Background: an optimization exercise with open tools, aiming at small area. Do not read the settings as production practice. Function was checked by simulation only, so behaviour that the tests miss may differ from the original. Some runs may be left out. An edit can pass the tests and still lose a function that they never use. No activity file was given, so power comes from the tool's default toggle rates.

## flow/config.mk

```make
export PLATFORM = sky130hd
export DESIGN_NAME = CombinedCode
export DESIGN_NICKNAME = CombinedCode
export VERILOG_FILES = /design/flow/design.v
export SDC_FILE = /design/flow/constraint.sdc
export NUM_CORES = 4
export LEC_CHECK = 0
export CAP_MARGIN = 20
export CORE_MARGIN = 2
export CORE_UTILIZATION = 40
export SLEW_MARGIN = 20
```

## flow/constraint.sdc

```tcl
create_clock -name core_clock -period 8.0 [get_ports {clk}]
set_input_delay 1.6000 -clock core_clock [delete_from_list [all_inputs] [get_ports {clk}]]
set_output_delay 1.6000 -clock core_clock [all_outputs]
set_load 0.01 [all_outputs]
```

## flow/design.v

```verilog
module CombinedCode(clk,rst,switch, btn1, btn2,keypad_col,keypad_row, dot_row, dot_col, seven_right, led1, led2);
input clk,rst;
input switch;
input btn1, btn2;
input [3:0] keypad_col;
output [3:0] keypad_row;
output reg [7:0] dot_row;
output reg [15:0] dot_col;
output wire [6:0] seven_right;
output wire led1, led2;
wire [15:0]col1;
wire [7:0]col2;
wire [7:0]row1;
wire[7:0]row2;
HeartDisease gm1(.game_mode(switch),.clk(clk),.rst(rst),.btn1(btn1),.btn2(btn2),
					.dot_row(row1),.dot_col(col1),.led1(led1),.led2(led2));
MoleBuster gm2(.game_mode(switch),.clk(clk),.rst(rst),.keypad_row(keypad_row),
					.keypad_col(keypad_col),.dot_row(row2),.dot_col(col2),.score(seven_right));
always@(*) begin
case(switch)
	1'd0:begin
		dot_col = col1;
		dot_row = row1;
	end
	1'd1:begin
		dot_col = {8'd0, col2};
		dot_row = row2;
	end
endcase
end
endmodule
module HeartDisease(    input game_mode,
								input clk,
                        input rst,
                        input btn1,
                        input btn2,
                        output wire [7:0] dot_row,
                        output wire [15:0] dot_col,
                        output wire led1,
                        output wire led2);
wire clk_seven, clk_dot;
wire tick_seven, tick_dot;
wire [3:0] number1, number2;
wire btn1push, btn2push;
ClockDividerSeven div_seven(clk, rst, clk_seven, tick_seven);
ClockDivDot div_dot(clk, rst, clk_dot, tick_dot);
ButtonControl button1(btn1, clk, rst, btn1push);
ButtonControl button2(btn2, clk, rst, btn2push);
StateMachineControl fsm(game_mode,clk, tick_seven, rst, btn1push, btn2push, number1, number2, led1, led2);
DotMatrixDisplay dot(game_mode, clk, tick_dot, number1, number2, rst, dot_row, dot_col);
endmodule
module StateMachineControl( input game_mode,
									 input clk,
									 input tick,
                            input rst,
                            input btn1push,
                            input btn2push,
                            output reg [3:0] number1,
                            output reg [3:0] number2,
                            output reg led1,
                            output reg led2);
reg [3:0] state, next;
reg [3:0] tmp1, tmp2;
parameter s0 = 4'd0, s1 = 4'd1, s2 = 4'd2;
always @(*) begin
	next = s0;
	led1 = 0;
	led2 = 0;
	if(!rst) begin
		next = s0;
   end
   else begin
		case (state)
			s0: begin
				if (btn1push) begin
					if (number1 == number2) begin
						next = s1;
					end
					else begin
						next = s2;
					end
				end
				else if (btn2push) begin
					if (number1 == number2) begin
						next = s2;
					end
					else begin
						next = s1;
					end
				end
				else 
					next = s0;
			end
			s1: begin
				next = s1;
			end
			s2: begin
				next = s2;
			end
			default: next = s0;
		endcase
		case (next)
			s0: begin
				led1 = 0;
				led2 = 0;
			end
			s1: begin
				led1 = 1;
				led2 = 0;
			end
			s2: begin
				led1 = 0;
				led2 = 1;
			end
			default: begin
				led1 = 0;
				led2 = 0;
			end
		endcase
	end
end
always @(posedge clk or negedge rst) begin
	if (!rst) begin
		state <= s0;
		tmp1 <= 3'd2;
		tmp2 <= 3'd3;
		number1<=4'd2;
		number2<=4'd3;
	end
	else if(!tick) begin
	end
	else if(game_mode != 1'd0) begin
		state <= s0;
		tmp1 <= 3'd2;
		tmp2 <= 3'd3;
		number1<=4'd2;
		number2<=4'd3;
	end
	else begin
		state <= next;
		if (state==s0) begin	
			number1 <= (number1 + tmp1) % 4'd10;
			number2 <= (number2 + tmp2) % 4'd10;
			tmp1 = tmp1 + 4'd1;
			tmp2 = tmp2 + 4'd1;
		end
	end
end
endmodule
module DotMatrixDisplay(    input game_mode,
									 input clk,
									 input tick,
									 input [3:0] number1,
									 input [3:0] number2,
                            input rst,
                            output reg [7:0] dot_row,
                            output reg [15:0] dot_col);
reg [3:0] counter;
reg [3:0] row_count;
always @ (posedge clk or negedge rst) begin
    if(~rst)
    begin
        row_count<=4'd0;
        dot_row<=8'd0;
        dot_col<=16'd0;
    end
    else if (tick) begin
	 if (game_mode==0)
    begin
		row_count <= row_count+4'd1;
		case(row_count)
			3'd0:dot_row<=8'b01111111;
			3'd1:dot_row<=8'b10111111;
			3'd2:dot_row<=8'b11011111;
			3'd3:dot_row<=8'b11101111;
			3'd4:dot_row<=8'b11110111;
			3'd5:dot_row<=8'b11111011;
			3'd6:dot_row<=8'b11111101;
			3'd7:dot_row<=8'b11111110;
			endcase
		case(number1)
		4'd0:
			case(row_count)
			3'd0:dot_col[7:0]<=8'b01111110;
			3'd1:dot_col[7:0]<=8'b01100110;
			3'd2:dot_col[7:0]<=8'b01100110;
			3'd3:dot_col[7:0]<=8'b01100110;
			3'd4:dot_col[7:0]<=8'b01100110;
			3'd5:dot_col[7:0]<=8'b01100110;
			3'd6:dot_col[7:0]<=8'b01100110;
			3'd7:dot_col[7:0]<=8'b01111110;
			endcase
		4'd1:
		    case(row_count)
		   3'd0:dot_col[7:0]<=8'b00111000;
			3'd1:dot_col[7:0]<=8'b11011000;
			3'd2:dot_col[7:0]<=8'b11011000;
			3'd3:dot_col[7:0]<=8'b00011000;
			3'd4:dot_col[7:0]<=8'b00011000;
			3'd5:dot_col[7:0]<=8'b00011000;
			3'd6:dot_col[7:0]<=8'b00011000;
			3'd7:dot_col[7:0]<=8'b01111110;
			endcase
		4'd2:
		    case(row_count)
		    3'd0:dot_col[7:0]<=8'b01111110;
			3'd1:dot_col[7:0]<=8'b00000110;
			3'd2:dot_col[7:0]<=8'b00000110;
			3'd3:dot_col[7:0]<=8'b01111110;
			3'd4:dot_col[7:0]<=8'b01111110;
			3'd5:dot_col[7:0]<=8'b01100000;
			3'd6:dot_col[7:0]<=8'b01100000;
			3'd7:dot_col[7:0]<=8'b01111110;
			endcase
		4'd3:
		    case(row_count)
		    3'd0:dot_col[7:0]<=8'b01111110;
			3'd1:dot_col[7:0]<=8'b00000110;
			3'd2:dot_col[7:0]<=8'b00000110;
			3'd3:dot_col[7:0]<=8'b01111110;
			3'd4:dot_col[7:0]<=8'b01111110;
			3'd5:dot_col[7:0]<=8'b00000110;
			3'd6:dot_col[7:0]<=8'b00000110;
			3'd7:dot_col[7:0]<=8'b01111110;
			endcase
		4'd4:
		    case(row_count)
		    3'd0:dot_col[7:0]<=8'b01100110;
			3'd1:dot_col[7:0]<=8'b01100110;
			3'd2:dot_col[7:0]<=8'b01100110;
			3'd3:dot_col[7:0]<=8'b01111110;
			3'd4:dot_col[7:0]<=8'b01111110;
			3'd5:dot_col[7:0]<=8'b00000110;
			3'd6:dot_col[7:0]<=8'b00000110;
			3'd7:dot_col[7:0]<=8'b00000110;
			endcase
		4'd5:
		    case(row_count)
		    3'd0:dot_col[7:0]<=8'b01111110;
			3'd1:dot_col[7:0]<=8'b01100000;
			3'd2:dot_col[7:0]<=8'b01100000;
			3'd3:dot_col[7:0]<=8'b01111110;
			3'd4:dot_col[7:0]<=8'b01111110;
			3'd5:dot_col[7:0]<=8'b00000110;
			3'd6:dot_col[7:0]<=8'b00000110;
			3'd7:dot_col[7:0]<=8'b01111110;
			endcase
		4'd6:
		    case(row_count)
		    3'd0:dot_col[7:0]<=8'b01100000;
			3'd1:dot_col[7:0]<=8'b01100000;
			3'd2:dot_col[7:0]<=8'b01100000;
			3'd3:dot_col[7:0]<=8'b01111110;
			3'd4:dot_col[7:0]<=8'b01111110;
			3'd5:dot_col[7:0]<=8'b01100110;
			3'd6:dot_col[7:0]<=8'b01100110;
			3'd7:dot_col[7:0]<=8'b01111110;
			endcase
		4'd7:
		    case(row_count)
		    3'd0:dot_col[7:0]<=8'b01111110;
			3'd1:dot_col[7:0]<=8'b01111110;
			3'd2:dot_col[7:0]<=8'b00000110;
			3'd3:dot_col[7:0]<=8'b00000110;
			3'd4:dot_col[7:0]<=8'b00000110;
			3'd5:dot_col[7:0]<=8'b00000110;
			3'd6:dot_col[7:0]<=8'b00000110;
			3'd7:dot_col[7:0]<=8'b00000110;
			endcase
		4'd8:
		    case(row_count)
		   3'd0:dot_col[7:0]<=8'b01111110;
			3'd1:dot_col[7:0]<=8'b01100110;
			3'd2:dot_col[7:0]<=8'b01100110;
			3'd3:dot_col[7:0]<=8'b01111110;
			3'd4:dot_col[7:0]<=8'b01111110;
			3'd5:dot_col[7:0]<=8'b01100110;
			3'd6:dot_col[7:0]<=8'b01100110;
			3'd7:dot_col[7:0]<=8'b01111110;
			endcase
		4'd9:
		    case(row_count)
		   3'd0:dot_col[7:0]<=8'b01111110;
			3'd1:dot_col[7:0]<=8'b01100110;
			3'd2:dot_col[7:0]<=8'b01100110;
			3'd3:dot_col[7:0]<=8'b01111110;
			3'd4:dot_col[7:0]<=8'b01111110;
			3'd5:dot_col[7:0]<=8'b00000110;
			3'd6:dot_col[7:0]<=8'b00000110;
			3'd7:dot_col[7:0]<=8'b01111110;
			endcase
		default:
			case(row_count)
			3'd0:dot_col[7:0]<=8'b01111110;
			3'd1:dot_col[7:0]<=8'b01111110;
			3'd2:dot_col[7:0]<=8'b01111110;
			3'd3:dot_col[7:0]<=8'b01111110;
			3'd4:dot_col[7:0]<=8'b01111110;
			3'd5:dot_col[7:0]<=8'b01111110;
			3'd6:dot_col[7:0]<=8'b01111110;
			3'd7:dot_col[7:0]<=8'b01111110;
			endcase
		endcase
		case(number2)
		4'd0:
			case(row_count)
			3'd0:dot_col[15:8]<=8'b01111110;
			3'd1:dot_col[15:8]<=8'b01100110;
			3'd2:dot_col[15:8]<=8'b01100110;
			3'd3:dot_col[15:8]<=8'b01100110;
			3'd4:dot_col[15:8]<=8'b01100110;
			3'd5:dot_col[15:8]<=8'b01100110;
			3'd6:dot_col[15:8]<=8'b01100110;
			3'd7:dot_col[15:8]<=8'b01111110;
			endcase
		4'd1:
		    case(row_count)
		   3'd0:dot_col[15:8]<=8'b00111000;
			3'd1:dot_col[15:8]<=8'b11011000;
			3'd2:dot_col[15:8]<=8'b11011000;
			3'd3:dot_col[15:8]<=8'b00011000;
			3'd4:dot_col[15:8]<=8'b00011000;
			3'd5:dot_col[15:8]<=8'b00011000;
			3'd6:dot_col[15:8]<=8'b00011000;
			3'd7:dot_col[15:8]<=8'b01111110;
			endcase
		4'd2:
		    case(row_count)
		    3'd0:dot_col[15:8]<=8'b01111110;
			3'd1:dot_col[15:8]<=8'b00000110;
			3'd2:dot_col[15:8]<=8'b00000110;
			3'd3:dot_col[15:8]<=8'b01111110;
			3'd4:dot_col[15:8]<=8'b01111110;
			3'd5:dot_col[15:8]<=8'b01100000;
			3'd6:dot_col[15:8]<=8'b01100000;
			3'd7:dot_col[15:8]<=8'b01111110;
			endcase
		4'd3:
		    case(row_count)
		    3'd0:dot_col[15:8]<=8'b01111110;
			3'd1:dot_col[15:8]<=8'b00000110;
			3'd2:dot_col[15:8]<=8'b00000110;
			3'd3:dot_col[15:8]<=8'b01111110;
			3'd4:dot_col[15:8]<=8'b01111110;
			3'd5:dot_col[15:8]<=8'b00000110;
			3'd6:dot_col[15:8]<=8'b00000110;
			3'd7:dot_col[15:8]<=8'b01111110;
			endcase
		4'd4:
		    case(row_count)
		    3'd0:dot_col[15:8]<=8'b01100110;
			3'd1:dot_col[15:8]<=8'b01100110;
			3'd2:dot_col[15:8]<=8'b01100110;
			3'd3:dot_col[15:8]<=8'b01111110;
			3'd4:dot_col[15:8]<=8'b01111110;
			3'd5:dot_col[15:8]<=8'b00000110;
			3'd6:dot_col[15:8]<=8'b00000110;
			3'd7:dot_col[15:8]<=8'b00000110;
			endcase
		4'd5:
		    case(row_count)
		    3'd0:dot_col[15:8]<=8'b01111110;
			3'd1:dot_col[15:8]<=8'b01100000;
			3'd2:dot_col[15:8]<=8'b01100000;
			3'd3:dot_col[15:8]<=8'b01111110;
			3'd4:dot_col[15:8]<=8'b01111110;
			3'd5:dot_col[15:8]<=8'b00000110;
			3'd6:dot_col[15:8]<=8'b00000110;
			3'd7:dot_col[15:8]<=8'b01111110;
			endcase
		4'd6:
		    case(row_count)
		    3'd0:dot_col[15:8]<=8'b01100000;
			3'd1:dot_col[15:8]<=8'b01100000;
			3'd2:dot_col[15:8]<=8'b01100000;
			3'd3:dot_col[15:8]<=8'b01111110;
			3'd4:dot_col[15:8]<=8'b01111110;
			3'd5:dot_col[15:8]<=8'b01100110;
			3'd6:dot_col[15:8]<=8'b01100110;
			3'd7:dot_col[15:8]<=8'b01111110;
			endcase
		4'd7:
		    case(row_count)
		    3'd0:dot_col[15:8]<=8'b01111110;
			3'd1:dot_col[15:8]<=8'b01111110;
			3'd2:dot_col[15:8]<=8'b00000110;
			3'd3:dot_col[15:8]<=8'b00000110;
			3'd4:dot_col[15:8]<=8'b00000110;
			3'd5:dot_col[15:8]<=8'b00000110;
			3'd6:dot_col[15:8]<=8'b00000110;
			3'd7:dot_col[15:8]<=8'b00000110;
			endcase
		4'd8:
		    case(row_count)
		   3'd0:dot_col[15:8]<=8'b01111110;
			3'd1:dot_col[15:8]<=8'b01100110;
			3'd2:dot_col[15:8]<=8'b01100110;
			3'd3:dot_col[15:8]<=8'b01111110;
			3'd4:dot_col[15:8]<=8'b01111110;
			3'd5:dot_col[15:8]<=8'b01100110;
			3'd6:dot_col[15:8]<=8'b01100110;
			3'd7:dot_col[15:8]<=8'b01111110;
			endcase
		4'd9:
		    case(row_count)
		    3'd0:dot_col[15:8]<=8'b01111110;
			3'd1:dot_col[15:8]<=8'b01100110;
			3'd2:dot_col[15:8]<=8'b01100110;
			3'd3:dot_col[15:8]<=8'b01111110;
			3'd4:dot_col[15:8]<=8'b01111110;
			3'd5:dot_col[15:8]<=8'b00000110;
			3'd6:dot_col[15:8]<=8'b00000110;
			3'd7:dot_col[15:8]<=8'b01111110;
			endcase
		default:
			case(row_count)
			3'd0:dot_col[15:8]<=8'b01111110;
			3'd1:dot_col[15:8]<=8'b01111110;
			3'd2:dot_col[15:8]<=8'b01111110;
			3'd3:dot_col[15:8]<=8'b01111110;
			3'd4:dot_col[15:8]<=8'b01111110;
			3'd5:dot_col[15:8]<=8'b01111110;
			3'd6:dot_col[15:8]<=8'b01111110;
			3'd7:dot_col[15:8]<=8'b01111110;
			endcase
		endcase
    end
	 end
end
endmodule
module ButtonControl(   input btn,
                        input clk,
                        input rst,
                        output reg isPushed);
reg [31:0] cnt;
always@(posedge clk or negedge rst)
begin
    if(~rst)
    begin
        isPushed <= 1'b0;
        cnt <= 32'd0;
    end
    else
    begin
        if(cnt == 300)
        begin
            isPushed <= 1'b0;
            cnt  <= 32'd0;
        end
        else if(cnt[7:0] == 8'd0)
        begin
            isPushed <= (!btn)? 1'b1 : isPushed;
            cnt <= cnt + 32'b1;
        end
        else 
        begin
            cnt <= cnt + 32'b1;
        end
    end
end
endmodule
module ClockDividerSeven(  input clk,
									input rst,
									output reg clk_seven,
									output tick);
reg [31:0] count;
assign tick = (count == 32'd1200) && !clk_seven;
always@(posedge clk or negedge rst) begin
    if(!rst) begin
        count <= 32'd0;
        clk_seven <= 1'b0;
    end
    else begin
		if(count == 32'd1200) begin
			count <= 32'd0;
			clk_seven <= ~clk_seven;
		end
		else count <= count + 32'd1;
    end
end
endmodule
module ClockDivDot(	input clk, 
							input rst, 
							output reg clk_dot,
							output tick);
reg [31:0] count;
assign tick = (count == 13'd3) && !clk_dot;
always @(posedge clk or negedge rst) begin
	if (!rst) begin
		count <= 32'd0;
		clk_dot <= 1'b0;
	end
	else begin
		if (count == 13'd3) begin
			count <= 32'd0;
			clk_dot <= ~clk_dot;
		end
		else count <= count + 32'd1;
	end
end
endmodule
module MoleBuster(game_mode,clk,rst,keypad_row,keypad_col,dot_row,dot_col,score);
	input clk,rst;
	input game_mode;
	output [3:0] keypad_row;
	input [3:0] keypad_col;
	output reg [7:0] dot_row,dot_col;
	output wire [6:0] score;
	reg [31:0] cnt_div,cnt_dot;
	reg [7:0] dot_col_buf[0:7];
	wire [4:0] keypad_buf;
	reg [2:0] row_count;
	reg [3:0] score_count;
	wire clk_div, clk_dot, clk_spn;  
	wire tick_div, tick_dot, tick_spn;
	clk_divide div(.clk(clk), .rst(rst), .div_clk(clk_div), .tick(tick_div), .frequency(32'd5));
	clk_divide dot(.clk(clk), .rst(rst), .div_clk(clk_dot), .tick(tick_dot), .frequency(32'd3));
	clk_divide spn(.clk(clk), .rst(rst), .div_clk(clk_spn), .tick(tick_spn), .frequency(32'd500));
	BCD scr(.in(cur2), .out(score), .game_mode(game_mode));
	checkkeypad keypad_detect(game_mode,clk,rst,keypad_row,keypad_col,keypad_buf);
	reg [7:0] rnd_seq;
	reg [7:0] rnd_num;
	always @(rnd_seq) begin
		rnd_num = (rnd_seq[6:3] * rnd_seq[4:1]);
		rnd_num[3:0] = {rnd_seq[7], rnd_num[3], rnd_num[5], rnd_seq[0]};
	end
	always @(posedge clk or negedge rst) begin		
	if (~rst)
		rnd_seq <= 8'd1; 
	else if (!tick_spn) begin
	end
	else if (game_mode!=1)
		rnd_seq <= 8'd1; 
	else
		rnd_seq <= {rnd_seq[6:0], rnd_seq[7] ^ rnd_seq[5] ^ rnd_seq[4] ^ rnd_seq[3]};
	end
	integer it;
	always@ (posedge clk or negedge rst)
	begin
		if (~rst)
		begin
			dot_row <= 8'd0;
			dot_col <= 8'd0;
			row_count <= 3'd0;
		end
		else if (!tick_dot) begin
		end
		else if (game_mode!=1)
		begin
			dot_row <= 8'd0;
			dot_col <= 8'd0;
			row_count <= 3'd0;
		end
		else
		begin
		    row_count <= row_count + 4'd1;
		    dot_col <= dot_col_buf[row_count];
		    case (row_count)
				3'd0: dot_row <= 8'b01111111;
				3'd1: dot_row <= 8'b10111111;
				3'd2: dot_row <= 8'b11011111;
				3'd3: dot_row <= 8'b11101111;
				3'd4: dot_row <= 8'b11110111;
				3'd5: dot_row <= 8'b11111011;
				3'd6: dot_row <= 8'b11111101;
				3'd7: dot_row <= 8'b11111110;
			endcase
		end
	end
	reg [15:0] signal;
	reg [31:0] count [15:0];
	reg [3:0] cur2;
	reg [3:0] nxt;
	always@(*)begin
		case(cur2)
			0:nxt=1;
			1:nxt=2;
			2:nxt=3;
			3:nxt=4;
			4:nxt=5;
			5:nxt=6;
			6:nxt=7;
			7:nxt=8;
			8:nxt=9;
			9:nxt=0;
			default:nxt=0;
		endcase
	end
	always@(posedge clk or negedge rst)
	begin
		if (~rst)
		begin
			cur2<=0;
			signal <= 16'd0;
			for(it=0;it<16;it=it+1)
				count[it] <= 32'd0;
			dot_col_buf[0] <= 8'd0;
			dot_col_buf[1] <= 8'd0;
			dot_col_buf[2] <= 8'd0;
			dot_col_buf[3] <= 8'd0;
			dot_col_buf[4] <= 8'd0;
			dot_col_buf[5] <= 8'd0;
			dot_col_buf[6] <= 8'd0;
			dot_col_buf[7] <= 8'd0;
		end
		else if (!tick_div) begin
		end
		else if (game_mode!=1)
		begin
			cur2<=0;
			dot_col_buf[0] <= 8'd0;
			dot_col_buf[1] <= 8'd0;
			dot_col_buf[2] <= 8'd0;
			dot_col_buf[3] <= 8'd0;
			dot_col_buf[4] <= 8'd0;
			dot_col_buf[5] <= 8'd0;
			dot_col_buf[6] <= 8'd0;
			dot_col_buf[7] <= 8'd0;
		end
		else
		begin
			case(rnd_num[5:2])
				4'hf:begin
					signal[0]<=1'b1;
					dot_col_buf[0]<=8'b11000000|dot_col_buf[0];
					dot_col_buf[1]<=8'b11000000|dot_col_buf[1];
				end
				4'he:begin
					signal[1]<=1'b1;
					dot_col_buf[0]<=8'b00110000|dot_col_buf[0];
					dot_col_buf[1]<=8'b00110000|dot_col_buf[1];
				end
				4'hd:begin
					signal[2]<=1'b1;
					dot_col_buf[0]<=8'b00001100|dot_col_buf[0];
					dot_col_buf[1]<=8'b00001100|dot_col_buf[1];
				end
				4'hc:begin
					signal[3]<=1'b1;
					dot_col_buf[0]<=8'b00000011|dot_col_buf[0];
					dot_col_buf[1]<=8'b00000011|dot_col_buf[1];
				end
				4'hb:begin
					signal[4]<=1'b1;
					dot_col_buf[2]<=8'b11000000|dot_col_buf[2];
					dot_col_buf[3]<=8'b11000000|dot_col_buf[3];
				end
				4'h3:begin
					signal[5]<=1'b1;
					dot_col_buf[2]<=8'b00110000|dot_col_buf[2];
					dot_col_buf[3]<=8'b00110000|dot_col_buf[3];
				end
				4'h6:begin
					signal[6]<=1'b1;
					dot_col_buf[2]<=8'b00001100|dot_col_buf[2];
					dot_col_buf[3]<=8'b00001100|dot_col_buf[3];
				end
				4'h9:begin
					signal[7]<=1'b1;
					dot_col_buf[2]<=8'b00000011|dot_col_buf[2];
					dot_col_buf[3]<=8'b00000011|dot_col_buf[3];
				end
				4'ha:begin
					signal[8]<=1'b1;
					dot_col_buf[4]<=8'b11000000|dot_col_buf[4];
					dot_col_buf[5]<=8'b11000000|dot_col_buf[5];
				end
				4'h2:begin
					signal[9]<=1'b1;
					dot_col_buf[4]<=8'b00110000|dot_col_buf[4];
					dot_col_buf[5]<=8'b00110000|dot_col_buf[5];
				end
				4'h5:begin
					signal[10]<=1'b1;
					dot_col_buf[4]<=8'b00001100|dot_col_buf[4];
					dot_col_buf[5]<=8'b00001100|dot_col_buf[5];
				end
				4'h8:begin
					signal[11]<=1'b1;
					dot_col_buf[4]<=8'b00000011|dot_col_buf[4];
					dot_col_buf[5]<=8'b00000011|dot_col_buf[5];
				end
				4'h0:begin
					signal[12]<=1'b1;
					dot_col_buf[6]<=8'b11000000|dot_col_buf[6];
					dot_col_buf[7]<=8'b11000000|dot_col_buf[7];
				end
				4'h1:begin
					signal[13]<=1'b1;
					dot_col_buf[6]<=8'b00110000|dot_col_buf[6];
					dot_col_buf[7]<=8'b00110000|dot_col_buf[7];
				end
				4'h4:begin
					signal[14]<=1'b1;
					dot_col_buf[6]<=8'b00001100|dot_col_buf[6];
					dot_col_buf[7]<=8'b00001100|dot_col_buf[7];
				end
				4'h7:begin
					signal[15]<=1'b1;
					dot_col_buf[6]<=8'b00000011|dot_col_buf[6];
					dot_col_buf[7]<=8'b00000011|dot_col_buf[7];
				end
			endcase
			case(keypad_buf)
				5'hf:begin
					if(dot_col_buf[0][6])
						cur2 <= nxt;
					dot_col_buf[0]<=8'b00111111&dot_col_buf[0];
					dot_col_buf[1]<=8'b00111111&dot_col_buf[1];
				end
				5'he:begin
					if(dot_col_buf[0][4])
						cur2 <= nxt;
					dot_col_buf[0]<=8'b11001111&dot_col_buf[0];
					dot_col_buf[1]<=8'b11001111&dot_col_buf[1];
				end
				5'hd:begin
					if(dot_col_buf[0][2])
						cur2 <= nxt;
					dot_col_buf[0]<=8'b11110011&dot_col_buf[0];
					dot_col_buf[1]<=8'b11110011&dot_col_buf[1];
				end
				5'hc:begin
					if(dot_col_buf[0][0])
						cur2 <= nxt;
					dot_col_buf[0]<=8'b11111100&dot_col_buf[0];
					dot_col_buf[1]<=8'b11111100&dot_col_buf[1];
				end
				5'hb:begin
					if(dot_col_buf[2][6])
						cur2 <= nxt;
					dot_col_buf[2]<=8'b00111111&dot_col_buf[2];
					dot_col_buf[3]<=8'b00111111&dot_col_buf[3];
				end
				5'h3:begin
					if(dot_col_buf[2][4])
						cur2 <= nxt;
					dot_col_buf[2]<=8'b11001111&dot_col_buf[2];
					dot_col_buf[3]<=8'b11001111&dot_col_buf[3];
				end
				5'h6:begin
					if(dot_col_buf[2][2])
						cur2 <= nxt;
					dot_col_buf[2]<=8'b11110011&dot_col_buf[2];
					dot_col_buf[3]<=8'b11110011&dot_col_buf[3];
				end
				5'h9:begin
				if(dot_col_buf[2][0])
						cur2 <= nxt;
					dot_col_buf[2]<=8'b11111100&dot_col_buf[2];
					dot_col_buf[3]<=8'b11111100&dot_col_buf[3];
				end
				5'ha:begin
				if(dot_col_buf[4][6])
						cur2 <= nxt;
					dot_col_buf[4]<=8'b00111111&dot_col_buf[4];
					dot_col_buf[5]<=8'b00111111&dot_col_buf[5];
				end
				5'h2:begin
				if(dot_col_buf[4][4])
						cur2 <= nxt;
					dot_col_buf[4]<=8'b11001111&dot_col_buf[4];
					dot_col_buf[5]<=8'b11001111&dot_col_buf[5];
				end
				5'h5:begin
				if(dot_col_buf[4][2])
						cur2 <= nxt;
					dot_col_buf[4]<=8'b11110011&dot_col_buf[4];
					dot_col_buf[5]<=8'b11110011&dot_col_buf[5];
				end
				5'h8:begin
					if(dot_col_buf[4][0])
						cur2 <= nxt;
					dot_col_buf[4]<=8'b11111100&dot_col_buf[4];
					dot_col_buf[5]<=8'b11111100&dot_col_buf[5];
				end
				5'h0:begin
				if(dot_col_buf[6][6])
						cur2 <= nxt;
					dot_col_buf[6]<=8'b00111111&dot_col_buf[6];
					dot_col_buf[7]<=8'b00111111&dot_col_buf[7];
				end
				5'h1:begin
				if(dot_col_buf[6][4])
						cur2 <= nxt;
					dot_col_buf[6]<=8'b11001111&dot_col_buf[6];
					dot_col_buf[7]<=8'b11001111&dot_col_buf[7];
				end
				5'h4:begin
				if(dot_col_buf[6][2])
						cur2 <= nxt;
					dot_col_buf[6]<=8'b11110011&dot_col_buf[6];
					dot_col_buf[7]<=8'b11110011&dot_col_buf[7];
				end
				5'h7:begin
				if(dot_col_buf[6][0])
						cur2 <= nxt;
					dot_col_buf[6]<=8'b11111100&dot_col_buf[6];
					dot_col_buf[7]<=8'b11111100&dot_col_buf[7];
				end
			endcase
			for(it=0;it<16;it=it+1) begin
				if(signal[it]==1'b1) begin
					if(count[it]==32'd500) begin
						count[it]<=32'd0;
						case(it)
							0:begin
								signal[0]<=1'b0;
								dot_col_buf[0]<=8'b00111111&dot_col_buf[0];
								dot_col_buf[1]<=8'b00111111&dot_col_buf[1];
							end
							1:begin
								signal[1]<=1'b0;
								dot_col_buf[0]<=8'b11001111&dot_col_buf[0];
								dot_col_buf[1]<=8'b11001111&dot_col_buf[1];
							end
							2:begin
								signal[2]<=1'b0;
								dot_col_buf[0]<=8'b11110011&dot_col_buf[0];
								dot_col_buf[1]<=8'b11110011&dot_col_buf[1];
							end
							3:begin
								signal[3]<=1'b0;
								dot_col_buf[0]<=8'b11111100&dot_col_buf[0];
								dot_col_buf[1]<=8'b11111100&dot_col_buf[1];
							end
							4:begin
								signal[4]<=1'b0;
								dot_col_buf[2]<=8'b00111111&dot_col_buf[2];
								dot_col_buf[3]<=8'b00111111&dot_col_buf[3];
							end
							5:begin
								signal[5]<=1'b0;
								dot_col_buf[2]<=8'b11001111&dot_col_buf[2];
								dot_col_buf[3]<=8'b11001111&dot_col_buf[3];
							end
							6:begin
								signal[6]<=1'b0;
								dot_col_buf[2]<=8'b11110011&dot_col_buf[2];
								dot_col_buf[3]<=8'b11110011&dot_col_buf[3];
							end
							7:begin
								signal[7]<=1'b0;
								dot_col_buf[2]<=8'b11111100&dot_col_buf[2];
								dot_col_buf[3]<=8'b11111100&dot_col_buf[3];
							end
							8:begin
								signal[8]<=1'b0;
								dot_col_buf[4]<=8'b00111111&dot_col_buf[4];
								dot_col_buf[5]<=8'b00111111&dot_col_buf[5];
							end
							9:begin
								signal[9]<=1'b0;
								dot_col_buf[4]<=8'b11001111&dot_col_buf[4];
								dot_col_buf[5]<=8'b11001111&dot_col_buf[5];
							end
							10:begin
								signal[10]<=1'b0;
								dot_col_buf[4]<=8'b11110011&dot_col_buf[4];
								dot_col_buf[5]<=8'b11110011&dot_col_buf[5];
							end
							11:begin
								signal[11]<=1'b0;
								dot_col_buf[4]<=8'b11111100&dot_col_buf[4];
								dot_col_buf[5]<=8'b11111100&dot_col_buf[5];
							end
							12:begin
								signal[12]<=1'b0;
								dot_col_buf[6]<=8'b00111111&dot_col_buf[6];
								dot_col_buf[7]<=8'b00111111&dot_col_buf[7];
							end
							13:begin
								signal[13]<=1'b0;
								dot_col_buf[6]<=8'b11001111&dot_col_buf[6];
								dot_col_buf[7]<=8'b11001111&dot_col_buf[7];
							end
							14:begin
								signal[14]<=1'b0;
								dot_col_buf[6]<=8'b11110011&dot_col_buf[6];
								dot_col_buf[7]<=8'b11110011&dot_col_buf[7];
							end
							15:begin
								signal[15]<=1'b0;
								dot_col_buf[6]<=8'b11111100&dot_col_buf[6];
								dot_col_buf[7]<=8'b11111100&dot_col_buf[7];
							end
						endcase
					end	
					else begin
						count[it] <= count[it] + 32'd1;
					end
				end
				else begin end
			end
		end
	end
endmodule
module checkkeypad (game_mode,clk,rst,keypadRow,keypadCol,keypadBuf);   
	input clk,rst;
	input game_mode;
	input [3:0]keypadCol;
	output reg[3:0]keypadRow;
	output reg [4:0]keypadBuf;
	reg [31:0]keypadDelay;
	always @(posedge clk or negedge rst)
	begin 
		if (!rst)
		begin
			keypadRow <= 4'b1110;
			keypadBuf <= 5'b11111;
			keypadDelay <= 31'd0;
		end
		else if (game_mode!=1)
		begin
			keypadRow <= 4'b1110;
			keypadBuf <= 5'b11111;
			keypadDelay <= 31'd0;
		end
		else
		begin
			if (keypadDelay == 32'd5) 
			begin 
				keypadDelay <= 31'd0;
				case ({keypadRow, keypadCol})
					8'b1110_1110: keypadBuf <= 5'h7;
					8'b1110_1101: keypadBuf <= 5'h4;
					8'b1110_1011: keypadBuf <= 5'h1;
					8'b1110_0111: keypadBuf <= 5'h0;
					8'b1101_1110: keypadBuf <= 5'h8;
					8'b1101_1101: keypadBuf <= 5'h5;
					8'b1101_1011: keypadBuf <= 5'h2;
					8'b1101_0111: keypadBuf <= 5'ha;
					8'b1011_1110: keypadBuf <= 5'h9;
					8'b1011_1101: keypadBuf <= 5'h6;
					8'b1011_1011: keypadBuf <= 5'h3;
					8'b1011_0111: keypadBuf <= 5'hb;
					8'b0111_1110: keypadBuf <= 5'hc;
					8'b0111_1101: keypadBuf <= 5'hd;
					8'b0111_1011: keypadBuf <= 5'he;
					8'b0111_0111: keypadBuf <= 5'hf;
					default: keypadBuf <= keypadBuf;
				endcase
				case (keypadRow)
					4'b1110: keypadRow <= 4'b1101;
					4'b1101: keypadRow <= 4'b1011;
					4'b1011: keypadRow <= 4'b0111;
					4'b0111: keypadRow <= 4'b1110;
					default: keypadRow <= 4'b1110;
				endcase
			end
			else
				keypadDelay <= keypadDelay + 1'b1;
		end
	end
endmodule
module clk_divide(clk, rst, div_clk, tick, frequency);
input clk, rst;
input [31:0] frequency;
output div_clk;
output tick;
reg div_clk;
reg [31:0] count;
assign tick = (count==frequency) && !div_clk;
always@(posedge clk)
begin
	if(!rst)
	begin
		count <= 32'd0;
		div_clk <= 1'b0;
	end
	else
	begin
		if(count==frequency)
		begin
			count <= 32'd0;
			div_clk <= ~div_clk;
		end
		else
		begin
			count <= count + 32'd1;
		end
	end
end
endmodule
module BCD(in, out,game_mode);
input game_mode;
input [3:0] in;
output [6:0] out;
reg [6:0] out;
always@(in or game_mode)
	begin
		case(in)
			1:	out=7'b1111001;
			2:	out=7'b0100100;
			3:	out=7'b0110000;
			4:	out=7'b0011001;
			5:	out=7'b0010010;
			6:	out=7'b0000010;
			7:	out=7'b1111000;
			8:	out=7'b0000000;
			9:	out=7'b0010000;
			10:out=7'b0001000;
			11:out=7'b0000011;
			12:out=7'b1000110;
			13:out=7'b0100001;
			14:out=7'b0000110;
			15:out=7'b0001110;
			default:	begin
			case(game_mode) 
			0:out=7'b1111111;
			1:out=7'b1000000;
			endcase
			end
		endcase
	end
endmodule
```

## flow/run.sh

```bash
#!/bin/bash
# synth_recipe.tcl (not shown) runs the flow's synth.tcl, then flattens the netlist and writes it again
# the make line also repeats each setting of config.mk as NAME=value (left out here)
make -C /OpenROAD-flow-scripts/flow DESIGN_CONFIG=/design/flow/config.mk WORK_HOME=/design/flow/orfs CLKGATE_MAP_FILE= SYNTH_SCRIPT=/design/flow/synth_recipe.tcl finish
```

==> flow_metrics.py, run 1 <==
metrics = {
    "status": {
        "run_status": "finished clean",
    },
    "place": {
        "dp_slack_ps": 2580,
        "postPlaceCellArea_mm2": 0.0496,
        "port_buffers": 44,
        "place_inst": 6420,
        "place_hpwl_mm": 74.8,
    },
    "synth": {
        "synth_adder_area_share_pct": 2.24,
        "synth_flop_cell": "dfrtp_1",
        "yosysWarnings": 12,
        "synth-edff-count": 0,
        "yosysSeqAreaShare_pct": 48.3,
        "synth-async-reset-ratio_pct": 89.4,
        "synth-seq-cells": 935,
        "synth_compound_area_share_pct": 7.81,
        "synth_nets": 5041,
    },
    "global_routing": {
        "overflow": 0,
        "antenna_found_initial": 2,
        "grt_max_degree": 94,
        "grt_pass1_vias": 34800,
        "grt_usage_pct": 17.9,
        "grt_pass1_wl_mm": 182,
    },
    "clock_network": {
        "cts-root-buf": "clkbuf_16",
        "worstSkewPairLatency_ps": 700,
        "clock_sinks": 935,
        "cts_tree": "built",
        "numCtsBuffers": 103,
        "post_cts_buffers": 0,
    },
    "critical_path": {
        "critPathKind": "in -> out",
        "ff2ff_path_depth": 8,
        "crit_fanout": 61,
        "cp-start-kind": "input port",
        "rrSetupSlack_ps": 4140,
    },
    "sta": {
        "skew_ps": 35.9,
        "rsz0062_at_grt": "no",
        "setup_ws_ps": 2900,
    },
    "min_path": {
        "hp-class": "reg -> reg",
    },
    "finish": {
        "final_area_mm2": 0.0531,
        "buffers": 90,
        "mostFrequentLayoutCells": "821 x dfrtp_1, 454 x nand2_1, 424 x nor2_1",
        "layout_commonest_cell": "dfrtp_1",
        "regMostFlops": "gm2.count",
        "buf_share_pct": 1.52,
        "nMultiInputCombCells": 3644,
    },
    "routing": {
        "firstDrtPassIters": 9,
        "post_drt_wl_per_cell_um": 16.3,
    },
    "power": {
        "power_mw": 10.9,
        "ir_worst_vdd_v": 0.000207,
    },
    "floorplan": {
        "n_tap_cell": 1536,
        "die_w_um": 348,
    },
}
run 1: worst max-delay path: stages:
cell,delay (ps)
buf_4,220
buf_4,630
nor2_1,110
nand3_1,170
o21a_1,160
o211ai_1,80
clkdlybuf4s50_1,480
run 1: cells in the mapped netlist (10+ instances only):
library cell | number | share of area (%)
nand2_1 | 454 | 3.6
nor4bb_1 | 16 | 0.34
nand2b_1 | 31 | 0.41
xor2_1 | 267 | 4.9
and2_1 | 50 | 0.66
nor2_1 | 424 | 3.4
a31oi_1 | 17 | 0.22
nor4_1 | 193 | 2.5
and4_1 | 104 | 1.9
nand3_1 | 294 | 3.1
o211ai_1 | 16 | 0.25
dfrtp_1 | 821 | 43
nor2b_1 | 24 | 0.32
buf_1 | 12 | 0.095
dfstp_2 | 15 | 0.83
or4_1 | 14 | 0.22
ha_1 | 77 | 2.0
nor3_1 | 168 | 1.8
nand3b_1 | 10 | 0.16
dfxtp_1 | 99 | 4.2
mux2_2 | 14 | 0.33
inv_1 | 215 | 1.7
o21a_1 | 15 | 0.24
o31ai_1 | 27 | 0.43
a21oi_1 | 121 | 1.3
nor4b_1 | 32 | 0.59
or3_1 | 36 | 0.47
a221oi_1 | 13 | 0.24
o21ai_0 | 247 | 2.6
nand4_1 | 226 | 3.0
a211oi_1 | 11 | 0.17
xnor2_1 | 383 | 7.1
clkbuf_1 | 103 | 0.81
a22o_1 | 10 | 0.18
a21o_1 | 28 | 0.44
buf_2 | 27 | 0.28
or2_2 | 11 | 0.15
mux2i_1 | 23 | 0.49
and3_1 | 130 | 1.7
run 1: power breakdown:
part / switching [mW] / internal, mW / total [mW]
clock network: 1.96 / 2.98 / 4.94
registers: 0.214 / 4.87 / 5.09
logic: 0.544 / 0.349 / 0.893
total: 2.72 / 8.20 / 10.9
run 1: routing by layer:
layer,vias to the layer above,global-route usage (%),routed length [um]
met5,-,0,13
met2,635,27.4,47300
met1,17600,25.8,52700
met4,2,4.85,2680
met3,174,3.27,4980
li1,17700,-,-
run 1: per-stage QoR:
stage | hold WS [ps] | util [%]
2_1_floorplan | 429 | -
3_3_place_gp | 444 | 42.1
3_5_place_dp | 452 | 42.1
4_1_cts | 465 | 45.1
5_1_grt | 475 | 45.1
6_report | 459 | 45.1
==> run_1/final_placement.png <==
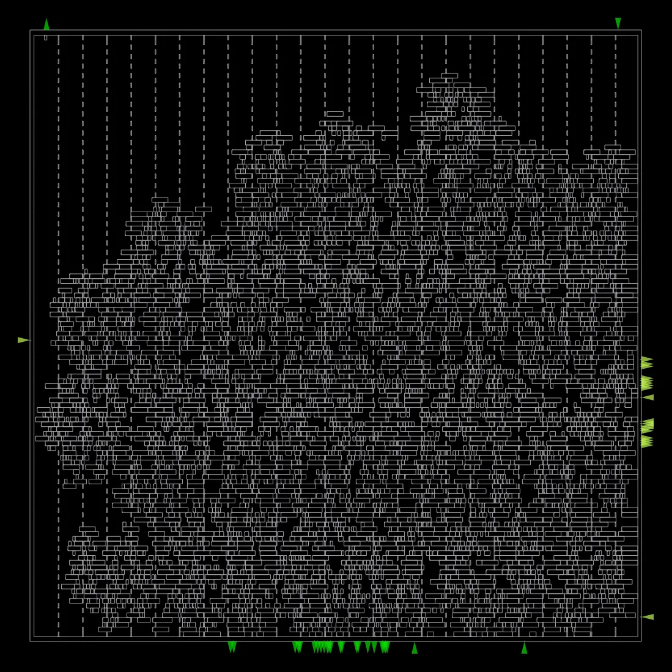
site row count: 126
fraction of area in registers: 43.1%
final core occ: 45.1%
core box area: 0.118 mm^2

==> run_1/final_all.png <==
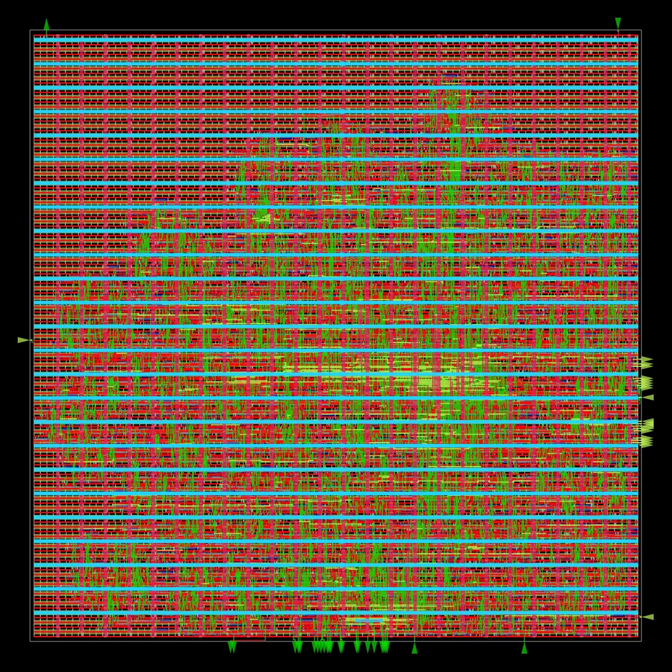
final wirelength: 108 mm
fin cells: 6612
Die ar.: 0.121 mm^2

==> run_1/met1.png <==
(1 px per um) Supply wires on this layer in gray.
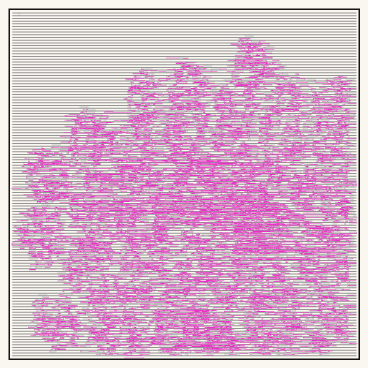
share of all routed wire: 49%
wire length on this layer: 52.7 mm
DR vias: 36100
met1 usage: 25.8%

==> run 2: a larger rewrite; changed files in full <==
==> flow/design.v <==
module CombinedCode(clk,rst,switch, btn1, btn2,keypad_col,keypad_row, dot_row, dot_col, seven_right, led1, led2);
input clk,rst;
input switch;
input btn1, btn2;
input [3:0] keypad_col;
output [3:0] keypad_row;
output [7:0] dot_row;
output [15:0] dot_col;
output [6:0] seven_right;
output led1, led2;
function [7:0] hdig(input [5:0] j);   
  begin hdig = 0;
  case (j)
    6'd25: hdig = 8'd50;
    6'd26: hdig = 8'd100;
    6'd27: hdig = 8'd7;
    6'd28: hdig = 8'd81;
    6'd29: hdig = 8'd22;
    6'd30: hdig = 8'd130;
    6'd31: hdig = 8'd9;
    6'd32: hdig = 8'd145;
    6'd33: hdig = 8'd48;
    6'd34: hdig = 8'd64;
    6'd35: hdig = 8'd1;
    6'd36: hdig = 8'd51;
    6'd37: hdig = 8'd16;
    6'd38: hdig = 8'd4;
    6'd39: hdig = 8'd3;
    6'd40: hdig = 8'd19;
    6'd41: hdig = 8'd52;
    6'd42: hdig = 8'd102;
    6'd43: hdig = 8'd9;
    6'd44: hdig = 8'd83;
    6'd45: hdig = 8'd24;
    6'd46: hdig = 8'd132;
    6'd47: hdig = 8'd1;
    6'd48: hdig = 8'd153;
    6'd49: hdig = 8'd50;
    6'd50: hdig = 8'd66;
    6'd51: hdig = 8'd3;
    6'd52: hdig = 8'd53;
    6'd53: hdig = 8'd18;
    6'd54: hdig = 8'd0;
    6'd55: hdig = 8'd5;
    6'd56: hdig = 8'd21;
    6'd57: hdig = 8'd54;
    6'd58: hdig = 8'd104;
    6'd59: hdig = 8'd1;
    6'd60: hdig = 8'd85;
    6'd61: hdig = 8'd16;
    6'd62: hdig = 8'd134;
    6'd63: hdig = 8'd3;
    default: hdig = 8'd0;
  endcase
  end
endfunction
function heq(input [5:0] j);   
  heq = (j == 6'd36) | (j == 6'd42) | (j == 6'd48) | (j == 6'd54) | (j == 6'd60);
endfunction
function [7:0] glyph(input [3:0] d, input [2:0] r);   
  begin glyph = 0;
  case ({d, r})
    7'd0: glyph = 8'd126;
    7'd1: glyph = 8'd102;
    7'd2: glyph = 8'd102;
    7'd3: glyph = 8'd102;
    7'd4: glyph = 8'd102;
    7'd5: glyph = 8'd102;
    7'd6: glyph = 8'd102;
    7'd7: glyph = 8'd126;
    7'd8: glyph = 8'd56;
    7'd9: glyph = 8'd216;
    7'd10: glyph = 8'd216;
    7'd11: glyph = 8'd24;
    7'd12: glyph = 8'd24;
    7'd13: glyph = 8'd24;
    7'd14: glyph = 8'd24;
    7'd15: glyph = 8'd126;
    7'd16: glyph = 8'd126;
    7'd17: glyph = 8'd6;
    7'd18: glyph = 8'd6;
    7'd19: glyph = 8'd126;
    7'd20: glyph = 8'd126;
    7'd21: glyph = 8'd96;
    7'd22: glyph = 8'd96;
    7'd23: glyph = 8'd126;
    7'd24: glyph = 8'd126;
    7'd25: glyph = 8'd6;
    7'd26: glyph = 8'd6;
    7'd27: glyph = 8'd126;
    7'd28: glyph = 8'd126;
    7'd29: glyph = 8'd6;
    7'd30: glyph = 8'd6;
    7'd31: glyph = 8'd126;
    7'd32: glyph = 8'd102;
    7'd33: glyph = 8'd102;
    7'd34: glyph = 8'd102;
    7'd35: glyph = 8'd126;
    7'd36: glyph = 8'd126;
    7'd37: glyph = 8'd6;
    7'd38: glyph = 8'd6;
    7'd39: glyph = 8'd6;
    7'd40: glyph = 8'd126;
    7'd41: glyph = 8'd96;
    7'd42: glyph = 8'd96;
    7'd43: glyph = 8'd126;
    7'd44: glyph = 8'd126;
    7'd45: glyph = 8'd6;
    7'd46: glyph = 8'd6;
    7'd47: glyph = 8'd126;
    7'd48: glyph = 8'd96;
    7'd49: glyph = 8'd96;
    7'd50: glyph = 8'd96;
    7'd51: glyph = 8'd126;
    7'd52: glyph = 8'd126;
    7'd53: glyph = 8'd102;
    7'd54: glyph = 8'd102;
    7'd55: glyph = 8'd126;
    7'd56: glyph = 8'd126;
    7'd57: glyph = 8'd126;
    7'd58: glyph = 8'd6;
    7'd59: glyph = 8'd6;
    7'd60: glyph = 8'd6;
    7'd61: glyph = 8'd6;
    7'd62: glyph = 8'd6;
    7'd63: glyph = 8'd6;
    7'd64: glyph = 8'd126;
    7'd65: glyph = 8'd102;
    7'd66: glyph = 8'd102;
    7'd67: glyph = 8'd126;
    7'd68: glyph = 8'd126;
    7'd69: glyph = 8'd102;
    7'd70: glyph = 8'd102;
    7'd71: glyph = 8'd126;
    7'd72: glyph = 8'd126;
    7'd73: glyph = 8'd102;
    7'd74: glyph = 8'd102;
    7'd75: glyph = 8'd126;
    7'd76: glyph = 8'd126;
    7'd77: glyph = 8'd6;
    7'd78: glyph = 8'd6;
    7'd79: glyph = 8'd126;
    default: glyph = 8'd0;
  endcase
  end
endfunction
function [3:0] selmap(input [3:0] rn);   
  begin selmap = 0;
  case (rn)
    4'd0: selmap = 4'd12;
    4'd1: selmap = 4'd13;
    4'd2: selmap = 4'd9;
    4'd3: selmap = 4'd5;
    4'd4: selmap = 4'd14;
    4'd5: selmap = 4'd10;
    4'd6: selmap = 4'd6;
    4'd7: selmap = 4'd15;
    4'd8: selmap = 4'd11;
    4'd9: selmap = 4'd7;
    4'd10: selmap = 4'd8;
    4'd11: selmap = 4'd4;
    4'd12: selmap = 4'd3;
    4'd13: selmap = 4'd2;
    4'd14: selmap = 4'd1;
    default: selmap = 4'd0;
  endcase
  end
endfunction
reg [2:0] c8;     
reg [1:0] c3;     
reg [7:0] l167;   
reg [10:0] l1201; 
reg [8:0] l301;   
wire e167  = ((l167  & 8'hcf)   == 8'hc2);      
wire e1201 = ((l1201 & 11'h2f7) == 11'h2d6);    
wire b_end = ((l301 & 9'h0df)   == 9'h05a);     
wire b_s0  = ((l301 & 9'h177)   == 9'h074);     
wire b_s1  = ((l301 & 9'h0bf)   == 9'h03c);     
always @(posedge clk or negedge rst) begin
  if (!rst) begin
    c8 <= 3'd0;
    c3 <= 2'd0;
    l167 <= 8'ha4;
    l1201 <= 11'h7bc;
    l301 <= 9'h0f4;
  end else begin
    c8 <= c8 + 3'd1;
    c3 <= {c3[0], ~(c3[0] | c3[1])};
    l167 <= {l167[6:0], l167[7] ^ l167[2] ^ e167};
    l1201 <= {l1201[9:0], l1201[10] ^ l1201[0] ^ e1201};
    l301 <= {l301[7:0], l301[8] ^ l301[1] ^ b_end};
  end
end
wire c3_0 = ~c3[0] & ~c3[1];
wire c3_1 = c3[0];
wire c3_2 = c3[1];
wire tick_dot = (c8 == 3'd3);                          
wire tick_div = (c8[1:0] == 2'd1) & c3_2;              
wire tick_spn = ~c8[0] & c3_2 & e167;                  
wire tick7    = ~c8[0] & e1201;                        
wire quiet = ((c8[1:0] == 2'd2) & c3_2) | ((c8[1:0] == 2'd3) & c3_0) |
             ((c8[1:0] == 2'd0) & c3_1) | ((c8[1:0] == 2'd1) & c3_2);
reg [1:0] st;      
reg [5:0] j;       
reg p1, p2;        
reg [3:0] q;       
reg hv;            
reg [3:0] d1, d2;  
wire eq = heq(j);
wire hs0 = ~st[0] & ~st[1];
wire nx1 = st[0] | (hs0 & (p1 ? eq : (p2 & ~eq)));
wire nx2 = st[1] | (hs0 & (p1 ? ~eq : (p2 & eq)));
assign led1 = nx1;
assign led2 = nx2;
always @(posedge clk or negedge rst) begin
  if (!rst) begin
    p1 <= 1'b0;
    p2 <= 1'b0;
  end else if (b_end) begin
    p1 <= 1'b0;
    p2 <= 1'b0;
  end else if (b_s0 | b_s1) begin
    p1 <= p1 | ~btn1;
    p2 <= p2 | ~btn2;
  end
end
always @(posedge clk or negedge rst) begin
  if (!rst) begin
    st <= 2'd0;
    j <= 6'd25;
  end else if (tick7) begin
    if (switch) begin
      st <= 2'd0;
      j <= 6'd25;
    end else begin
      st <= {nx2, nx1};
      if (hs0) j <= {j[5] | (&j[4:0]), j[4:0] + 5'd1};
    end
  end
end
wire [3:0] q1 = q + 4'd1;
wire [7:0] dj = hdig(j);
always @(posedge clk or negedge rst) begin
  if (!rst) begin
    q <= 4'd15;
    hv <= 1'b0;
    d1 <= 4'd0;
    d2 <= 4'd0;
  end else if (tick_dot & ~switch) begin
    q <= q1;
    if (!q1[3]) begin
      hv <= 1'b1;
      d1 <= dj[3:0];
      d2 <= dj[7:4];
    end
  end
end
wire [2:0] hr = q[2:0] | {3{q[3]}};
wire [7:0] g1 = glyph(d1, hr);
wire [7:0] g2 = glyph(d2, hr);
wire [15:0] h_col = hv ? {g2, g1} : 16'd0;
reg [7:0] rnd;
always @(posedge clk or negedge rst) begin
  if (!rst) rnd <= 8'd1;
  else if (tick_spn) rnd <= switch ? {rnd[6:0], rnd[7] ^ rnd[5] ^ rnd[4] ^ rnd[3]} : 8'd1;
end
wire [7:0] prod = rnd[6:3] * rnd[4:1];
wire [3:0] rn = {prod[5], prod[4], rnd[7], prod[3]};
wire [3:0] sel = selmap(rn);
reg [2:0] kd;      
reg [1:0] kr;      
reg kv;            
reg [3:0] kb;      
wire kev = kd[2] & ~kd[1];
wire col_ok = (keypad_col == 4'b1110) | (keypad_col == 4'b1101) |
              (keypad_col == 4'b1011) | (keypad_col == 4'b0111);
wire [1:0] ci = {~keypad_col[3] | ~keypad_col[2], ~keypad_col[3] | ~keypad_col[1]};
assign keypad_row = ~(4'b0001 << kr);
always @(posedge clk or negedge rst) begin
  if (!rst) begin
    kd <= 3'd0;
    kr <= 2'd0;
    kv <= 1'b0;
  end else if (!switch) begin
    kd <= 3'd0;
    kr <= 2'd0;
    kv <= 1'b0;
  end else begin
    kd <= {kd[1:0], ~kd[2]};
    if (kev) begin
      kr <= kr + 2'd1;
      if (col_ok) kv <= 1'b1;
    end
  end
end
always @(posedge clk) begin
  if (switch & kev & col_ok) kb <= ~{kr, ci};
end
reg [8:0] ra [0:7];
reg [8:0] rb [0:7];
reg m1;            
reg [3:0] slast;   
reg swp;           
reg xv;            
reg [3:0] xi;      
wire tw = m1 & ~quiet;
wire [8:0] ha = swp ? 9'd0 : ra[7];
wire [8:0] hb = swp ? 9'd0 : rb[7];
wire nza = |ha;
wire nzb = |hb;
wire sta = tw & (slast == {1'b0, c8});
wire stb = tw & (slast == {1'b1, c8});
wire [8:0] na = (ha + {8'd0, tw & (nza | sta)}) | {5'd0, sta & ~nza, 1'b0, sta & ~nza, 1'b0};
wire [8:0] nb = (hb + {8'd0, tw & (nzb | stb)}) | {5'd0, stb & ~nzb, 1'b0, stb & ~nzb, 1'b0};
wire xa = tw & (ha == 9'd510);
wire xb = tw & (hb == 9'd510);
integer i;
always @(posedge clk) begin
  for (i = 7; i > 0; i = i - 1) begin
    ra[i] <= ra[i-1];
    rb[i] <= rb[i-1];
  end
  ra[0] <= na;
  rb[0] <= nb;
end
always @(posedge clk) begin
  if (tick_div) slast <= sel;
  if (xa | xb) xi <= {xb, c8};
end
wire T1 = tick_div & switch;
wire T0 = tick_div & ~switch;
always @(posedge clk or negedge rst) begin
  if (!rst) begin
    m1 <= 1'b0;
    swp <= 1'b1;
    xv <= 1'b0;
  end else begin
    if (tick_div) m1 <= switch;
    if (c8 == 3'd7) swp <= 1'b0;
    if (T1) xv <= 1'b0;
    else if (xa | xb) xv <= 1'b1;
  end
end
reg [15:0] lit;
reg [3:0] cur2;
wire hit = kv & lit[kb];
integer p, b;
reg [15:0] lit_n;
always @(*) begin
  lit_n = lit;
  for (p = 0; p < 4; p = p + 1) begin
    if (xv && xi[3:2] == p) lit_n[4*p + xi[1:0]] = 1'b0;
    else if (kv && kb[3:2] == p) lit_n[4*p + kb[1:0]] = 1'b0;
    else if (sel[3:2] == p) lit_n[4*p + sel[1:0]] = 1'b1;
  end
end
always @(posedge clk or negedge rst) begin
  if (!rst) begin
    lit <= 16'd0;
    cur2 <= 4'd0;
  end else if (T0) begin
    lit <= 16'd0;
    cur2 <= 4'd0;
  end else if (T1) begin
    lit <= lit_n;
    if (hit) cur2 <= (cur2 == 4'd9) ? 4'd0 : cur2 + 4'd1;
  end
end
reg [2:0] rd;      
reg vm;            
reg [3:0] cap;     
wire [2:0] rd1 = rd + 3'd1;
always @(posedge clk or negedge rst) begin
  if (!rst) begin
    rd <= 3'd7;
    vm <= 1'b0;
    cap <= 4'd0;
  end else if (tick_dot) begin
    if (switch) begin
      rd <= rd1;
      vm <= 1'b1;
      cap <= lit[{rd1[2:1], 2'b00} +: 4];
    end else begin
      rd <= 3'd7;
      vm <= 1'b0;
      cap <= 4'd0;
    end
  end
end
wire [7:0] m_col = {cap[0], cap[0], cap[1], cap[1], cap[2], cap[2], cap[3], cap[3]};
reg [6:0] seg;
always @(*) begin
  case (cur2)
    4'd1: seg = 7'b1111001;
    4'd2: seg = 7'b0100100;
    4'd3: seg = 7'b0110000;
    4'd4: seg = 7'b0011001;
    4'd5: seg = 7'b0010010;
    4'd6: seg = 7'b0000010;
    4'd7: seg = 7'b1111000;
    4'd8: seg = 7'b0000000;
    4'd9: seg = 7'b0010000;
    default: seg = switch ? 7'b1000000 : 7'b1111111;
  endcase
end
assign seven_right = seg;
wire [2:0] rsel = switch ? rd : hr;
wire ren = switch ? vm : hv;
assign dot_row = ren ? ~(8'h80 >> rsel) : 8'h00;
assign dot_col = switch ? {8'd0, m_col} : h_col;
endmodule
==> run_2/pins.png <==
(2 px per um) Pins as bars across the die edge, other pins in gray.
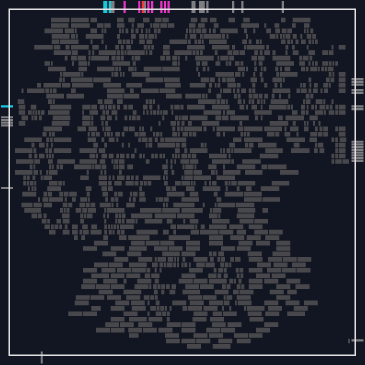
| port | color | pins | direction | edge |
|---|---|---|---|---|
| `seven_right` | magenta | 7 | output | top |
| `led2` | red | 1 | output | top |
| `keypad_row` | cyan | 4 | output | 3 top, 1 left |
Buffers on Ports: 44
die height: 172 um
Die W: 172 um

==> run_2/final_all.png <==
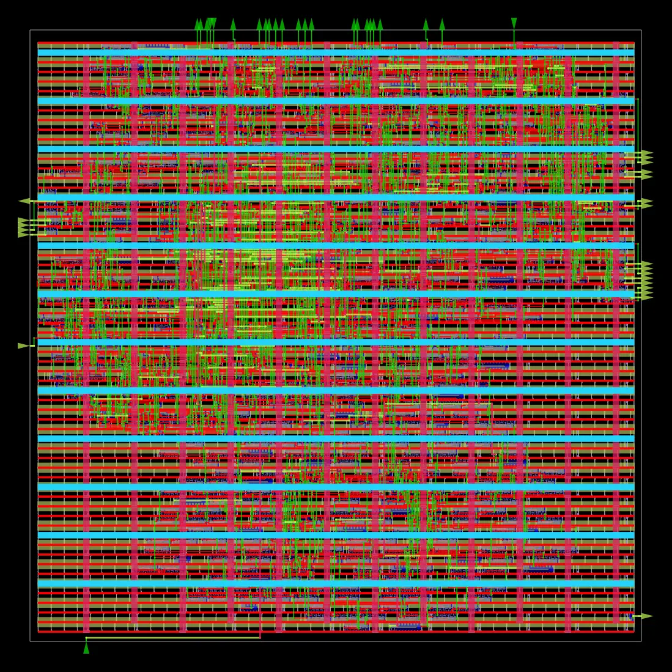
fin area: 0.0129 mm^2
final wirelength: 24.9 mm
fin cells: 1562
final core occ: 46.5%

==> flow_metrics.py, run 2 <==
metrics = {
    "status": {
        "run_status": "finished clean",
    },
    "critical_path": {
        "cpLargestDelayFamily": "compound AO/OA/AOI/OAI gates",
        "r2r_start": "rnd[4]",
        "worst_path_largest_cell_delay_ps": 580,
        "crit_slowest_cell": "dfstp_2",
        "crit_buf_inv": 2,
        "cp-start-kind": "register",
        "crit_fanout": 7,
        "critPathKind": "reg -> out",
        "crit_required_ps": 6400,
        "cp.arrival_ps": 3670,
        "crit_chain": "nor2_1 -> inv_1 -> ha_1 -> o21ai_0 -> o21ai_1 -> nor3_1 -> a211oi_1 -> a211oi_1 -> a211oi_1 -> a21o_1 -> clkdlybuf4s50_1",
        "end_kind": "output port",
        "cp-startpoint": "q[3]",
        "cp_common_cell": "a211oi_1",
    },
    "synth": {
        "synth_common_cells": "144 x dfxtp_1, 108 x nand2_1, 91 x nor2_1, 75 x a21oi_1, 73 x dfrtp_1",
        "yosys.cell_types.count": 80,
        "yosysMostFrequentCell": "dfxtp_1",
        "yosysWarnings": 3,
        "synth-edff-count": 12,
        "syn_avg_cell_area_um2": 9.89,
        "synth_area_mm2": 0.0113,
        "ys_top_cells_by_area": "dfxtp_1 25%, dfrtp_1 16%, dfstp_2 6.5%",
        "synth_flop_cell": "dfxtp_1",
        "netlist.area_leader.share_pct": 25.4,
        "synth_nets": 1206,
        "yosysSeqAreaShare_pct": 51.2,
        "synth-async-reset-ratio_pct": 39.3,
        "synthCells": 1145,
        "synth-seq-cells": 257,
        "synth_top_cell_by_area": "dfxtp_1",
    },
    "clock_network": {
        "clock_sinks": 257,
        "clockBufferDepth": 3,
        "post_cts_buffers": 0,
        "clk_pin_slew_ps": 60,
        "htree_levels": 1,
        "cts-root-buf": "clkbuf_16",
        "post_cts_resize_count": 0,
        "numCtsBuffers": 26,
        "worstSkewPairLatency_ps": 530,
        "cts_tree": "built",
        "cts_hold_buf": 0,
    },
    "sta": {
        "finalHoldViolCount": 0,
        "finalSetupViolCount": 0,
        "fmax_ghz": 0.190,
        "fin_setup_tns_ps": 0,
        "maxSlewViolCount": 0,
        "skew_ps": 5.87,
        "slew_headroom_pct": 35.0,
        "holdWs_ps": 320,
        "worst_pin_slew_ps": 967,
        "setup_ws_ps": 2730,
        "period_minus_slack_ps": 5270,
        "min_period_over_period_pct": 65.8,
        "rsz0062_at_grt": "no",
    },
    "floorplan": {
        "core_mm2": 0.0279,
        "rows": 61,
        "io_pins": 46,
        "initial_core_util_pct": 40.7,
        "die_area_mm2": 0.0297,
    },
    "flow_run": {
        "maxCapViolCount": 0,
    },
    "finish": {
        "finalNetCount": 1225,
        "drive_gt1_share_pct": 9.63,
        "antenna_cells": 0,
        "mostFrequentLayoutCells": "144 x dfxtp_1, 108 x nand2_1, 91 x nor2_1",
        "top_regs": "ra (72), rb (72), lit (16)",
        "layout_commonest_cell": "dfxtp_1",
        "syn_to_final_growth_pct": 14.3,
    },
    "routing": {
        "via_per_inst": 5.32,
        "firstDrtPassIters": 5,
        "route.vias.total": 8316,
        "antenna_left": 0,
        "post_drt_wl_per_cell_um": 16.0,
        "initialDrtViolationCount": 579,
        "drc": 0,
    },
    "min_path": {
        "hp-class": "reg -> reg",
        "hp-start": "rb[3][0]",
    },
    "place": {
        "place_inst": 1514,
        "place_hpwl_mm": 17.2,
        "gp_congestion": 0.953,
        "dp_slack_ps": 2760,
    },
    "global_routing": {
        "grt_usage_pct": 17.1,
        "grt_pass1_vias": 7823,
        "overflow": 0,
        "grt_pass1_wl_mm": 41.0,
        "grt_max_degree": 53,
        "antenna_found_initial": 0,
    },
    "power": {
        "power.leakage_nw": 5.22,
        "ir_worst_vdd_v": 0.000113,
        "p_per_area_mw_per_mm2": 229,
    },
}
[run 2: cell count changes in the layout (fill, tap and decap cells not counted), moves of 246 or more]
cell / change
xnor2_1: -366
nor2_1: -333
xor2_1: -246
nand2_1: -346
dfrtp_1: -748
nand3_1: -258
[run 2: cell families after synthesis]
logic type      synth area share (%)
simple gates                    17.0
fa+ha+maj                       6.03
mux                             2.99
xor+xnor                        3.43
flops                           51.2
buf+inv                         3.88
compound gates                  15.4
other cells                   0.0331
[run 2: through the flow]
| step | power (mW) | instance area (um^2) |
|---|---|---|
| final | 2.97 | 12900 |
| after floorplan | 1.64 | 11300 |
| after global placement | 1.77 | 12000 |
| after CTS | 3.01 | 12900 |
| after global routing | 3.10 | 12900 |
| after detailed placement | 1.78 | 12000 |
[run 2: area by class of cell]
| class | instances | area (um^2) |
|---|---|---|
| Multi-Input combinational cell | 775 | 5080 |
| Clock buffer | 40 | 826 |
| Tap cell | 378 | 473 |
| Inverter | 54 | 203 |
| Clock inverter | 8 | 77.6 |
| Sequential cell | 257 | 5810 |
| Timing Repair Buffer | 50 | 478 |
| Fill cell | 2573 | 14900 |
[run 2: final timing paths]
path | endpoint | slack [ps] | cells after the start
max in group asynchronous | rnd[6] | 5790 | 2
min | rb[4][0] | 320 | 0
min in group asynchronous | hv | 1080 | 1
max reg2reg | lit[2] | 3210 | 16
min reg2reg | rb[4][0] | 320 | 0
max | dot_col[3] | 2730 | 11
[run 2: per-layer routing]
metal	vias to the layer above	track usage (%)	share of wire [%]	routed length, um
li1	4073	-	-	-
met1	3962	25.3	48	12000
met4	0	5.04	2.6	656
met5	-	0	0	0
met3	51	2.22	5.8	1440
met2	230	26.1	43	10800
[run 2: power by group]
group          switching (mW)  leakage [nW]  total (mW)  internal [mW]
Sequential             0.0556          2.48        1.41           1.36
Combinational           0.185          2.30       0.342          0.157
Clock                   0.496         0.445        1.22          0.719
Total                   0.736          5.22        2.97           2.23
==> inputs of run 3 (changes only) <==
--- a/flow/design.v
+++ b/flow/design.v
@@ -145,23 +145,23 @@
   end
 endfunction
-function [3:0] selmap(input [3:0] rn);   
-  begin selmap = 0;
-  case (rn)
-    4'd0: selmap = 4'd12;
-    4'd1: selmap = 4'd13;
-    4'd2: selmap = 4'd9;
-    4'd3: selmap = 4'd5;
-    4'd4: selmap = 4'd14;
-    4'd5: selmap = 4'd10;
-    4'd6: selmap = 4'd6;
-    4'd7: selmap = 4'd15;
-    4'd8: selmap = 4'd11;
-    4'd9: selmap = 4'd7;
-    4'd10: selmap = 4'd8;
-    4'd11: selmap = 4'd4;
-    4'd12: selmap = 4'd3;
-    4'd13: selmap = 4'd2;
-    4'd14: selmap = 4'd1;
-    default: selmap = 4'd0;
+function [3:0] keyid(input [3:0] s);   
+  begin keyid = 0;
+  case (s)
+    4'd0: keyid = 4'd15;
+    4'd1: keyid = 4'd14;
+    4'd2: keyid = 4'd13;
+    4'd3: keyid = 4'd12;
+    4'd4: keyid = 4'd11;
+    4'd5: keyid = 4'd3;
+    4'd6: keyid = 4'd6;
+    4'd7: keyid = 4'd9;
+    4'd8: keyid = 4'd10;
+    4'd9: keyid = 4'd2;
+    4'd10: keyid = 4'd5;
+    4'd11: keyid = 4'd8;
+    4'd12: keyid = 4'd0;
+    4'd13: keyid = 4'd1;
+    4'd14: keyid = 4'd4;
+    default: keyid = 4'd7;
   endcase
   end
@@ -245,13 +245,13 @@
     q <= 4'd15;
     hv <= 1'b0;
-    d1 <= 4'd0;
-    d2 <= 4'd0;
   end else if (tick_dot & ~switch) begin
     q <= q1;
-    if (!q1[3]) begin
-      hv <= 1'b1;
-      d1 <= dj[3:0];
-      d2 <= dj[7:4];
-    end
+    if (!q1[3]) hv <= 1'b1;
+  end
+end
+always @(posedge clk) begin
+  if (tick_dot & ~switch & ~q1[3]) begin
+    d1 <= dj[3:0];
+    d2 <= dj[7:4];
   end
 end
@@ -267,5 +267,5 @@
 wire [7:0] prod = rnd[6:3] * rnd[4:1];
 wire [3:0] rn = {prod[5], prod[4], rnd[7], prod[3]};
-wire [3:0] sel = selmap(rn);
+wire [3:0] sel = rn;   
 reg [2:0] kd;      
 reg [1:0] kr;      
@@ -295,5 +295,5 @@
 end
 always @(posedge clk) begin
-  if (switch & kev & col_ok) kb <= ~{kr, ci};
+  if (switch & kev & col_ok) kb <= keyid(~{kr, ci});
 end
 reg [8:0] ra [0:7];
@@ -343,27 +343,34 @@
 end
 reg [15:0] lit;
-reg [3:0] cur2;
-wire hit = kv & lit[kb];
-integer p, b;
+wire [15:0] X, K, S;
+assign X[0] = xv & (xi == 4'd15);  assign K[0] = kv & (kb == 4'd15);  assign S[0] = (sel == 4'd15);
+assign X[1] = xv & (xi == 4'd14);  assign K[1] = kv & (kb == 4'd14);  assign S[1] = (sel == 4'd14);
+assign X[2] = xv & (xi == 4'd13);  assign K[2] = kv & (kb == 4'd13);  assign S[2] = (sel == 4'd13);
+assign X[3] = xv & (xi == 4'd12);  assign K[3] = kv & (kb == 4'd12);  assign S[3] = (sel == 4'd12);
+assign X[4] = xv & (xi == 4'd11);  assign K[4] = kv & (kb == 4'd11);  assign S[4] = (sel == 4'd11);
+assign X[5] = xv & (xi == 4'd3);  assign K[5] = kv & (kb == 4'd3);  assign S[5] = (sel == 4'd3);
+assign X[6] = xv & (xi == 4'd6);  assign K[6] = kv & (kb == 4'd6);  assign S[6] = (sel == 4'd6);
+assign X[7] = xv & (xi == 4'd9);  assign K[7] = kv & (kb == 4'd9);  assign S[7] = (sel == 4'd9);
+assign X[8] = xv & (xi == 4'd10);  assign K[8] = kv & (kb == 4'd10);  assign S[8] = (sel == 4'd10);
+assign X[9] = xv & (xi == 4'd2);  assign K[9] = kv & (kb == 4'd2);  assign S[9] = (sel == 4'd2);
+assign X[10] = xv & (xi == 4'd5);  assign K[10] = kv & (kb == 4'd5);  assign S[10] = (sel == 4'd5);
+assign X[11] = xv & (xi == 4'd8);  assign K[11] = kv & (kb == 4'd8);  assign S[11] = (sel == 4'd8);
+assign X[12] = xv & (xi == 4'd0);  assign K[12] = kv & (kb == 4'd0);  assign S[12] = (sel == 4'd0);
+assign X[13] = xv & (xi == 4'd1);  assign K[13] = kv & (kb == 4'd1);  assign S[13] = (sel == 4'd1);
+assign X[14] = xv & (xi == 4'd4);  assign K[14] = kv & (kb == 4'd4);  assign S[14] = (sel == 4'd4);
+assign X[15] = xv & (xi == 4'd7);  assign K[15] = kv & (kb == 4'd7);  assign S[15] = (sel == 4'd7);
+wire [3:0] XP = {|X[15:12], |X[11:8], |X[7:4], |X[3:0]};
+wire [3:0] KP = {|K[15:12], |K[11:8], |K[7:4], |K[3:0]};
+wire hit = |(K & lit);
 reg [15:0] lit_n;
+integer s;
 always @(*) begin
-  lit_n = lit;
-  for (p = 0; p < 4; p = p + 1) begin
-    if (xv && xi[3:2] == p) lit_n[4*p + xi[1:0]] = 1'b0;
-    else if (kv && kb[3:2] == p) lit_n[4*p + kb[1:0]] = 1'b0;
-    else if (sel[3:2] == p) lit_n[4*p + sel[1:0]] = 1'b1;
-  end
+  for (s = 0; s < 16; s = s + 1)
+    lit_n[s] = XP[s/4] ? (lit[s] & ~X[s]) : KP[s/4] ? (lit[s] & ~K[s]) : (lit[s] | S[s]);
 end
 always @(posedge clk or negedge rst) begin
-  if (!rst) begin
-    lit <= 16'd0;
-    cur2 <= 4'd0;
-  end else if (T0) begin
-    lit <= 16'd0;
-    cur2 <= 4'd0;
-  end else if (T1) begin
-    lit <= lit_n;
-    if (hit) cur2 <= (cur2 == 4'd9) ? 4'd0 : cur2 + 4'd1;
-  end
+  if (!rst) lit <= 16'd0;
+  else if (T0) lit <= 16'd0;
+  else if (T1) lit <= lit_n;
 end
 reg [2:0] rd;      
@@ -389,17 +396,40 @@
 end
 wire [7:0] m_col = {cap[0], cap[0], cap[1], cap[1], cap[2], cap[2], cap[3], cap[3]};
+reg [3:0] cur2;
+reg [3:0] cnx;
+always @(*) begin
+  case (cur2)
+    4'd0: cnx = 4'd8;
+    4'd8: cnx = 4'd2;
+    4'd2: cnx = 4'd3;
+    4'd3: cnx = 4'd15;
+    4'd15: cnx = 4'd5;
+    4'd5: cnx = 4'd9;
+    4'd9: cnx = 4'd6;
+    4'd6: cnx = 4'd1;
+    4'd1: cnx = 4'd13;
+    4'd13: cnx = 4'd0;
+    default: cnx = 4'bx;
+  endcase
+end
+always @(posedge clk or negedge rst) begin
+  if (!rst) cur2 <= 4'd0;
+  else if (T0) cur2 <= 4'd0;
+  else if (T1 & hit) cur2 <= cnx;
+end
 reg [6:0] seg;
 always @(*) begin
   case (cur2)
-    4'd1: seg = 7'b1111001;
+    4'd8: seg = 7'b1111001;
     4'd2: seg = 7'b0100100;
     4'd3: seg = 7'b0110000;
-    4'd4: seg = 7'b0011001;
+    4'd15: seg = 7'b0011001;
     4'd5: seg = 7'b0010010;
-    4'd6: seg = 7'b0000010;
-    4'd7: seg = 7'b1111000;
-    4'd8: seg = 7'b0000000;
-    4'd9: seg = 7'b0010000;
-    default: seg = switch ? 7'b1000000 : 7'b1111111;
+    4'd9: seg = 7'b0000010;
+    4'd6: seg = 7'b1111000;
+    4'd1: seg = 7'b0000000;
+    4'd13: seg = 7'b0010000;
+    4'd0: seg = switch ? 7'b1000000 : 7'b1111111;
+    default: seg = 7'bx;
   endcase
 end
--- a/flow/config.mk
+++ b/flow/config.mk
@@ -9,3 +9,6 @@
 export CORE_MARGIN = 2
 export CORE_UTILIZATION = 40
+export CTS_BUF_LIST = sky130_fd_sc_hd__clkbuf_8
+export CTS_CLUSTER_DIAMETER = 50
+export CTS_CLUSTER_SIZE = 16
 export SLEW_MARGIN = 20
==> run_3/pins.png <==
(2 px per um) Pins as bars across the die edge, other pins in gray.
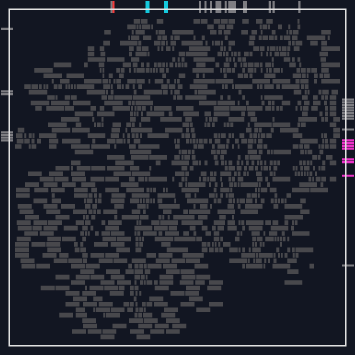
| port | color | pins | direction | edge |
|---|---|---|---|---|
| `led2` | red | 1 | output | top |
| `keypad_row` | cyan | 4 | output | top |
| `seven_right` | magenta | 7 | output | right |
all pins by edge: 22 top, 17 right, 7 left

==> run_3/port_nets.png <==
(2 px per um)
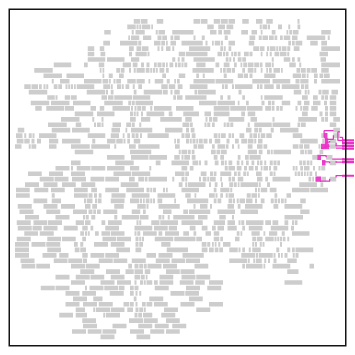
| port | color | bits | direction | edge | end cells | buffers | wire |
|---|---|---|---|---|---|---|---|
| `seven_right` | magenta | 7 | output | right | 7 | 7 | 76.2 um |
IO Pins: 46

==> flow_metrics.py, run 3 <==
metrics = {
    "min_path": {
        "hold_depth": 0,
        "hp-class": "reg -> reg",
        "min_to": "ra[6][7]",
        "hp-start": "ra[5][7]",
    },
    "synth": {
        "synth-edff-count": 20,
        "yosysMostFrequentCell": "dfxtp_1",
        "synth_nets": 1097,
        "synth_top_cell_by_area": "dfxtp_1",
        "synth-seq-cells": 257,
        "yosys.cell_types.count": 77,
        "synth-async-reset-ratio_pct": 36.2,
        "syn_avg_cell_area_um2": 10.2,
        "synthCells": 1052,
    },
    "sta": {
        "fin_setup_tns_ps": 0,
        "worst_pin_slew_ps": 811,
        "period_minus_slack_ps": 5140,
        "finalHoldViolCount": 0,
    },
    "floorplan": {
        "core_mm2": 0.0261,
        "initial_core_util_pct": 40.9,
    },
    "power": {
        "power.leakage_nw": 4.83,
        "p_int_mw": 1.91,
        "p_per_area_mw_per_mm2": 220,
        "ir_worst_vdd_v": 0.000172,
        "p_clk_share_pct": 34.8,
    },
    "critical_path": {
        "cp-start-kind": "register",
        "crit_fanout": 16,
        "critPathKind": "reg -> out",
    },
    "place": {
        "postPlaceCellArea_mm2": 0.0114,
        "port_buffers": 44,
    },
    "routing": {
        "routed_wl_mm": 22.0,
        "drc": 0,
        "post_drt_wl_per_cell_um": 15.4,
        "antenna_left": 0,
    },
    "finish": {
        "finalNetCount": 1118,
        "mostFrequentLayoutCells": "144 x dfxtp_1, 91 x nand2_1, 80 x nor2_1, 80 x o21ai_0, 65 x dfrtp_1",
        "final_area_mm2": 0.0120,
    },
    "global_routing": {
        "met2_usage_pct": 23.7,
        "grt_usage_pct": 15.9,
        "grtUsageMet3_pct": 2.41,
        "grt_max_degree": 63,
        "grt_pass1_vias": 7159,
        "antenna_found_initial": 0,
    },
    "status": {
        "run_status": "finished clean",
    },
    "clock_network": {
        "htree_levels": 1,
        "numCtsBuffers": 28,
    },
}
[run 3: cell types whose count changed in the layout (fill, tap and decap cells not counted), moves of 8 or more]
cell,previous run,this run
ha_1,49,33
a21oi_1,75,52
a21o_1,10,2
edfxtp_1,12,20
a32oi_1,2,10
dfrtp_1,73,65
clkbuf_8,8,29
nand2_1,108,91
o21ai_0,72,80
clkbuf_16,28,0
nor2_1,91,80
[run 3: how the worst max path moves through the flow]
| stage | start | endpoint |
|---|---|---|
| finish | q[3] | dot_col[6] |
| global route | q[3] | dot_col[5] |
| CTS | switch | dot_row[4] |
| detailed placement | switch | dot_row[4] |
| global placement | switch | dot_row[4] |
| floorplan | switch | dot_col[12] |
[run 3: power groups by stage]
stage / clock, mW / combinational (mW) / sequential [mW]
4_1_cts: 0.960 / 0.312 / 1.41
6_report: 0.919 / 0.313 / 1.41
2_1_floorplan: 0 / 0.228 / 1.41
5_1_grt: 1.01 / 0.350 / 1.42
3_3_place_gp: 0 / 0.308 / 1.43
3_5_place_dp: 0 / 0.310 / 1.43
[run 3: kinds of logic after synthesis]
logic type      after synthesis  share of synthesized area (%)
compound gates              248                           14.9
xor+xnor                     37                           3.17
fa+ha+maj                    39                           4.70
buf+inv                     114                           4.13
flops                       257                           54.6
mux                          25                           3.10
other cells                   1                         0.0351
simple gates                331                           15.3
[run 3: stage by stage]
| step | power, mW | util (%) | setup WS, ps | cells |
|---|---|---|---|---|
| floorplan | 1.64 | - | 3640 | 1052 |
| global placement | 1.74 | 43.5 | 2890 | 1378 |
| detailed placement | 1.74 | 43.5 | 2870 | 1378 |
| CTS | 2.68 | 45.8 | 2860 | 1426 |
| global route | 2.78 | 45.8 | 2650 | 1426 |
| finish | 2.64 | 45.8 | 2860 | 1426 |
[run 3: area by class of cell]
class,instances,area (um^2)
inverter,55,206
multi-input combinational,681,4410
clock buffer,29,399
timing repair buffer,50,478
clock inverter,19,218
fill,2484,14200
sequential,257,5850
tap,335,419
[run 3: metal layers]
metal,wire [um],share of wire [%]
met1,10800,49
met2,9290,42
met3,1280,5.8
met4,644,2.9
met5,0,0
[run 3: critical path, cell delays in order (launching register included)]
cell,delay [ps]
dfstp_2,410
or2_2,330
ha_1,540
nor2_1,260
o21ai_0,100
a221oi_1,360
o21ai_0,180
o21ai_0,220
clkdlybuf4s50_1,570
==> inputs of run 4 (changes only) <==
--- a/flow/config.mk
+++ b/flow/config.mk
@@ -9,6 +9,6 @@
 export CORE_MARGIN = 2
 export CORE_UTILIZATION = 40
-export CTS_BUF_LIST = sky130_fd_sc_hd__clkbuf_8
-export CTS_CLUSTER_DIAMETER = 50
-export CTS_CLUSTER_SIZE = 16
+export CTS_BUF_LIST = sky130_fd_sc_hd__clkbuf_4
+export CTS_CLUSTER_DIAMETER = 40
+export CTS_CLUSTER_SIZE = 10
 export SLEW_MARGIN = 20
==> run_4/port_nets.png <==
(2 px per um)
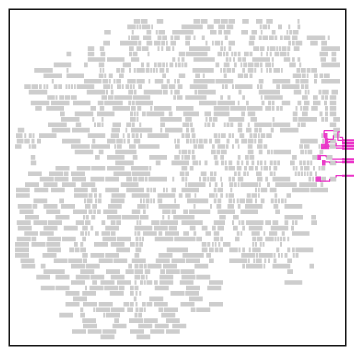
| port | color | bits | direction | edge | end cells | buffers | wire |
|---|---|---|---|---|---|---|---|
| `seven_right` | magenta | 7 | output | right | 7 | 7 | 76.2 um |

==> run_4/met1.png <==
(2 px per um) Supply wires on this layer in gray.
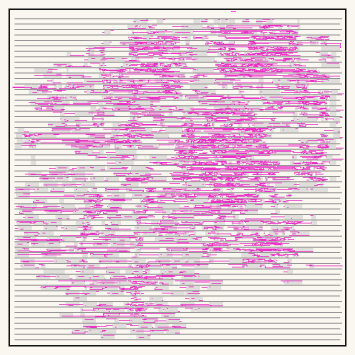
nets with wire on the layer: 1049
share of all routed wire: 48%
longest straight run: 39.6 um
wire length on this layer: 10700 um
main direction: horizontal
final wirelength: 22.2 mm
met1 usage: 23.6%

==> flow_metrics.py, run 4 <==
metrics = {
    "status": {
        "run_status": "finished clean",
    },
    "finish": {
        "top_regs": "ra (72), rb (72), lit (16)",
        "nFillCells": 2497,
        "layout_commonest_cell": "dfxtp_1",
        "drive_gt1_share_pct": 11.6,
        "syn_to_final_growth_pct": 11.9,
        "final_cells": 1448,
        "mostFrequentLayoutCells": "144 x dfxtp_1, 91 x nand2_1, 80 x nor2_1, 80 x o21ai_0, 65 x dfrtp_1",
    },
    "sta": {
        "holdWs_ps": 319,
        "period_minus_slack_ps": 5160,
        "maxSlewViolCount": 0,
        "rsz0062_at_grt": "no",
        "slew_headroom_pct": 45.8,
        "fmax_ghz": 0.194,
        "min_period_over_period_pct": 64.5,
        "skew_ps": 39.2,
        "finalHoldViolCount": 0,
        "finalSetupViolCount": 0,
        "fin_setup_tns_ps": 0,
        "worst_pin_slew_ps": 812,
    },
    "place": {
        "gp_congestion": 0.895,
        "place_inst": 1378,
        "place_hpwl_mm": 14.9,
        "port_buffers": 44,
    },
    "synth": {
        "yosysSeqAreaShare_pct": 54.6,
        "netlist.area_leader.share_pct": 26.9,
        "synth_compound_area_share_pct": 14.9,
        "yosysMostFrequentCell": "dfxtp_1",
        "synth_top_family_by_area": "simple AND/OR/NAND/NOR gates",
        "synth_top_cell_by_area": "dfxtp_1",
        "synth-edff-count": 20,
        "synthCells": 1052,
        "synth_nets": 1097,
        "synth_flop_cell": "dfxtp_1",
        "ys_top_cells_by_area": "dfxtp_1 27%, dfrtp_1 15%, dfstp_2 6.9%",
        "synth-seq-cells": 257,
        "syn_avg_cell_area_um2": 10.2,
        "synth_adder_area_share_pct": 4.70,
        "synth_common_cells": "144 x dfxtp_1, 91 x nand2_1, 80 x nor2_1, 80 x o21ai_0, 65 x dfrtp_1",
        "synthXorXnorAreaFrac_pct": 3.17,
        "yosys.cell_types.count": 77,
        "synth_mux_area_share_pct": 3.10,
        "yosysWarnings": 3,
        "synth_area_mm2": 0.0107,
        "synth-async-reset-ratio_pct": 36.2,
    },
    "floorplan": {
        "core_mm2": 0.0261,
        "io_pins": 46,
        "die_area_mm2": 0.0281,
        "die_h_um": 168,
        "initial_core_util_pct": 40.9,
        "die_w_um": 168,
        "rows": 59,
    },
    "clock_network": {
        "worstSkewPairLatency_ps": 660,
        "clock_sinks": 257,
        "clockBufferDepth": 3,
        "post_cts_resize_count": 0,
        "clk_pin_slew_ps": 110,
        "cts_tree": "built",
        "numCtsBuffers": 41,
        "post_cts_buffers": 0,
        "cts-root-buf": "clkbuf_4",
        "htree_levels": 2,
        "cts_hold_buf": 0,
    },
    "critical_path": {
        "cp.arrival_ps": 3560,
        "critPathKind": "reg -> out",
        "crit_slowest_cell": "clkdlybuf4s50_1",
        "worst_path_largest_cell_delay_ps": 570,
        "crit_fanout": 16,
        "crit_required_ps": 6400,
        "crit_chain": "or2_2 -> ha_1 -> nor2_1 -> o21ai_0 -> a221oi_1 -> o21ai_0 -> o21ai_0 -> clkdlybuf4s50_1",
        "end_kind": "output port",
        "cp-start-kind": "register",
    },
    "global_routing": {
        "grt_max_degree": 63,
        "antenna_found_initial": 1,
        "overflow": 0,
        "grt_pass1_vias": 7301,
        "grt_usage_pct": 16.2,
    },
    "power": {
        "power_mw": 2.65,
        "ir_worst_vdd_v": 0.000154,
        "power.leakage_nw": 4.84,
        "p_per_area_mw_per_mm2": 221,
    },
    "routing": {
        "drc": 0,
        "route.vias.total": 7841,
        "antenna_left": 0,
        "via_per_inst": 5.42,
        "post_drt_wl_per_cell_um": 15.3,
        "firstDrtPassIters": 16,
        "initialDrtViolationCount": 460,
    },
    "min_path": {
        "hp-class": "reg -> reg",
    },
    "flow_run": {
        "maxCapViolCount": 0,
    },
}
## run 4: cell counts after synthesis
No cell type changed its count.
## run 4: cells by family (layout without fill, tap and decap cells)
logic type	count (synthesis)	in the layout
and+or+nand+nor	331	331
DFF	257	257
AOI/OAI and AO/OA	248	248
buffers and inverters	114	174
adders and majority gates	39	39
xor gates and xnor gates	37	37
muxes	25	25
other	1	2
## run 4: critical path, delay by kind of cell, from the launching register on
family | cells | cell delay [ps]
compound gates | 4 | 830
simple gates | 2 | 570
buf+inv | 1 | 570
fa+ha+maj | 1 | 520
flops | 1 | 410
## run 4: area by class of cell
cell class | instances | area, um^2 | share of cell area [%]
Clock buffer | 49 | 368 | 3.07
Tap cell | 335 | 419 | 3.50
Sequential cell | 257 | 5850 | 48.8
Clock inverter | 20 | 241 | 2.02
Antenna cell | 1 | 2.50 | 0.0209
Multi-Input combinational cell | 681 | 4410 | 36.8
Timing Repair Buffer | 50 | 478 | 3.99
Inverter | 55 | 206 | 1.72
## run 4: per-stage QoR
stage | area (um^2) | utilization (%) | setup WS (ps)
detailed placement | 11400 | 43.5 | 2870
global route | 12000 | 45.8 | 2540
CTS | 12000 | 45.8 | 2780
finish | 12000 | 45.8 | 2840
floorplan | 10700 | - | 3640
global placement | 11400 | 43.5 | 2890
## run 4: report_power, final
part	switching, mW	internal [mW]
sequential	0.0412	1.36
combinational	0.175	0.136
clock	0.491	0.443
## run 4: routing by layer
metal | part of all wire, % | wire length (um) | vias up | global-route usage (%)
li1 | - | - | 3795 | -
met1 | 48 | 10700 | 3725 | 23.6
met2 | 43 | 9550 | 265 | 24.0
met3 | 6.1 | 1360 | 56 | 3.10
met4 | 2.6 | 575 | 0 | 6.05
met5 | 0 | 0 | - | 0
## run 4: final timing paths
check | from | to | slack, ps | depth (start not counted)
worst min-delay path | ra[6][6] | ra[7][6] | 320 | 0
max in group asynchronous | rst | j[2] | 5980 | 2
worst max-delay path | q[3] | dot_col[6] | 2840 | 8
min in group asynchronous | rst | c3[1] | 880 | 1
worst max register to register | rnd[2] | lit[7] | 4690 | 10
worst min register to register | ra[6][6] | ra[7][6] | 320 | 0
==> inputs of run 5 (changes only) <==
==> flow/flow/run.sh (new file) <==
#!/bin/bash
# Standard layout with the port buffers made of the smallest buffer cell and a clock tree of
# mid-size buffers without dummy loads.
set -euo pipefail
export BUFFER_PORTS_ARGS="-buffer_cell sky130_fd_sc_hd__buf_1"
export CTS_ARGS="-sink_clustering_enable -repair_clock_nets -sink_clustering_size 16 -sink_clustering_max_diameter 50 -buf_list sky130_fd_sc_hd__clkbuf_8 -dont_use_dummy_load"
bash standard.sh finish > layout.log 2>&1
==> flow/standard.sh (new file) <==
#!/bin/bash
# synth_recipe.tcl (not shown) runs the flow's synth.tcl, then flattens the netlist and writes it again
# the make line also repeats each setting of config.mk as NAME=value (left out here)
make -C /OpenROAD-flow-scripts/flow DESIGN_CONFIG=/design/flow/config.mk WORK_HOME=/design/flow/orfs CLKGATE_MAP_FILE= SYNTH_SCRIPT=/design/flow/synth_recipe.tcl "${@:-finish}"
--- a/flow/config.mk
+++ b/flow/config.mk
@@ -9,6 +9,3 @@
 export CORE_MARGIN = 2
 export CORE_UTILIZATION = 40
-export CTS_BUF_LIST = sky130_fd_sc_hd__clkbuf_4
-export CTS_CLUSTER_DIAMETER = 40
-export CTS_CLUSTER_SIZE = 10
 export SLEW_MARGIN = 20
removed: flow/run.sh
==> run_5/registers.png <==
(3 px per um) Other sequential cells in the stronger gray, the rest of the logic in the fainter gray.
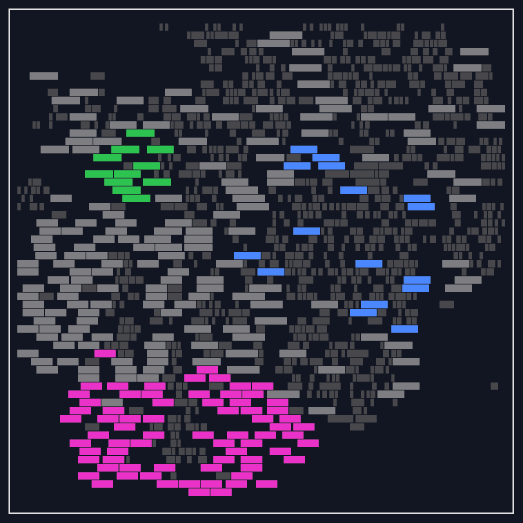
| netlist name | color | sequential cells |
|---|---|---|
| `lit` | blue | 16 |
| `l1201` | green | 11 |
| `rb` | magenta | 72 |
not colored: 158

==> run_5/final_placement.png <==
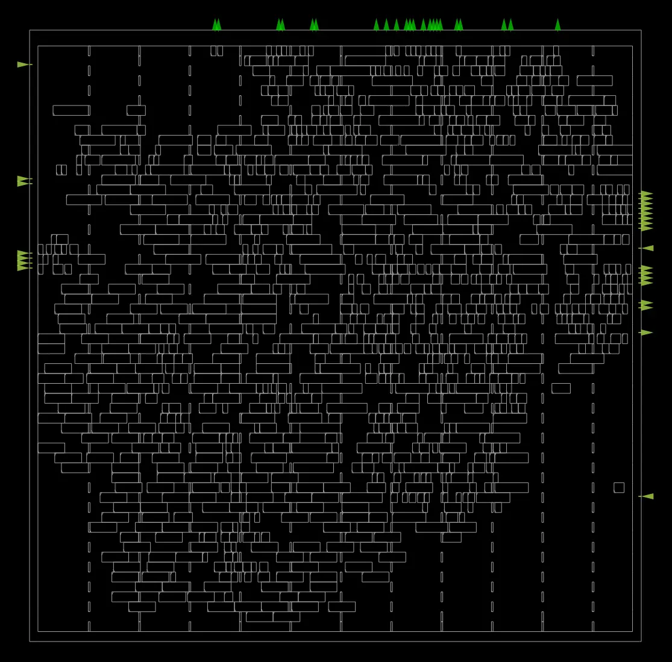
fill count: 2542
fraction of area in registers: 50.8%

==> flow_metrics.py, run 5 <==
metrics = {
    "status": {
        "run_status": "finished clean",
    },
    "power": {
        "p_per_area_mw_per_mm2": 209,
        "ir_worst_vdd_v": 0.000188,
        "power_mw": 2.41,
        "power.leakage_nw": 4.61,
    },
    "finish": {
        "finalNetCount": 1119,
        "syn_to_final_growth_pct": 7.46,
        "mostFrequentLayoutCells": "144 x dfxtp_1, 91 x nand2_1, 80 x nor2_1, 80 x o21ai_0, 65 x dfrtp_1",
        "antenna_cells": 0,
    },
    "clock_network": {
        "htree_levels": 1,
        "cts_tree": "built",
        "clk_pin_slew_ps": 90,
        "cts_hold_buf": 0,
        "cts-root-buf": "clkbuf_8",
        "worstSkewPairLatency_ps": 570,
        "numCtsBuffers": 29,
    },
    "routing": {
        "firstDrtPassIters": 16,
        "drc": 0,
        "routed_wl_mm": 21.9,
        "via_per_inst": 5.45,
        "route.vias.total": 7671,
        "initialDrtViolationCount": 627,
    },
    "synth": {
        "synth_area_mm2": 0.0107,
        "yosysMostFrequentCell": "dfxtp_1",
        "syn_avg_cell_area_um2": 10.2,
        "synth_common_cells": "144 x dfxtp_1, 91 x nand2_1, 80 x nor2_1, 80 x o21ai_0, 65 x dfrtp_1",
        "synth-seq-cells": 257,
        "netlist.area_leader.share_pct": 26.9,
        "yosysSeqAreaShare_pct": 54.6,
        "synth-async-reset-ratio_pct": 36.2,
        "synthCells": 1052,
        "synth-edff-count": 20,
        "yosys.cell_types.count": 77,
        "synth_nets": 1097,
    },
    "sta": {
        "worst_pin_slew_ps": 796,
        "setup_ws_ps": 2910,
        "rsz0062_at_grt": "no",
        "fin_setup_tns_ps": 0,
        "skew_ps": 81.9,
        "holdWs_ps": 303,
        "fmax_ghz": 0.196,
        "maxSlewViolCount": 0,
        "slew_headroom_pct": 46.9,
    },
    "floorplan": {
        "io_pins": 46,
        "initial_core_util_pct": 40.9,
        "die_w_um": 168,
    },
    "critical_path": {
        "cp.arrival_ps": 3490,
        "crit_required_ps": 6400,
        "crit_chain": "clkbuf_2 -> buf_4 -> inv_1 -> mux2_2 -> a21oi_1 -> buf_1",
        "crit_fanout": 56,
        "end_kind": "output port",
        "critPathKind": "in -> out",
        "worst_path_largest_cell_delay_ps": 540,
    },
    "place": {
        "dp_slack_ps": 2890,
        "port_buffers": 44,
    },
    "global_routing": {
        "grt_pass1_wl_mm": 37.3,
        "grt_pass1_vias": 7234,
    },
    "min_path": {
        "hp-class": "reg -> reg",
    },
    "flow_run": {
        "maxCapViolCount": 0,
    },
}
## run 5: cell count changes in the layout (fill, tap and decap cells not counted), sizes merged
cell and change:
buf +40, clkdlybuf4s50 -42, diode -1, clkinv -4
inv -8, bufinv -4, clkinvlp -4, clkbuf -18
## run 5: cell type report
class                      count  share of cell area, %
sequential                   257                   50.8
multi-input combinational    681                   38.4
tap                          335                   3.65
clock buffer                  29                   3.47
timing repair buffer          50                   1.87
inverter                      55                   1.80
## run 5: report_power, final
part	internal [mW]	leakage (nW)	switching, mW
Clock	0.319	0.209	0.393
Sequential	1.37	2.39	0.0408
Combinational	0.113	2.01	0.176
## run 5: per-stage QoR
step | area [um^2] | instances
2_1_floorplan | 10700 | 1052
3_3_place_gp | 11100 | 1378
3_5_place_dp | 11100 | 1378
4_1_cts | 11500 | 1407
5_1_grt | 11500 | 1407
6_report | 11500 | 1407
## run 5: metal layers
| metal | track usage (%) | share of wire [%] | routed length, um |
|---|---|---|---|
| met1 | 23.5 | 48 | 10600 |
| met2 | 24.6 | 44 | 9620 |
| met3 | 2.51 | 5.6 | 1220 |
| met4 | 4.39 | 2.4 | 524 |
| met5 | 0 | 0 | 0 |
## run 5: worst paths after layout
check                      cells past startpoint  slack [ps]          to     start
max reg2reg                                   10        4720      lit[7]    rnd[2]
min reg2reg                                    0         300    ra[3][8]  ra[2][8]
max in group asynchronous                      2        5760        j[1]       rst
min                                            0         300    ra[3][8]  ra[2][8]
max                                            6        2910  dot_row[6]    switch
min in group asynchronous                      1        1060     lit[14]       rst
## run 5: logic make-up (layout without fill, tap and decap cells)
logic type | after synthesis | count (layout) | synth area share, %
AO/OA/AOI/OAI | 248 | 248 | 14.9
buffers and inverters | 114 | 134 | 4.13
XOR/XNOR | 37 | 37 | 3.17
flip-flops | 257 | 257 | 54.6
AND/OR/NAND/NOR | 331 | 331 | 15.3
multiplexers | 25 | 25 | 3.10
adder cells (fa/ha/maj) | 39 | 39 | 4.70
other | 1 | 1 | 0.0351
## run 5: worst max-delay path: cells and delay by family
family | cells | cell delay, ps
buffers and inverters | 4 | 1260
multiplexers | 1 | 460
AO/OA/AOI/OAI | 1 | 160
==> inputs of run 6 (changes only) <==
==> flow/flow/run.sh (replaced) <==
#!/bin/bash
# Standard layout with the port buffers made of the smallest buffer cell and a clock tree of
# mid-size buffers without dummy loads.
set -euo pipefail
export BUFFER_PORTS_ARGS="-buffer_cell sky130_fd_sc_hd__buf_1"
export CTS_ARGS="-sink_clustering_enable -repair_clock_nets -sink_clustering_size 10 -sink_clustering_max_diameter 40 -buf_list sky130_fd_sc_hd__clkbuf_4 -dont_use_dummy_load"
bash standard.sh finish > layout.log 2>&1
==> run_6/registers.png <==
(3 px per um) Other sequential cells in the stronger gray, the rest of the logic in the fainter gray.
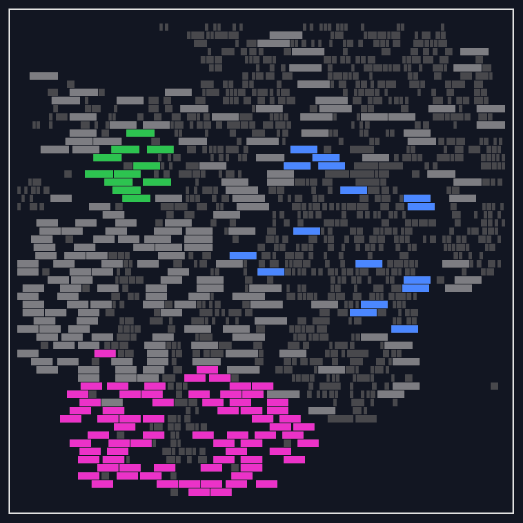
| netlist name | color | sequential cells |
|---|---|---|
| `lit` | blue | 16 |
| `rb` | magenta | 72 |
| `l1201` | green | 11 |
not colored: 158

==> run_6/final_all.png <==
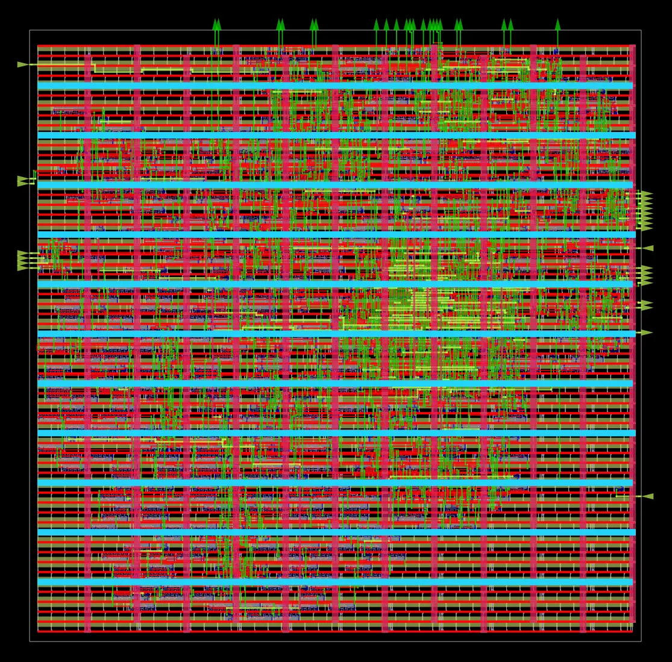
Die W: 168 um
Die ar.: 0.0281 mm^2
fin cells: 1418

==> flow_metrics.py, run 6 <==
metrics = {
    "status": {
        "run_status": "finished clean",
    },
    "routing": {
        "via_per_inst": 5.42,
        "post_drt_wl_per_cell_um": 15.6,
        "route.vias.total": 7691,
        "antenna_left": 0,
        "dr_wl_met2_mm": 9.71,
        "firstDrtPassIters": 16,
    },
    "min_path": {
        "hp-class": "reg -> reg",
    },
    "power": {
        "power.leakage_nw": 4.58,
        "ir_worst_vdd_v": 0.000131,
    },
    "finish": {
        "drive_gt1_share_pct": 9.33,
        "syn_to_final_growth_pct": 6.49,
        "mostFrequentLayoutCells": "144 x dfxtp_1, 91 x nand2_1, 80 x nor2_1, 80 x o21ai_0, 65 x dfrtp_1",
        "final_area_mm2": 0.0114,
        "utilization_pct": 43.6,
        "finalNetCount": 1129,
        "layout_commonest_cell": "dfxtp_1",
    },
    "critical_path": {
        "crit_slowest_cell": "inv_1",
        "cp.arrival_ps": 3500,
        "crit_required_ps": 6400,
        "worst_path_largest_cell_delay_ps": 540,
        "end_kind": "output port",
    },
    "synth": {
        "synth-edff-count": 20,
        "synth_common_cells": "144 x dfxtp_1, 91 x nand2_1, 80 x nor2_1, 80 x o21ai_0, 65 x dfrtp_1",
        "synth_nets": 1097,
        "yosysWarnings": 3,
        "synth-async-reset-ratio_pct": 36.2,
        "yosysSeqAreaShare_pct": 54.6,
        "synth_area_mm2": 0.0107,
    },
    "sta": {
        "min_period_over_period_pct": 63.7,
        "maxSlewViolCount": 0,
        "rsz0062_at_grt": "no",
        "setup_ws_ps": 2900,
        "worst_pin_slew_ps": 815,
    },
    "global_routing": {
        "antenna_found_initial": 1,
        "grt_max_degree": 64,
    },
    "floorplan": {
        "core_mm2": 0.0261,
        "io_pins": 46,
        "initial_core_util_pct": 40.9,
    },
    "clock_network": {
        "htree_levels": 2,
        "cts-root-buf": "clkbuf_4",
        "post_cts_buffers": 0,
        "clk_pin_slew_ps": 90,
    },
    "place": {
        "gp_congestion": 0.912,
        "postPlaceCellArea_mm2": 0.0111,
        "place_hpwl_mm": 15.1,
    },
    "flow_run": {
        "maxCapViolCount": 0,
    },
}
run 6: worst paths after layout:
path | slack [ps] | cells after the start | end | startpoint
max in group asynchronous | 5810 | 2 | st[1] | rst
worst min register to register | 290 | 0 | ra[2][4] | ra[1][4]
min in group asynchronous | 950 | 1 | cur2[1] | rst
worst min-delay path | 290 | 0 | ra[2][4] | ra[1][4]
worst max register to register | 4740 | 10 | lit[7] | rnd[2]
worst max-delay path | 2900 | 6 | dot_row[6] | switch
run 6: final cells by class:
class                           instances  area [um^2]
Tap cell                              335          419
Timing Repair Buffer                   50          215
Clock buffer                           39          293
Fill cell                            2564        14700
Antenna cell                            1         2.50
Multi-Input combinational cell        681         4410
Inverter                               55          206
Sequential cell                       257         5850
run 6: logic make-up (layout without fill, tap and decap cells):
logic type / count (synthesis) / count (layout) / synth area share, %
adder cells (fa/ha/maj): 39 / 39 / 4.70
buffers and inverters: 114 / 144 / 4.13
flip-flops: 257 / 257 / 54.6
XOR/XNOR: 37 / 37 / 3.17
AND/OR/NAND/NOR: 331 / 331 / 15.3
multiplexers: 25 / 25 / 3.10
other: 1 / 2 / 0.0351
AO/OA/AOI/OAI: 248 / 248 / 14.9
run 6: per-layer routing:
layer  vias to the layer above  GRT usage (%)
li1                       3770              -
met1                      3656           23.3
met2                       220           24.8
met3                        45           3.10
met4                         0           5.33
met5                         -              0
run 6: report_power, final:
part	switching [mW]	internal, mW	leakage (nW)
logic	0.176	0.113	2.01
registers	0.0408	1.36	2.39
clock network	0.392	0.224	0.179
total	0.608	1.70	4.58
run 6: stage by stage:
step	instances	hold slack (ps)	power, mW
2_1_floorplan	1052	310	1.64
3_3_place_gp	1378	310	1.72
3_5_place_dp	1378	312	1.72
4_1_cts	1417	292	2.35
5_1_grt	1418	301	2.44
6_report	1418	287	2.31
run 6: worst max-delay path, delay by kind of cell:
kind	cells	cell delay, ps
buffers and inverters	4	1270
muxes	1	460
AOI/OAI and AO/OA	1	160
==> inputs of run 7 (changes only) <==
==> flow/flow/run.sh (replaced) <==
#!/bin/bash
# Standard layout, except: the combinational cells of the standard synthesis are mapped again
# for area (registers untouched), the port buffers use the smallest buffer cell, and the clock
# tree uses mid-size buffers without dummy loads. Each tool's output goes to its own log here.
set -euo pipefail
export BUFFER_PORTS_ARGS="-buffer_cell sky130_fd_sc_hd__buf_1"
export CTS_ARGS="-sink_clustering_enable -repair_clock_nets -sink_clustering_size 10 -sink_clustering_max_diameter 40 -buf_list sky130_fd_sc_hd__clkbuf_4 -dont_use_dummy_load"
YOSYS=${YOSYS_EXE:-$FLOW_HOME/../tools/install/yosys/bin/yosys}
R=orfs/results/$FLOW_PLATFORM/CombinedCode/base
bash standard.sh synth > synth.log 2>&1
cp $R/1_2_yosys.v standard_synth.v
REOPT_LIB=$FLOW_HOME/platforms/$FLOW_PLATFORM/lib/sky130_fd_sc_hd__tt_025C_1v80.lib \
REOPT_IN=standard_synth.v REOPT_OUT=reopt_synth.v REOPT_DIR=. REOPT_ABC=flow/reopt.abc \
  $YOSYS -c flow/reopt.tcl > reopt.log 2>&1
cp reopt_synth.v $R/1_2_yosys.v
bash standard.sh finish > layout.log 2>&1
==> flow/flow/reopt.abc (new file) <==
strash
balance -l
resub -K 6 -l
rewrite -l
resub -K 6 -N 2 -l
refactor -l
resub -K 8 -l
balance -l
resub -K 8 -N 2 -l
rewrite -l
resub -K 10 -l
rewrite -z -l
resub -K 10 -N 2 -l
balance -l
resub -K 12 -l
refactor -z -l
resub -K 12 -N 2 -l
rewrite -z -l
balance -l
&get -n
&st
&dch -f
&nf -a
&put
strash
balance -l
resub -K 6 -l
rewrite -l
resub -K 6 -N 2 -l
refactor -l
resub -K 8 -l
balance -l
resub -K 8 -N 2 -l
rewrite -l
resub -K 10 -l
rewrite -z -l
resub -K 10 -N 2 -l
balance -l
resub -K 12 -l
refactor -z -l
resub -K 12 -N 2 -l
rewrite -z -l
balance -l
&get -n
&st
&dch -f
&nf -a
&put
topo
==> flow/flow/reopt.tcl (new file) <==
# Area re-mapping of the standard synthesis netlist: the registers (and the tie cell) are kept
# as they are; only the combinational cells between them are mapped again, for area.
yosys -import
set lib $::env(REOPT_LIB)
set top $::env(FLOW_TOP)
read_liberty -ignore_miss_func $lib
read_verilog $::env(REOPT_IN)
hierarchy -top $top
setattr -mod -set keep_hierarchy 1 sky130_fd_sc_hd__df* sky130_fd_sc_hd__edf* sky130_fd_sc_hd__conb*
tee -o $::env(REOPT_DIR)/reopt_before.stat stat -liberty $lib
flatten
opt_clean
techmap
opt -fast
abc -liberty $lib -dont_use *probe* -dont_use *lpflow* -dont_use *clkbuf* -dont_use *clkdly* -dont_use *clkinv* -dont_use *dlygate* -dont_use *dlymetal* -script $::env(REOPT_ABC) $top
opt_clean -purge
splitnets
opt_clean -purge
insbuf -buf sky130_fd_sc_hd__buf_4 A X
hierarchy -top $top
tee -o $::env(REOPT_DIR)/reopt_after.stat stat -liberty $lib
blackbox =A:keep_hierarchy
setattr -mod -unset keep_hierarchy
write_verilog -noattr -noexpr -nohex -nodec $::env(REOPT_OUT)
==> run_7/final_all.png <==
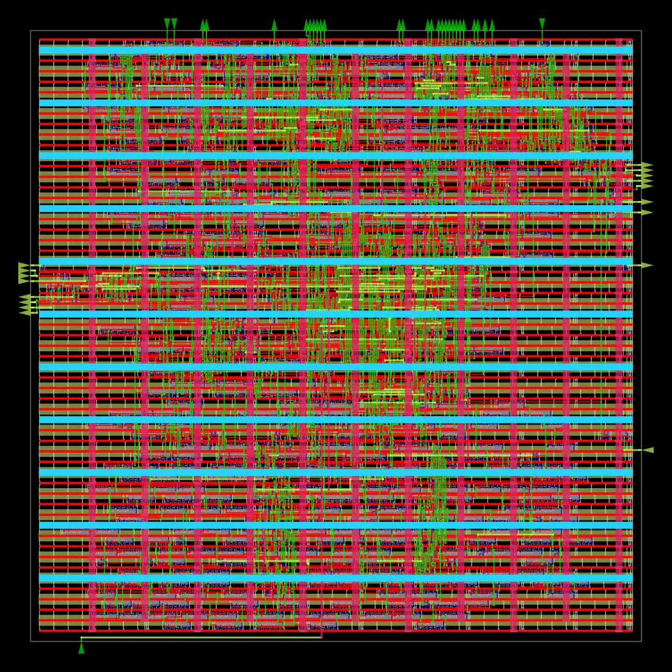
die height: 157 um
Die W: 157 um
Die ar.: 0.0248 mm^2
site row count: 56
final core occ: 44.1%

==> run_7/port_nets.png <==
(2 px per um)
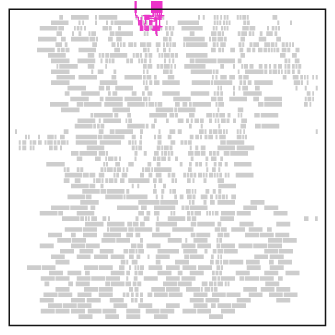
| port | color | bits | direction | edge | end cells | buffers | wire |
|---|---|---|---|---|---|---|---|
| `seven_right` | magenta | 7 | output | top | 7 | 7 | 92.3 um |

==> flow_metrics.py, run 7 <==
metrics = {
    "status": {
        "run_status": "finished clean",
    },
    "finish": {
        "mostFrequentLayoutCells": "144 x dfxtp_1, 97 x nand2_1, 80 x nor2_1",
        "final_area_mm2": 0.0103,
        "final_cells": 1283,
        "drive_gt1_share_pct": 7.27,
        "finalNetCount": 974,
        "layout_commonest_cell": "dfxtp_1",
        "area.sequential_mm2": 0.00585,
        "multi_input_area_mm2": 0.00347,
    },
    "critical_path": {
        "rrSetupSlack_ps": 5150,
        "critPathKind": "in -> out",
        "r2r_start": "c8[0]",
        "ff2ff_path_depth": 6,
        "crit_required_ps": 6400,
        "crit_fanout": 43,
        "cp.arrival_ps": 3350,
        "reg2reg_to": "d2[0]",
    },
    "synth": {
        "yosysWarnings": 3,
        "synthCells": 883,
        "synth_area_mm2": 0.00941,
        "synth_nets": 892,
    },
    "min_path": {
        "hp-class": "reg -> reg",
        "hold_depth": 0,
    },
    "sta": {
        "finalHoldViolCount": 0,
        "min_period_over_period_pct": 61.9,
        "period_minus_slack_ps": 4950,
        "maxSlewViolCount": 0,
        "skew_ps": 96.1,
        "worst_pin_slew_ps": 788,
        "fmax_ghz": 0.202,
        "fin_setup_tns_ps": 0,
        "slew_headroom_pct": 47.3,
        "finalSetupViolCount": 0,
    },
    "routing": {
        "firstDrtPassIters": 6,
        "antenna_left": 0,
        "initialDrtViolationCount": 554,
        "via_per_inst": 5.22,
        "post_drt_wl_per_cell_um": 15.0,
        "routed_wl_mm": 19.2,
        "route.vias.total": 6700,
        "drc": 0,
    },
    "global_routing": {
        "grt_busiest_layer": "met1",
        "overflow": 0,
        "antenna_found_initial": 1,
        "use_met1_pct": 23.9,
        "grt_max_degree": 62,
        "grt_pass1_vias": 6255,
        "grt_pass1_wl_mm": 31.7,
        "grtUsageMet3_pct": 3.22,
        "met2_usage_pct": 23.1,
    },
    "power": {
        "p_int_mw": 1.64,
        "p_seq_share_pct": 63.4,
        "p_clk_share_pct": 26.6,
        "power.leakage_nw": 4.04,
        "ir_worst_vdd_v": 0.0000915,
        "switching_share_pct": 25.3,
        "power_mw": 2.20,
        "power.net_switching_uw": 555,
    },
    "clock_network": {
        "post_cts_resize_count": 0,
        "cts_tree": "built",
        "worstSkewPairLatency_ps": 620,
        "numCtsBuffers": 36,
        "cts_hold_buf": 0,
        "htree_levels": 2,
        "clock_sinks": 257,
    },
    "floorplan": {
        "core_mm2": 0.0233,
        "io_pins": 46,
        "initial_core_util_pct": 40.4,
    },
    "place": {
        "postPlaceCellArea_mm2": 0.00998,
        "place_inst": 1246,
        "place_hpwl_mm": 13.2,
    },
    "flow_run": {
        "maxCapViolCount": 0,
    },
}
## run 7: layout make-up
type / count / area share (%)
antenna: 1 / 0.0244
multi-input combinational: 603 / 33.8
tap: 319 / 3.89
sequential: 257 / 57.0
clock buffer: 36 / 2.64
timing repair buffer: 47 / 1.88
inverter: 20 / 0.732
## run 7: worst max path at each step
stage                                 to  slack, ps
final                        dot_col[15]       3050
after CTS                 seven_right[1]       3040
after detailed placement  seven_right[1]       3060
after global placement       dot_col[15]       3060
after global routing         dot_col[15]       2810
after floorplan              dot_col[15]       3640
## run 7: stage by stage
step,setup WS (ps),hold slack (ps)
finish,3050,313
CTS,3040,314
global route,2810,331
floorplan,3640,310
global placement,3060,310
detailed placement,3060,312
## run 7: layer usage
layer,wire length [um],vias up
met5,0,-
met4,370,0
met3,1050,27
met2,8190,182
met1,9590,3130
li1,-,3361
## run 7: power groups by stage
stage               combinational (mW)  sequential (mW)  clock [mW]
floorplan                        0.153             1.41           0
global placement                 0.215             1.42           0
detailed placement               0.217             1.42           0
CTS                              0.217             1.39       0.623
global route                     0.249             1.40       0.673
finish                           0.218             1.39       0.585
## run 7: worst max-delay path: stages
cell      delay, ps
clkbuf_2         80
buf_4           270
nor2b_1         360
nand2_1         150
a41o_1          230
a31o_1          190
a21oi_1         140
and3_1          160
buf_1           150
==> inputs of run 8 (changes only) <==
--- a/flow/flow/run.sh
+++ b/flow/flow/run.sh
@@ -5,5 +5,5 @@
 set -euo pipefail
 export BUFFER_PORTS_ARGS="-buffer_cell sky130_fd_sc_hd__buf_1"
-export CTS_ARGS="-sink_clustering_enable -repair_clock_nets -sink_clustering_size 10 -sink_clustering_max_diameter 40 -buf_list sky130_fd_sc_hd__clkbuf_4 -dont_use_dummy_load"
+export CTS_ARGS="-sink_clustering_enable -repair_clock_nets -sink_clustering_size 6 -sink_clustering_max_diameter 30 -buf_list sky130_fd_sc_hd__clkbuf_2 -dont_use_dummy_load"
 YOSYS=${YOSYS_EXE:-$FLOW_HOME/../tools/install/yosys/bin/yosys}
 R=orfs/results/$FLOW_PLATFORM/CombinedCode/base
==> run_8/registers.png <==
(4 px per um) Other sequential cells in the stronger gray, the rest of the logic in the fainter gray.
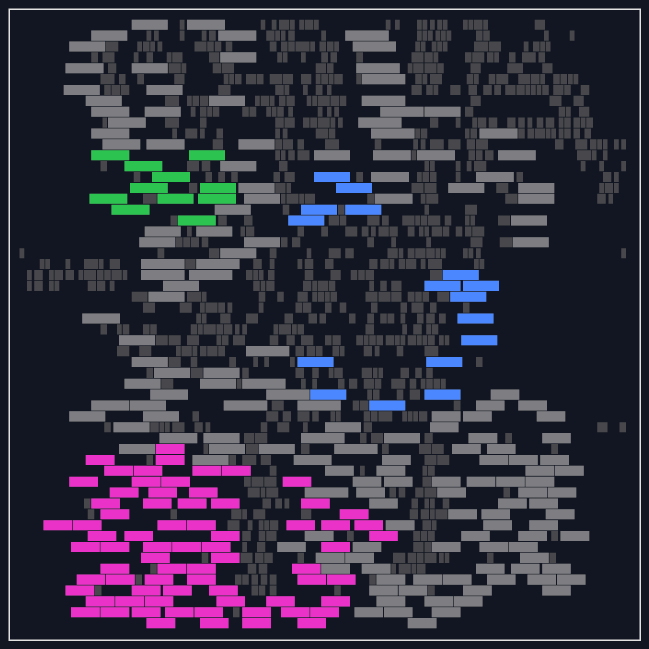
| netlist name | color | sequential cells |
|---|---|---|
| `l1201` | green | 11 |
| `rb` | magenta | 72 |
| `lit` | blue | 16 |
not colored: 158
Seq. pwr: 1.39 mW
final core occ: 44.1%
Storage cell area: 0.00585 mm^2
fraction of area in registers: 56.9%

==> run_8/final_placement.png <==
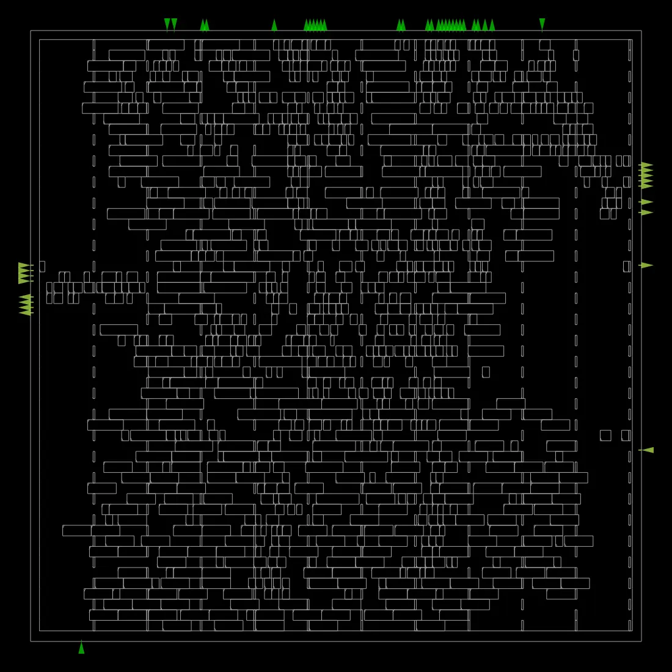
fin cells: 1304
core box area: 0.0233 mm^2
fill count: 2278
Well Taps: 319

==> flow_metrics.py, run 8 <==
metrics = {
    "status": {
        "run_status": "finished clean",
    },
    "routing": {
        "drc": 0,
        "antenna_left": 0,
        "via_per_inst": 5.25,
        "routed_wl_mm": 19.4,
        "firstDrtPassIters": 6,
    },
    "global_routing": {
        "grt_usage_pct": 16.2,
        "antenna_found_initial": 1,
        "grt_max_degree": 62,
    },
    "sta": {
        "rsz0062_at_grt": "no",
        "slew_headroom_pct": 46.8,
        "holdWs_ps": 292,
        "worst_pin_slew_ps": 795,
        "skew_ps": 128,
        "setup_ws_ps": 3050,
        "min_period_over_period_pct": 61.9,
        "fin_setup_tns_ps": 0,
        "fmax_ghz": 0.202,
        "maxSlewViolCount": 0,
        "period_minus_slack_ps": 4950,
        "finalHoldViolCount": 0,
    },
    "floorplan": {
        "initial_core_util_pct": 40.4,
        "die_w_um": 157,
        "io_pins": 46,
        "die_area_mm2": 0.0248,
    },
    "power": {
        "switching_share_pct": 26.9,
        "power_mw": 2.21,
        "ir_worst_vdd_v": 0.0000806,
        "p_seq_share_pct": 63.0,
        "p_comb_share_pct": 9.9,
        "p_int_mw": 1.62,
        "power.net_switching_uw": 594,
    },
    "place": {
        "port_buffers": 44,
        "postPlaceCellArea_mm2": 0.00998,
        "dp_slack_ps": 3060,
        "gp_congestion": 0.890,
    },
    "flow_run": {
        "maxCapViolCount": 0,
    },
    "min_path": {
        "hp-class": "reg -> reg",
    },
    "synth": {
        "syn_avg_cell_area_um2": 10.7,
        "synth_area_mm2": 0.00941,
        "yosysWarnings": 3,
        "synth_nets": 892,
    },
    "clock_network": {
        "post_cts_resize_count": 0,
        "cts_tree": "built",
        "worstSkewPairLatency_ps": 830,
        "cts_hold_buf": 0,
        "htree_levels": 2,
        "clock_sinks": 257,
        "clockBufferDepth": 3,
        "clk_pin_slew_ps": 100,
        "post_cts_buffers": 0,
    },
    "critical_path": {
        "crit_required_ps": 6400,
        "cp.arrival_ps": 3350,
    },
    "finish": {
        "syn_to_final_growth_pct": 9.16,
        "mostFrequentLayoutCells": "144 x dfxtp_1, 97 x nand2_1, 80 x nor2_1",
        "top_regs": "ra (72), rb (72), lit (16)",
        "layout_commonest_cell": "dfxtp_1",
    },
}
==> run 8: layout make-up <==
type,count,area (um^2)
antenna,1,2.50
fill,2278,13000
timing repair buffer,47,193
multi-input combinational,603,3470
tap,319,399
sequential,257,5850
clock buffer,57,285
inverter,20,75.1
==> run 8: worst paths after layout <==
kind                            startpoint          end  slack (ps)  depth (start not counted)
worst max-delay path                switch  dot_col[15]        3050                          9
worst min register to register    rb[2][2]     rb[3][2]         290                          0
min in group asynchronous              rst        c8[0]         760                          1
worst max register to register       c8[0]      lit[10]        5070                          5
max in group asynchronous              rst      lit[10]        5990                          2
worst min-delay path              rb[2][2]     rb[3][2]         290                          0
==> run 8: layer usage <==
layer / global-route usage, % / vias up / wire (um)
met3: 3.74 / 35 / 1110
met5: 0 / - / 0
met1: 23.7 / 3205 / 9620
met2: 22.9 / 198 / 8300
met4: 6.62 / 0 / 418
li1: - / 3403 / -
==> run 8: power by group through the flow <==
stage,combinational (mW),sequential (mW),clock (mW)
2_1_floorplan,0.153,1.41,0
3_3_place_gp,0.215,1.42,0
3_5_place_dp,0.217,1.42,0
4_1_cts,0.217,1.39,0.640
5_1_grt,0.249,1.40,0.695
6_report,0.219,1.39,0.599
==> run 8: worst max-delay path, stage by stage <==
cell,delay (ps)
clkbuf_2,80
buf_4,270
nor2b_1,350
nand2_1,160
a41o_1,230
a31o_1,190
a21oi_1,140
and3_1,160
buf_1,150
==> inputs of run 9 (changes only) <==
--- a/flow/flow/run.sh
+++ b/flow/flow/run.sh
@@ -5,5 +5,5 @@
 set -euo pipefail
 export BUFFER_PORTS_ARGS="-buffer_cell sky130_fd_sc_hd__buf_1"
-export CTS_ARGS="-sink_clustering_enable -repair_clock_nets -sink_clustering_size 6 -sink_clustering_max_diameter 30 -buf_list sky130_fd_sc_hd__clkbuf_2 -dont_use_dummy_load"
+export CTS_ARGS="-sink_clustering_enable -repair_clock_nets -sink_clustering_size 12 -sink_clustering_max_diameter 45 -buf_list sky130_fd_sc_hd__clkbuf_4 -dont_use_dummy_load"
 YOSYS=${YOSYS_EXE:-$FLOW_HOME/../tools/install/yosys/bin/yosys}
 R=orfs/results/$FLOW_PLATFORM/CombinedCode/base
==> run_9/final_placement.png <==
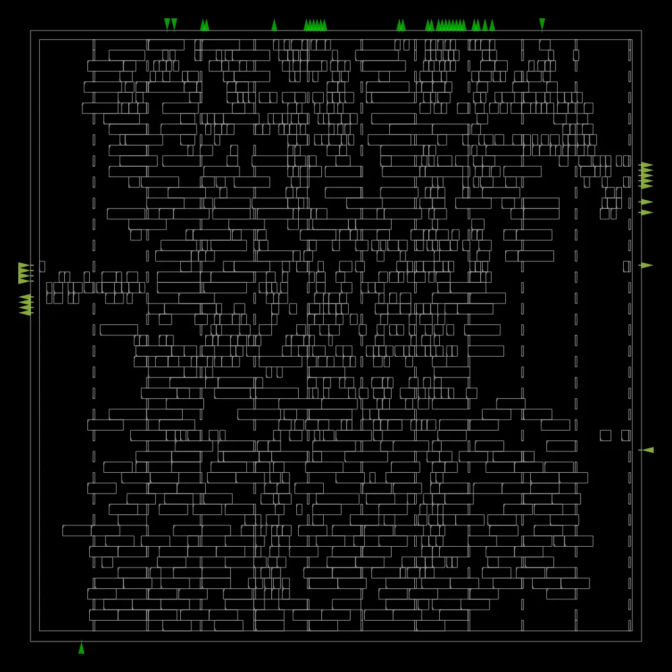
FF+latch count: 257
final core occ: 43.9%
fraction of area in registers: 57.3%

==> run_9/pins.png <==
(2 px per um) Pins as bars across the die edge, other pins in gray.
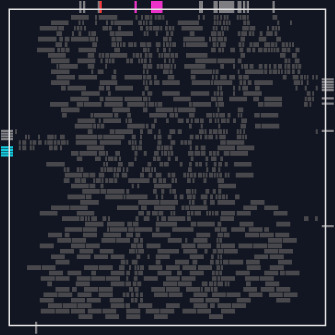
| port | color | pins | direction | edge |
|---|---|---|---|---|
| `seven_right` | magenta | 7 | output | top |
| `keypad_row` | cyan | 4 | output | left |
| `led2` | red | 1 | output | top |

==> flow_metrics.py, run 9 <==
metrics = {
    "routing": {
        "via_per_inst": 5.25,
        "routed_wl_mm": 19.2,
        "antenna_left": 0,
        "met3WireLength_mm": 1.00,
        "met1_length_mm": 9.62,
        "dr_wl_met2_mm": 8.09,
        "drc": 0,
        "initialDrtViolationCount": 530,
        "post_drt_wl_per_cell_um": 15.0,
        "firstDrtPassIters": 5,
        "top_layer": "met4",
        "route.vias.total": 6700,
    },
    "floorplan": {
        "die_h_um": 157,
        "rows": 56,
        "die_area_mm2": 0.0248,
        "core_mm2": 0.0233,
        "io_pins": 46,
        "initial_core_util_pct": 40.4,
        "die_w_um": 157,
    },
    "sta": {
        "worst_pin_slew_ps": 789,
        "period_minus_slack_ps": 4950,
        "maxSlewViolCount": 0,
        "skew_ps": 95.7,
        "setup_ws_ps": 3050,
        "finalSetupViolCount": 0,
        "finalHoldViolCount": 0,
        "fmax_ghz": 0.202,
        "min_period_over_period_pct": 61.9,
        "rsz0062_at_grt": "no",
        "fin_setup_tns_ps": 0,
        "slew_headroom_pct": 47.3,
    },
    "synth": {
        "synthCells": 883,
        "synth_area_mm2": 0.00941,
        "yosysWarnings": 3,
        "syn_avg_cell_area_um2": 10.7,
        "synth_nets": 892,
    },
    "flow_run": {
        "maxCapViolCount": 0,
    },
    "global_routing": {
        "grt_usage_pct": 15.7,
        "grt_max_degree": 62,
        "antenna_found_initial": 1,
        "grt_pass1_vias": 6216,
        "grt_pass1_wl_mm": 31.5,
        "overflow": 0,
    },
    "power": {
        "ir_worst_vdd_v": 0.0000819,
        "p_per_area_mw_per_mm2": 210,
        "power.leakage_nw": 4.01,
    },
    "critical_path": {
        "critPathKind": "in -> out",
        "cp.arrival_ps": 3350,
        "crit_required_ps": 6400,
        "end_kind": "output port",
        "cp-start-kind": "input port",
        "crit_fanout": 43,
    },
    "finish": {
        "layout_commonest_cell": "dfxtp_1",
        "mostFrequentLayoutCells": "144 x dfxtp_1, 97 x nand2_1, 80 x nor2_1",
        "top_regs": "ra (72), rb (72), lit (16)",
        "final_area_mm2": 0.0102,
        "drive_gt1_share_pct": 6.59,
        "finalNetCount": 967,
        "syn_to_final_growth_pct": 8.45,
    },
    "clock_network": {
        "post_cts_resize_count": 0,
        "clock_sinks": 257,
        "clk_pin_slew_ps": 110,
        "clockBufferDepth": 3,
        "worstSkewPairLatency_ps": 690,
        "cts_tree": "built",
        "cts-root-buf": "clkbuf_4",
        "htree_levels": 1,
        "post_cts_buffers": 0,
        "numCtsBuffers": 29,
        "cts_hold_buf": 0,
    },
    "place": {
        "dp_slack_ps": 3060,
        "port_buffers": 44,
        "postPlaceCellArea_mm2": 0.00998,
        "place_hpwl_mm": 13.2,
        "gp_congestion": 0.890,
    },
    "min_path": {
        "hp-class": "reg -> reg",
    },
    "status": {
        "run_status": "finished clean",
    },
}
## run 9: area by class of cell
class | count | area, um^2
timing repair buffer | 47 | 193
clock buffer | 29 | 218
sequential | 257 | 5850
fill | 2280 | 13100
antenna | 1 | 2.50
tap | 319 | 399
inverter | 20 | 75.1
multi-input combinational | 603 | 3470
## run 9: worst paths after layout
kind / cells past startpoint / slack (ps) / end / startpoint
setup / recovery: 9 / 3050 / seven_right[1] / switch
hold / removal: 0 / 320 / rb[2][3] / rb[1][3]
setup reg to reg: 7 / 5110 / cur2[1] / c8[0]
hold reg to reg: 0 / 320 / rb[2][3] / rb[1][3]
max in group asynchronous: 2 / 5880 / j[2] / rst
min in group asynchronous: 1 / 900 / c8[2] / rst
## run 9: power breakdown
part           internal (mW)  switching [mW]  total, mW
logic                 0.0750           0.144      0.219
clock network          0.166           0.368      0.534
registers               1.36          0.0359       1.39
total                   1.60           0.547       2.15
## run 9: through the flow
| step | cells | total power [mW] | hold slack, ps |
|---|---|---|---|
| 4_1_cts | 1275 | 2.18 | 330 |
| 3_3_place_gp | 1246 | 1.64 | 310 |
| 6_report | 1276 | 2.15 | 323 |
| 3_5_place_dp | 1246 | 1.64 | 312 |
| 2_1_floorplan | 883 | 1.56 | 310 |
| 5_1_grt | 1276 | 2.26 | 331 |
## run 9: worst max-delay path, cell delays in order
cell      delay (ps)
clkbuf_2          80
buf_4            270
inv_1            440
nor2_1           130
a21oi_1          250
a21o_1           180
o21ai_0           80
mux2i_1          130
buf_1            170
## run 9: layer usage
layer,global-route usage (%),up-vias
li1,-,3337
met1,23.9,3144
met2,23.0,185
met3,2.42,34
met4,4.81,0
met5,0,-

==> notes/layouts.md <==
Pictures saved along the way, in no particular order.

I/O pins on the die edge.
image #1
(2 px per um) Pins as bars across the die edge, other pins in gray.
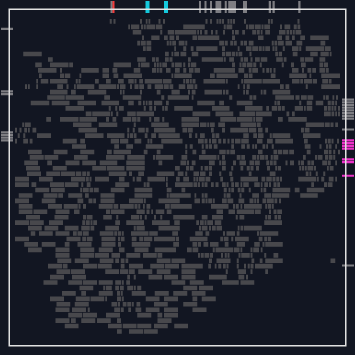
image #2
(1 px per um) Pins as bars across the die edge, other pins in gray.
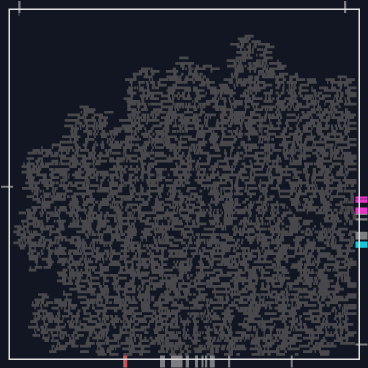
image #3
(2 px per um) Pins as bars across the die edge, other pins in gray.
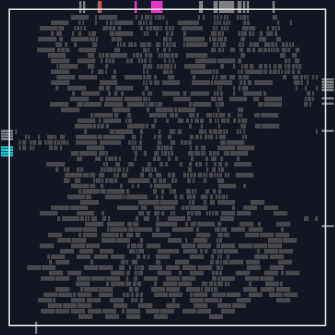
The one with the largest die is image #2.
Image #2 comes from run 1.
Image #3 comes from run 8.
Image #1 comes from run 6.


==> gallery <==
I/O nets highlighted.
Plate I
(2 px per um)
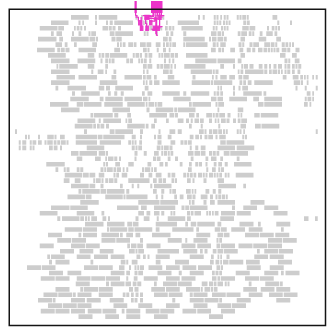
Plate II
(2 px per um)
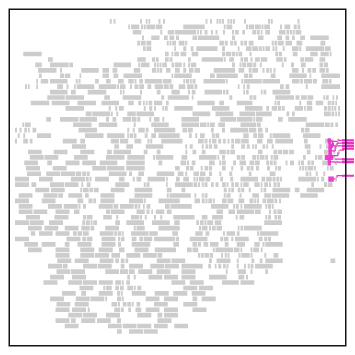
Plate III
(2 px per um)
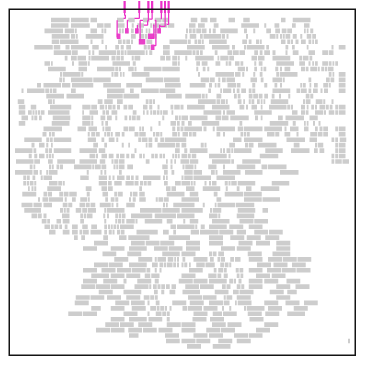
Plate IV
(1 px per um)
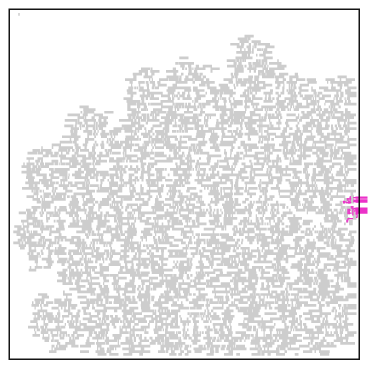
- Plate IV = run 1
- Plate III = run 2
- Plate I = run 8
- Plate II = run 6

re-timing with driven ports:
In the flow no input, the clock included, has a driving cell. The finished layouts below were timed again as built, in two steps. Step 1 sets driving cells, clkbuf_16 on the clock port and buf_2 on the other inputs (assumed; they add their load-dependent delay and slew). Step 2 adds t to the input delays and takes it off the output delays; t is the mean of the earliest and latest rising clock arrival at the registers after step 1. Input paths then give back, and output paths get back, about the clock's delay inside the block. Slacks: ideal / step 1 / step 2; pairs: ideal / step 1.
run	shift t [ns]	setup slack, ns	worst setup path at the end	clock arrival spread, ns	worst data-port slew with drivers (ns)
run 1	0.766	2.899 / 2.870 / 2.480	input to register	0.037 / 0.037	0.05
run 2	0.571	2.733 / 2.692 / 2.714	input to output	0.007 / 0.007	0.03
run 3	0.617	2.858 / 2.817 / 2.855	input to output	0.015 / 0.015	0.03
run 4	0.687	2.843 / 2.799 / 2.852	input to output	0.043 / 0.044	0.03
run 5	0.576	2.905 / 2.880 / 2.880	input to output	0.082 / 0.082	0.03
run 6	0.646	2.900 / 2.875 / 2.875	input to output	0.106 / 0.106	0.03
run 7	0.608	3.048 / 3.026 / 3.026	input to output	0.096 / 0.097	0.03
run 8	0.798	3.046 / 3.025 / 3.025	input to output	0.129 / 0.129	0.03
run 9	0.682	3.049 / 3.027 / 3.027	input to output	0.098 / 0.098	0.03
After both steps every run listed still meets setup and hold. For run 1, which loses most, drivers alone change the setup slack by -0.029 ns; drivers and shift together by -0.419 ns.
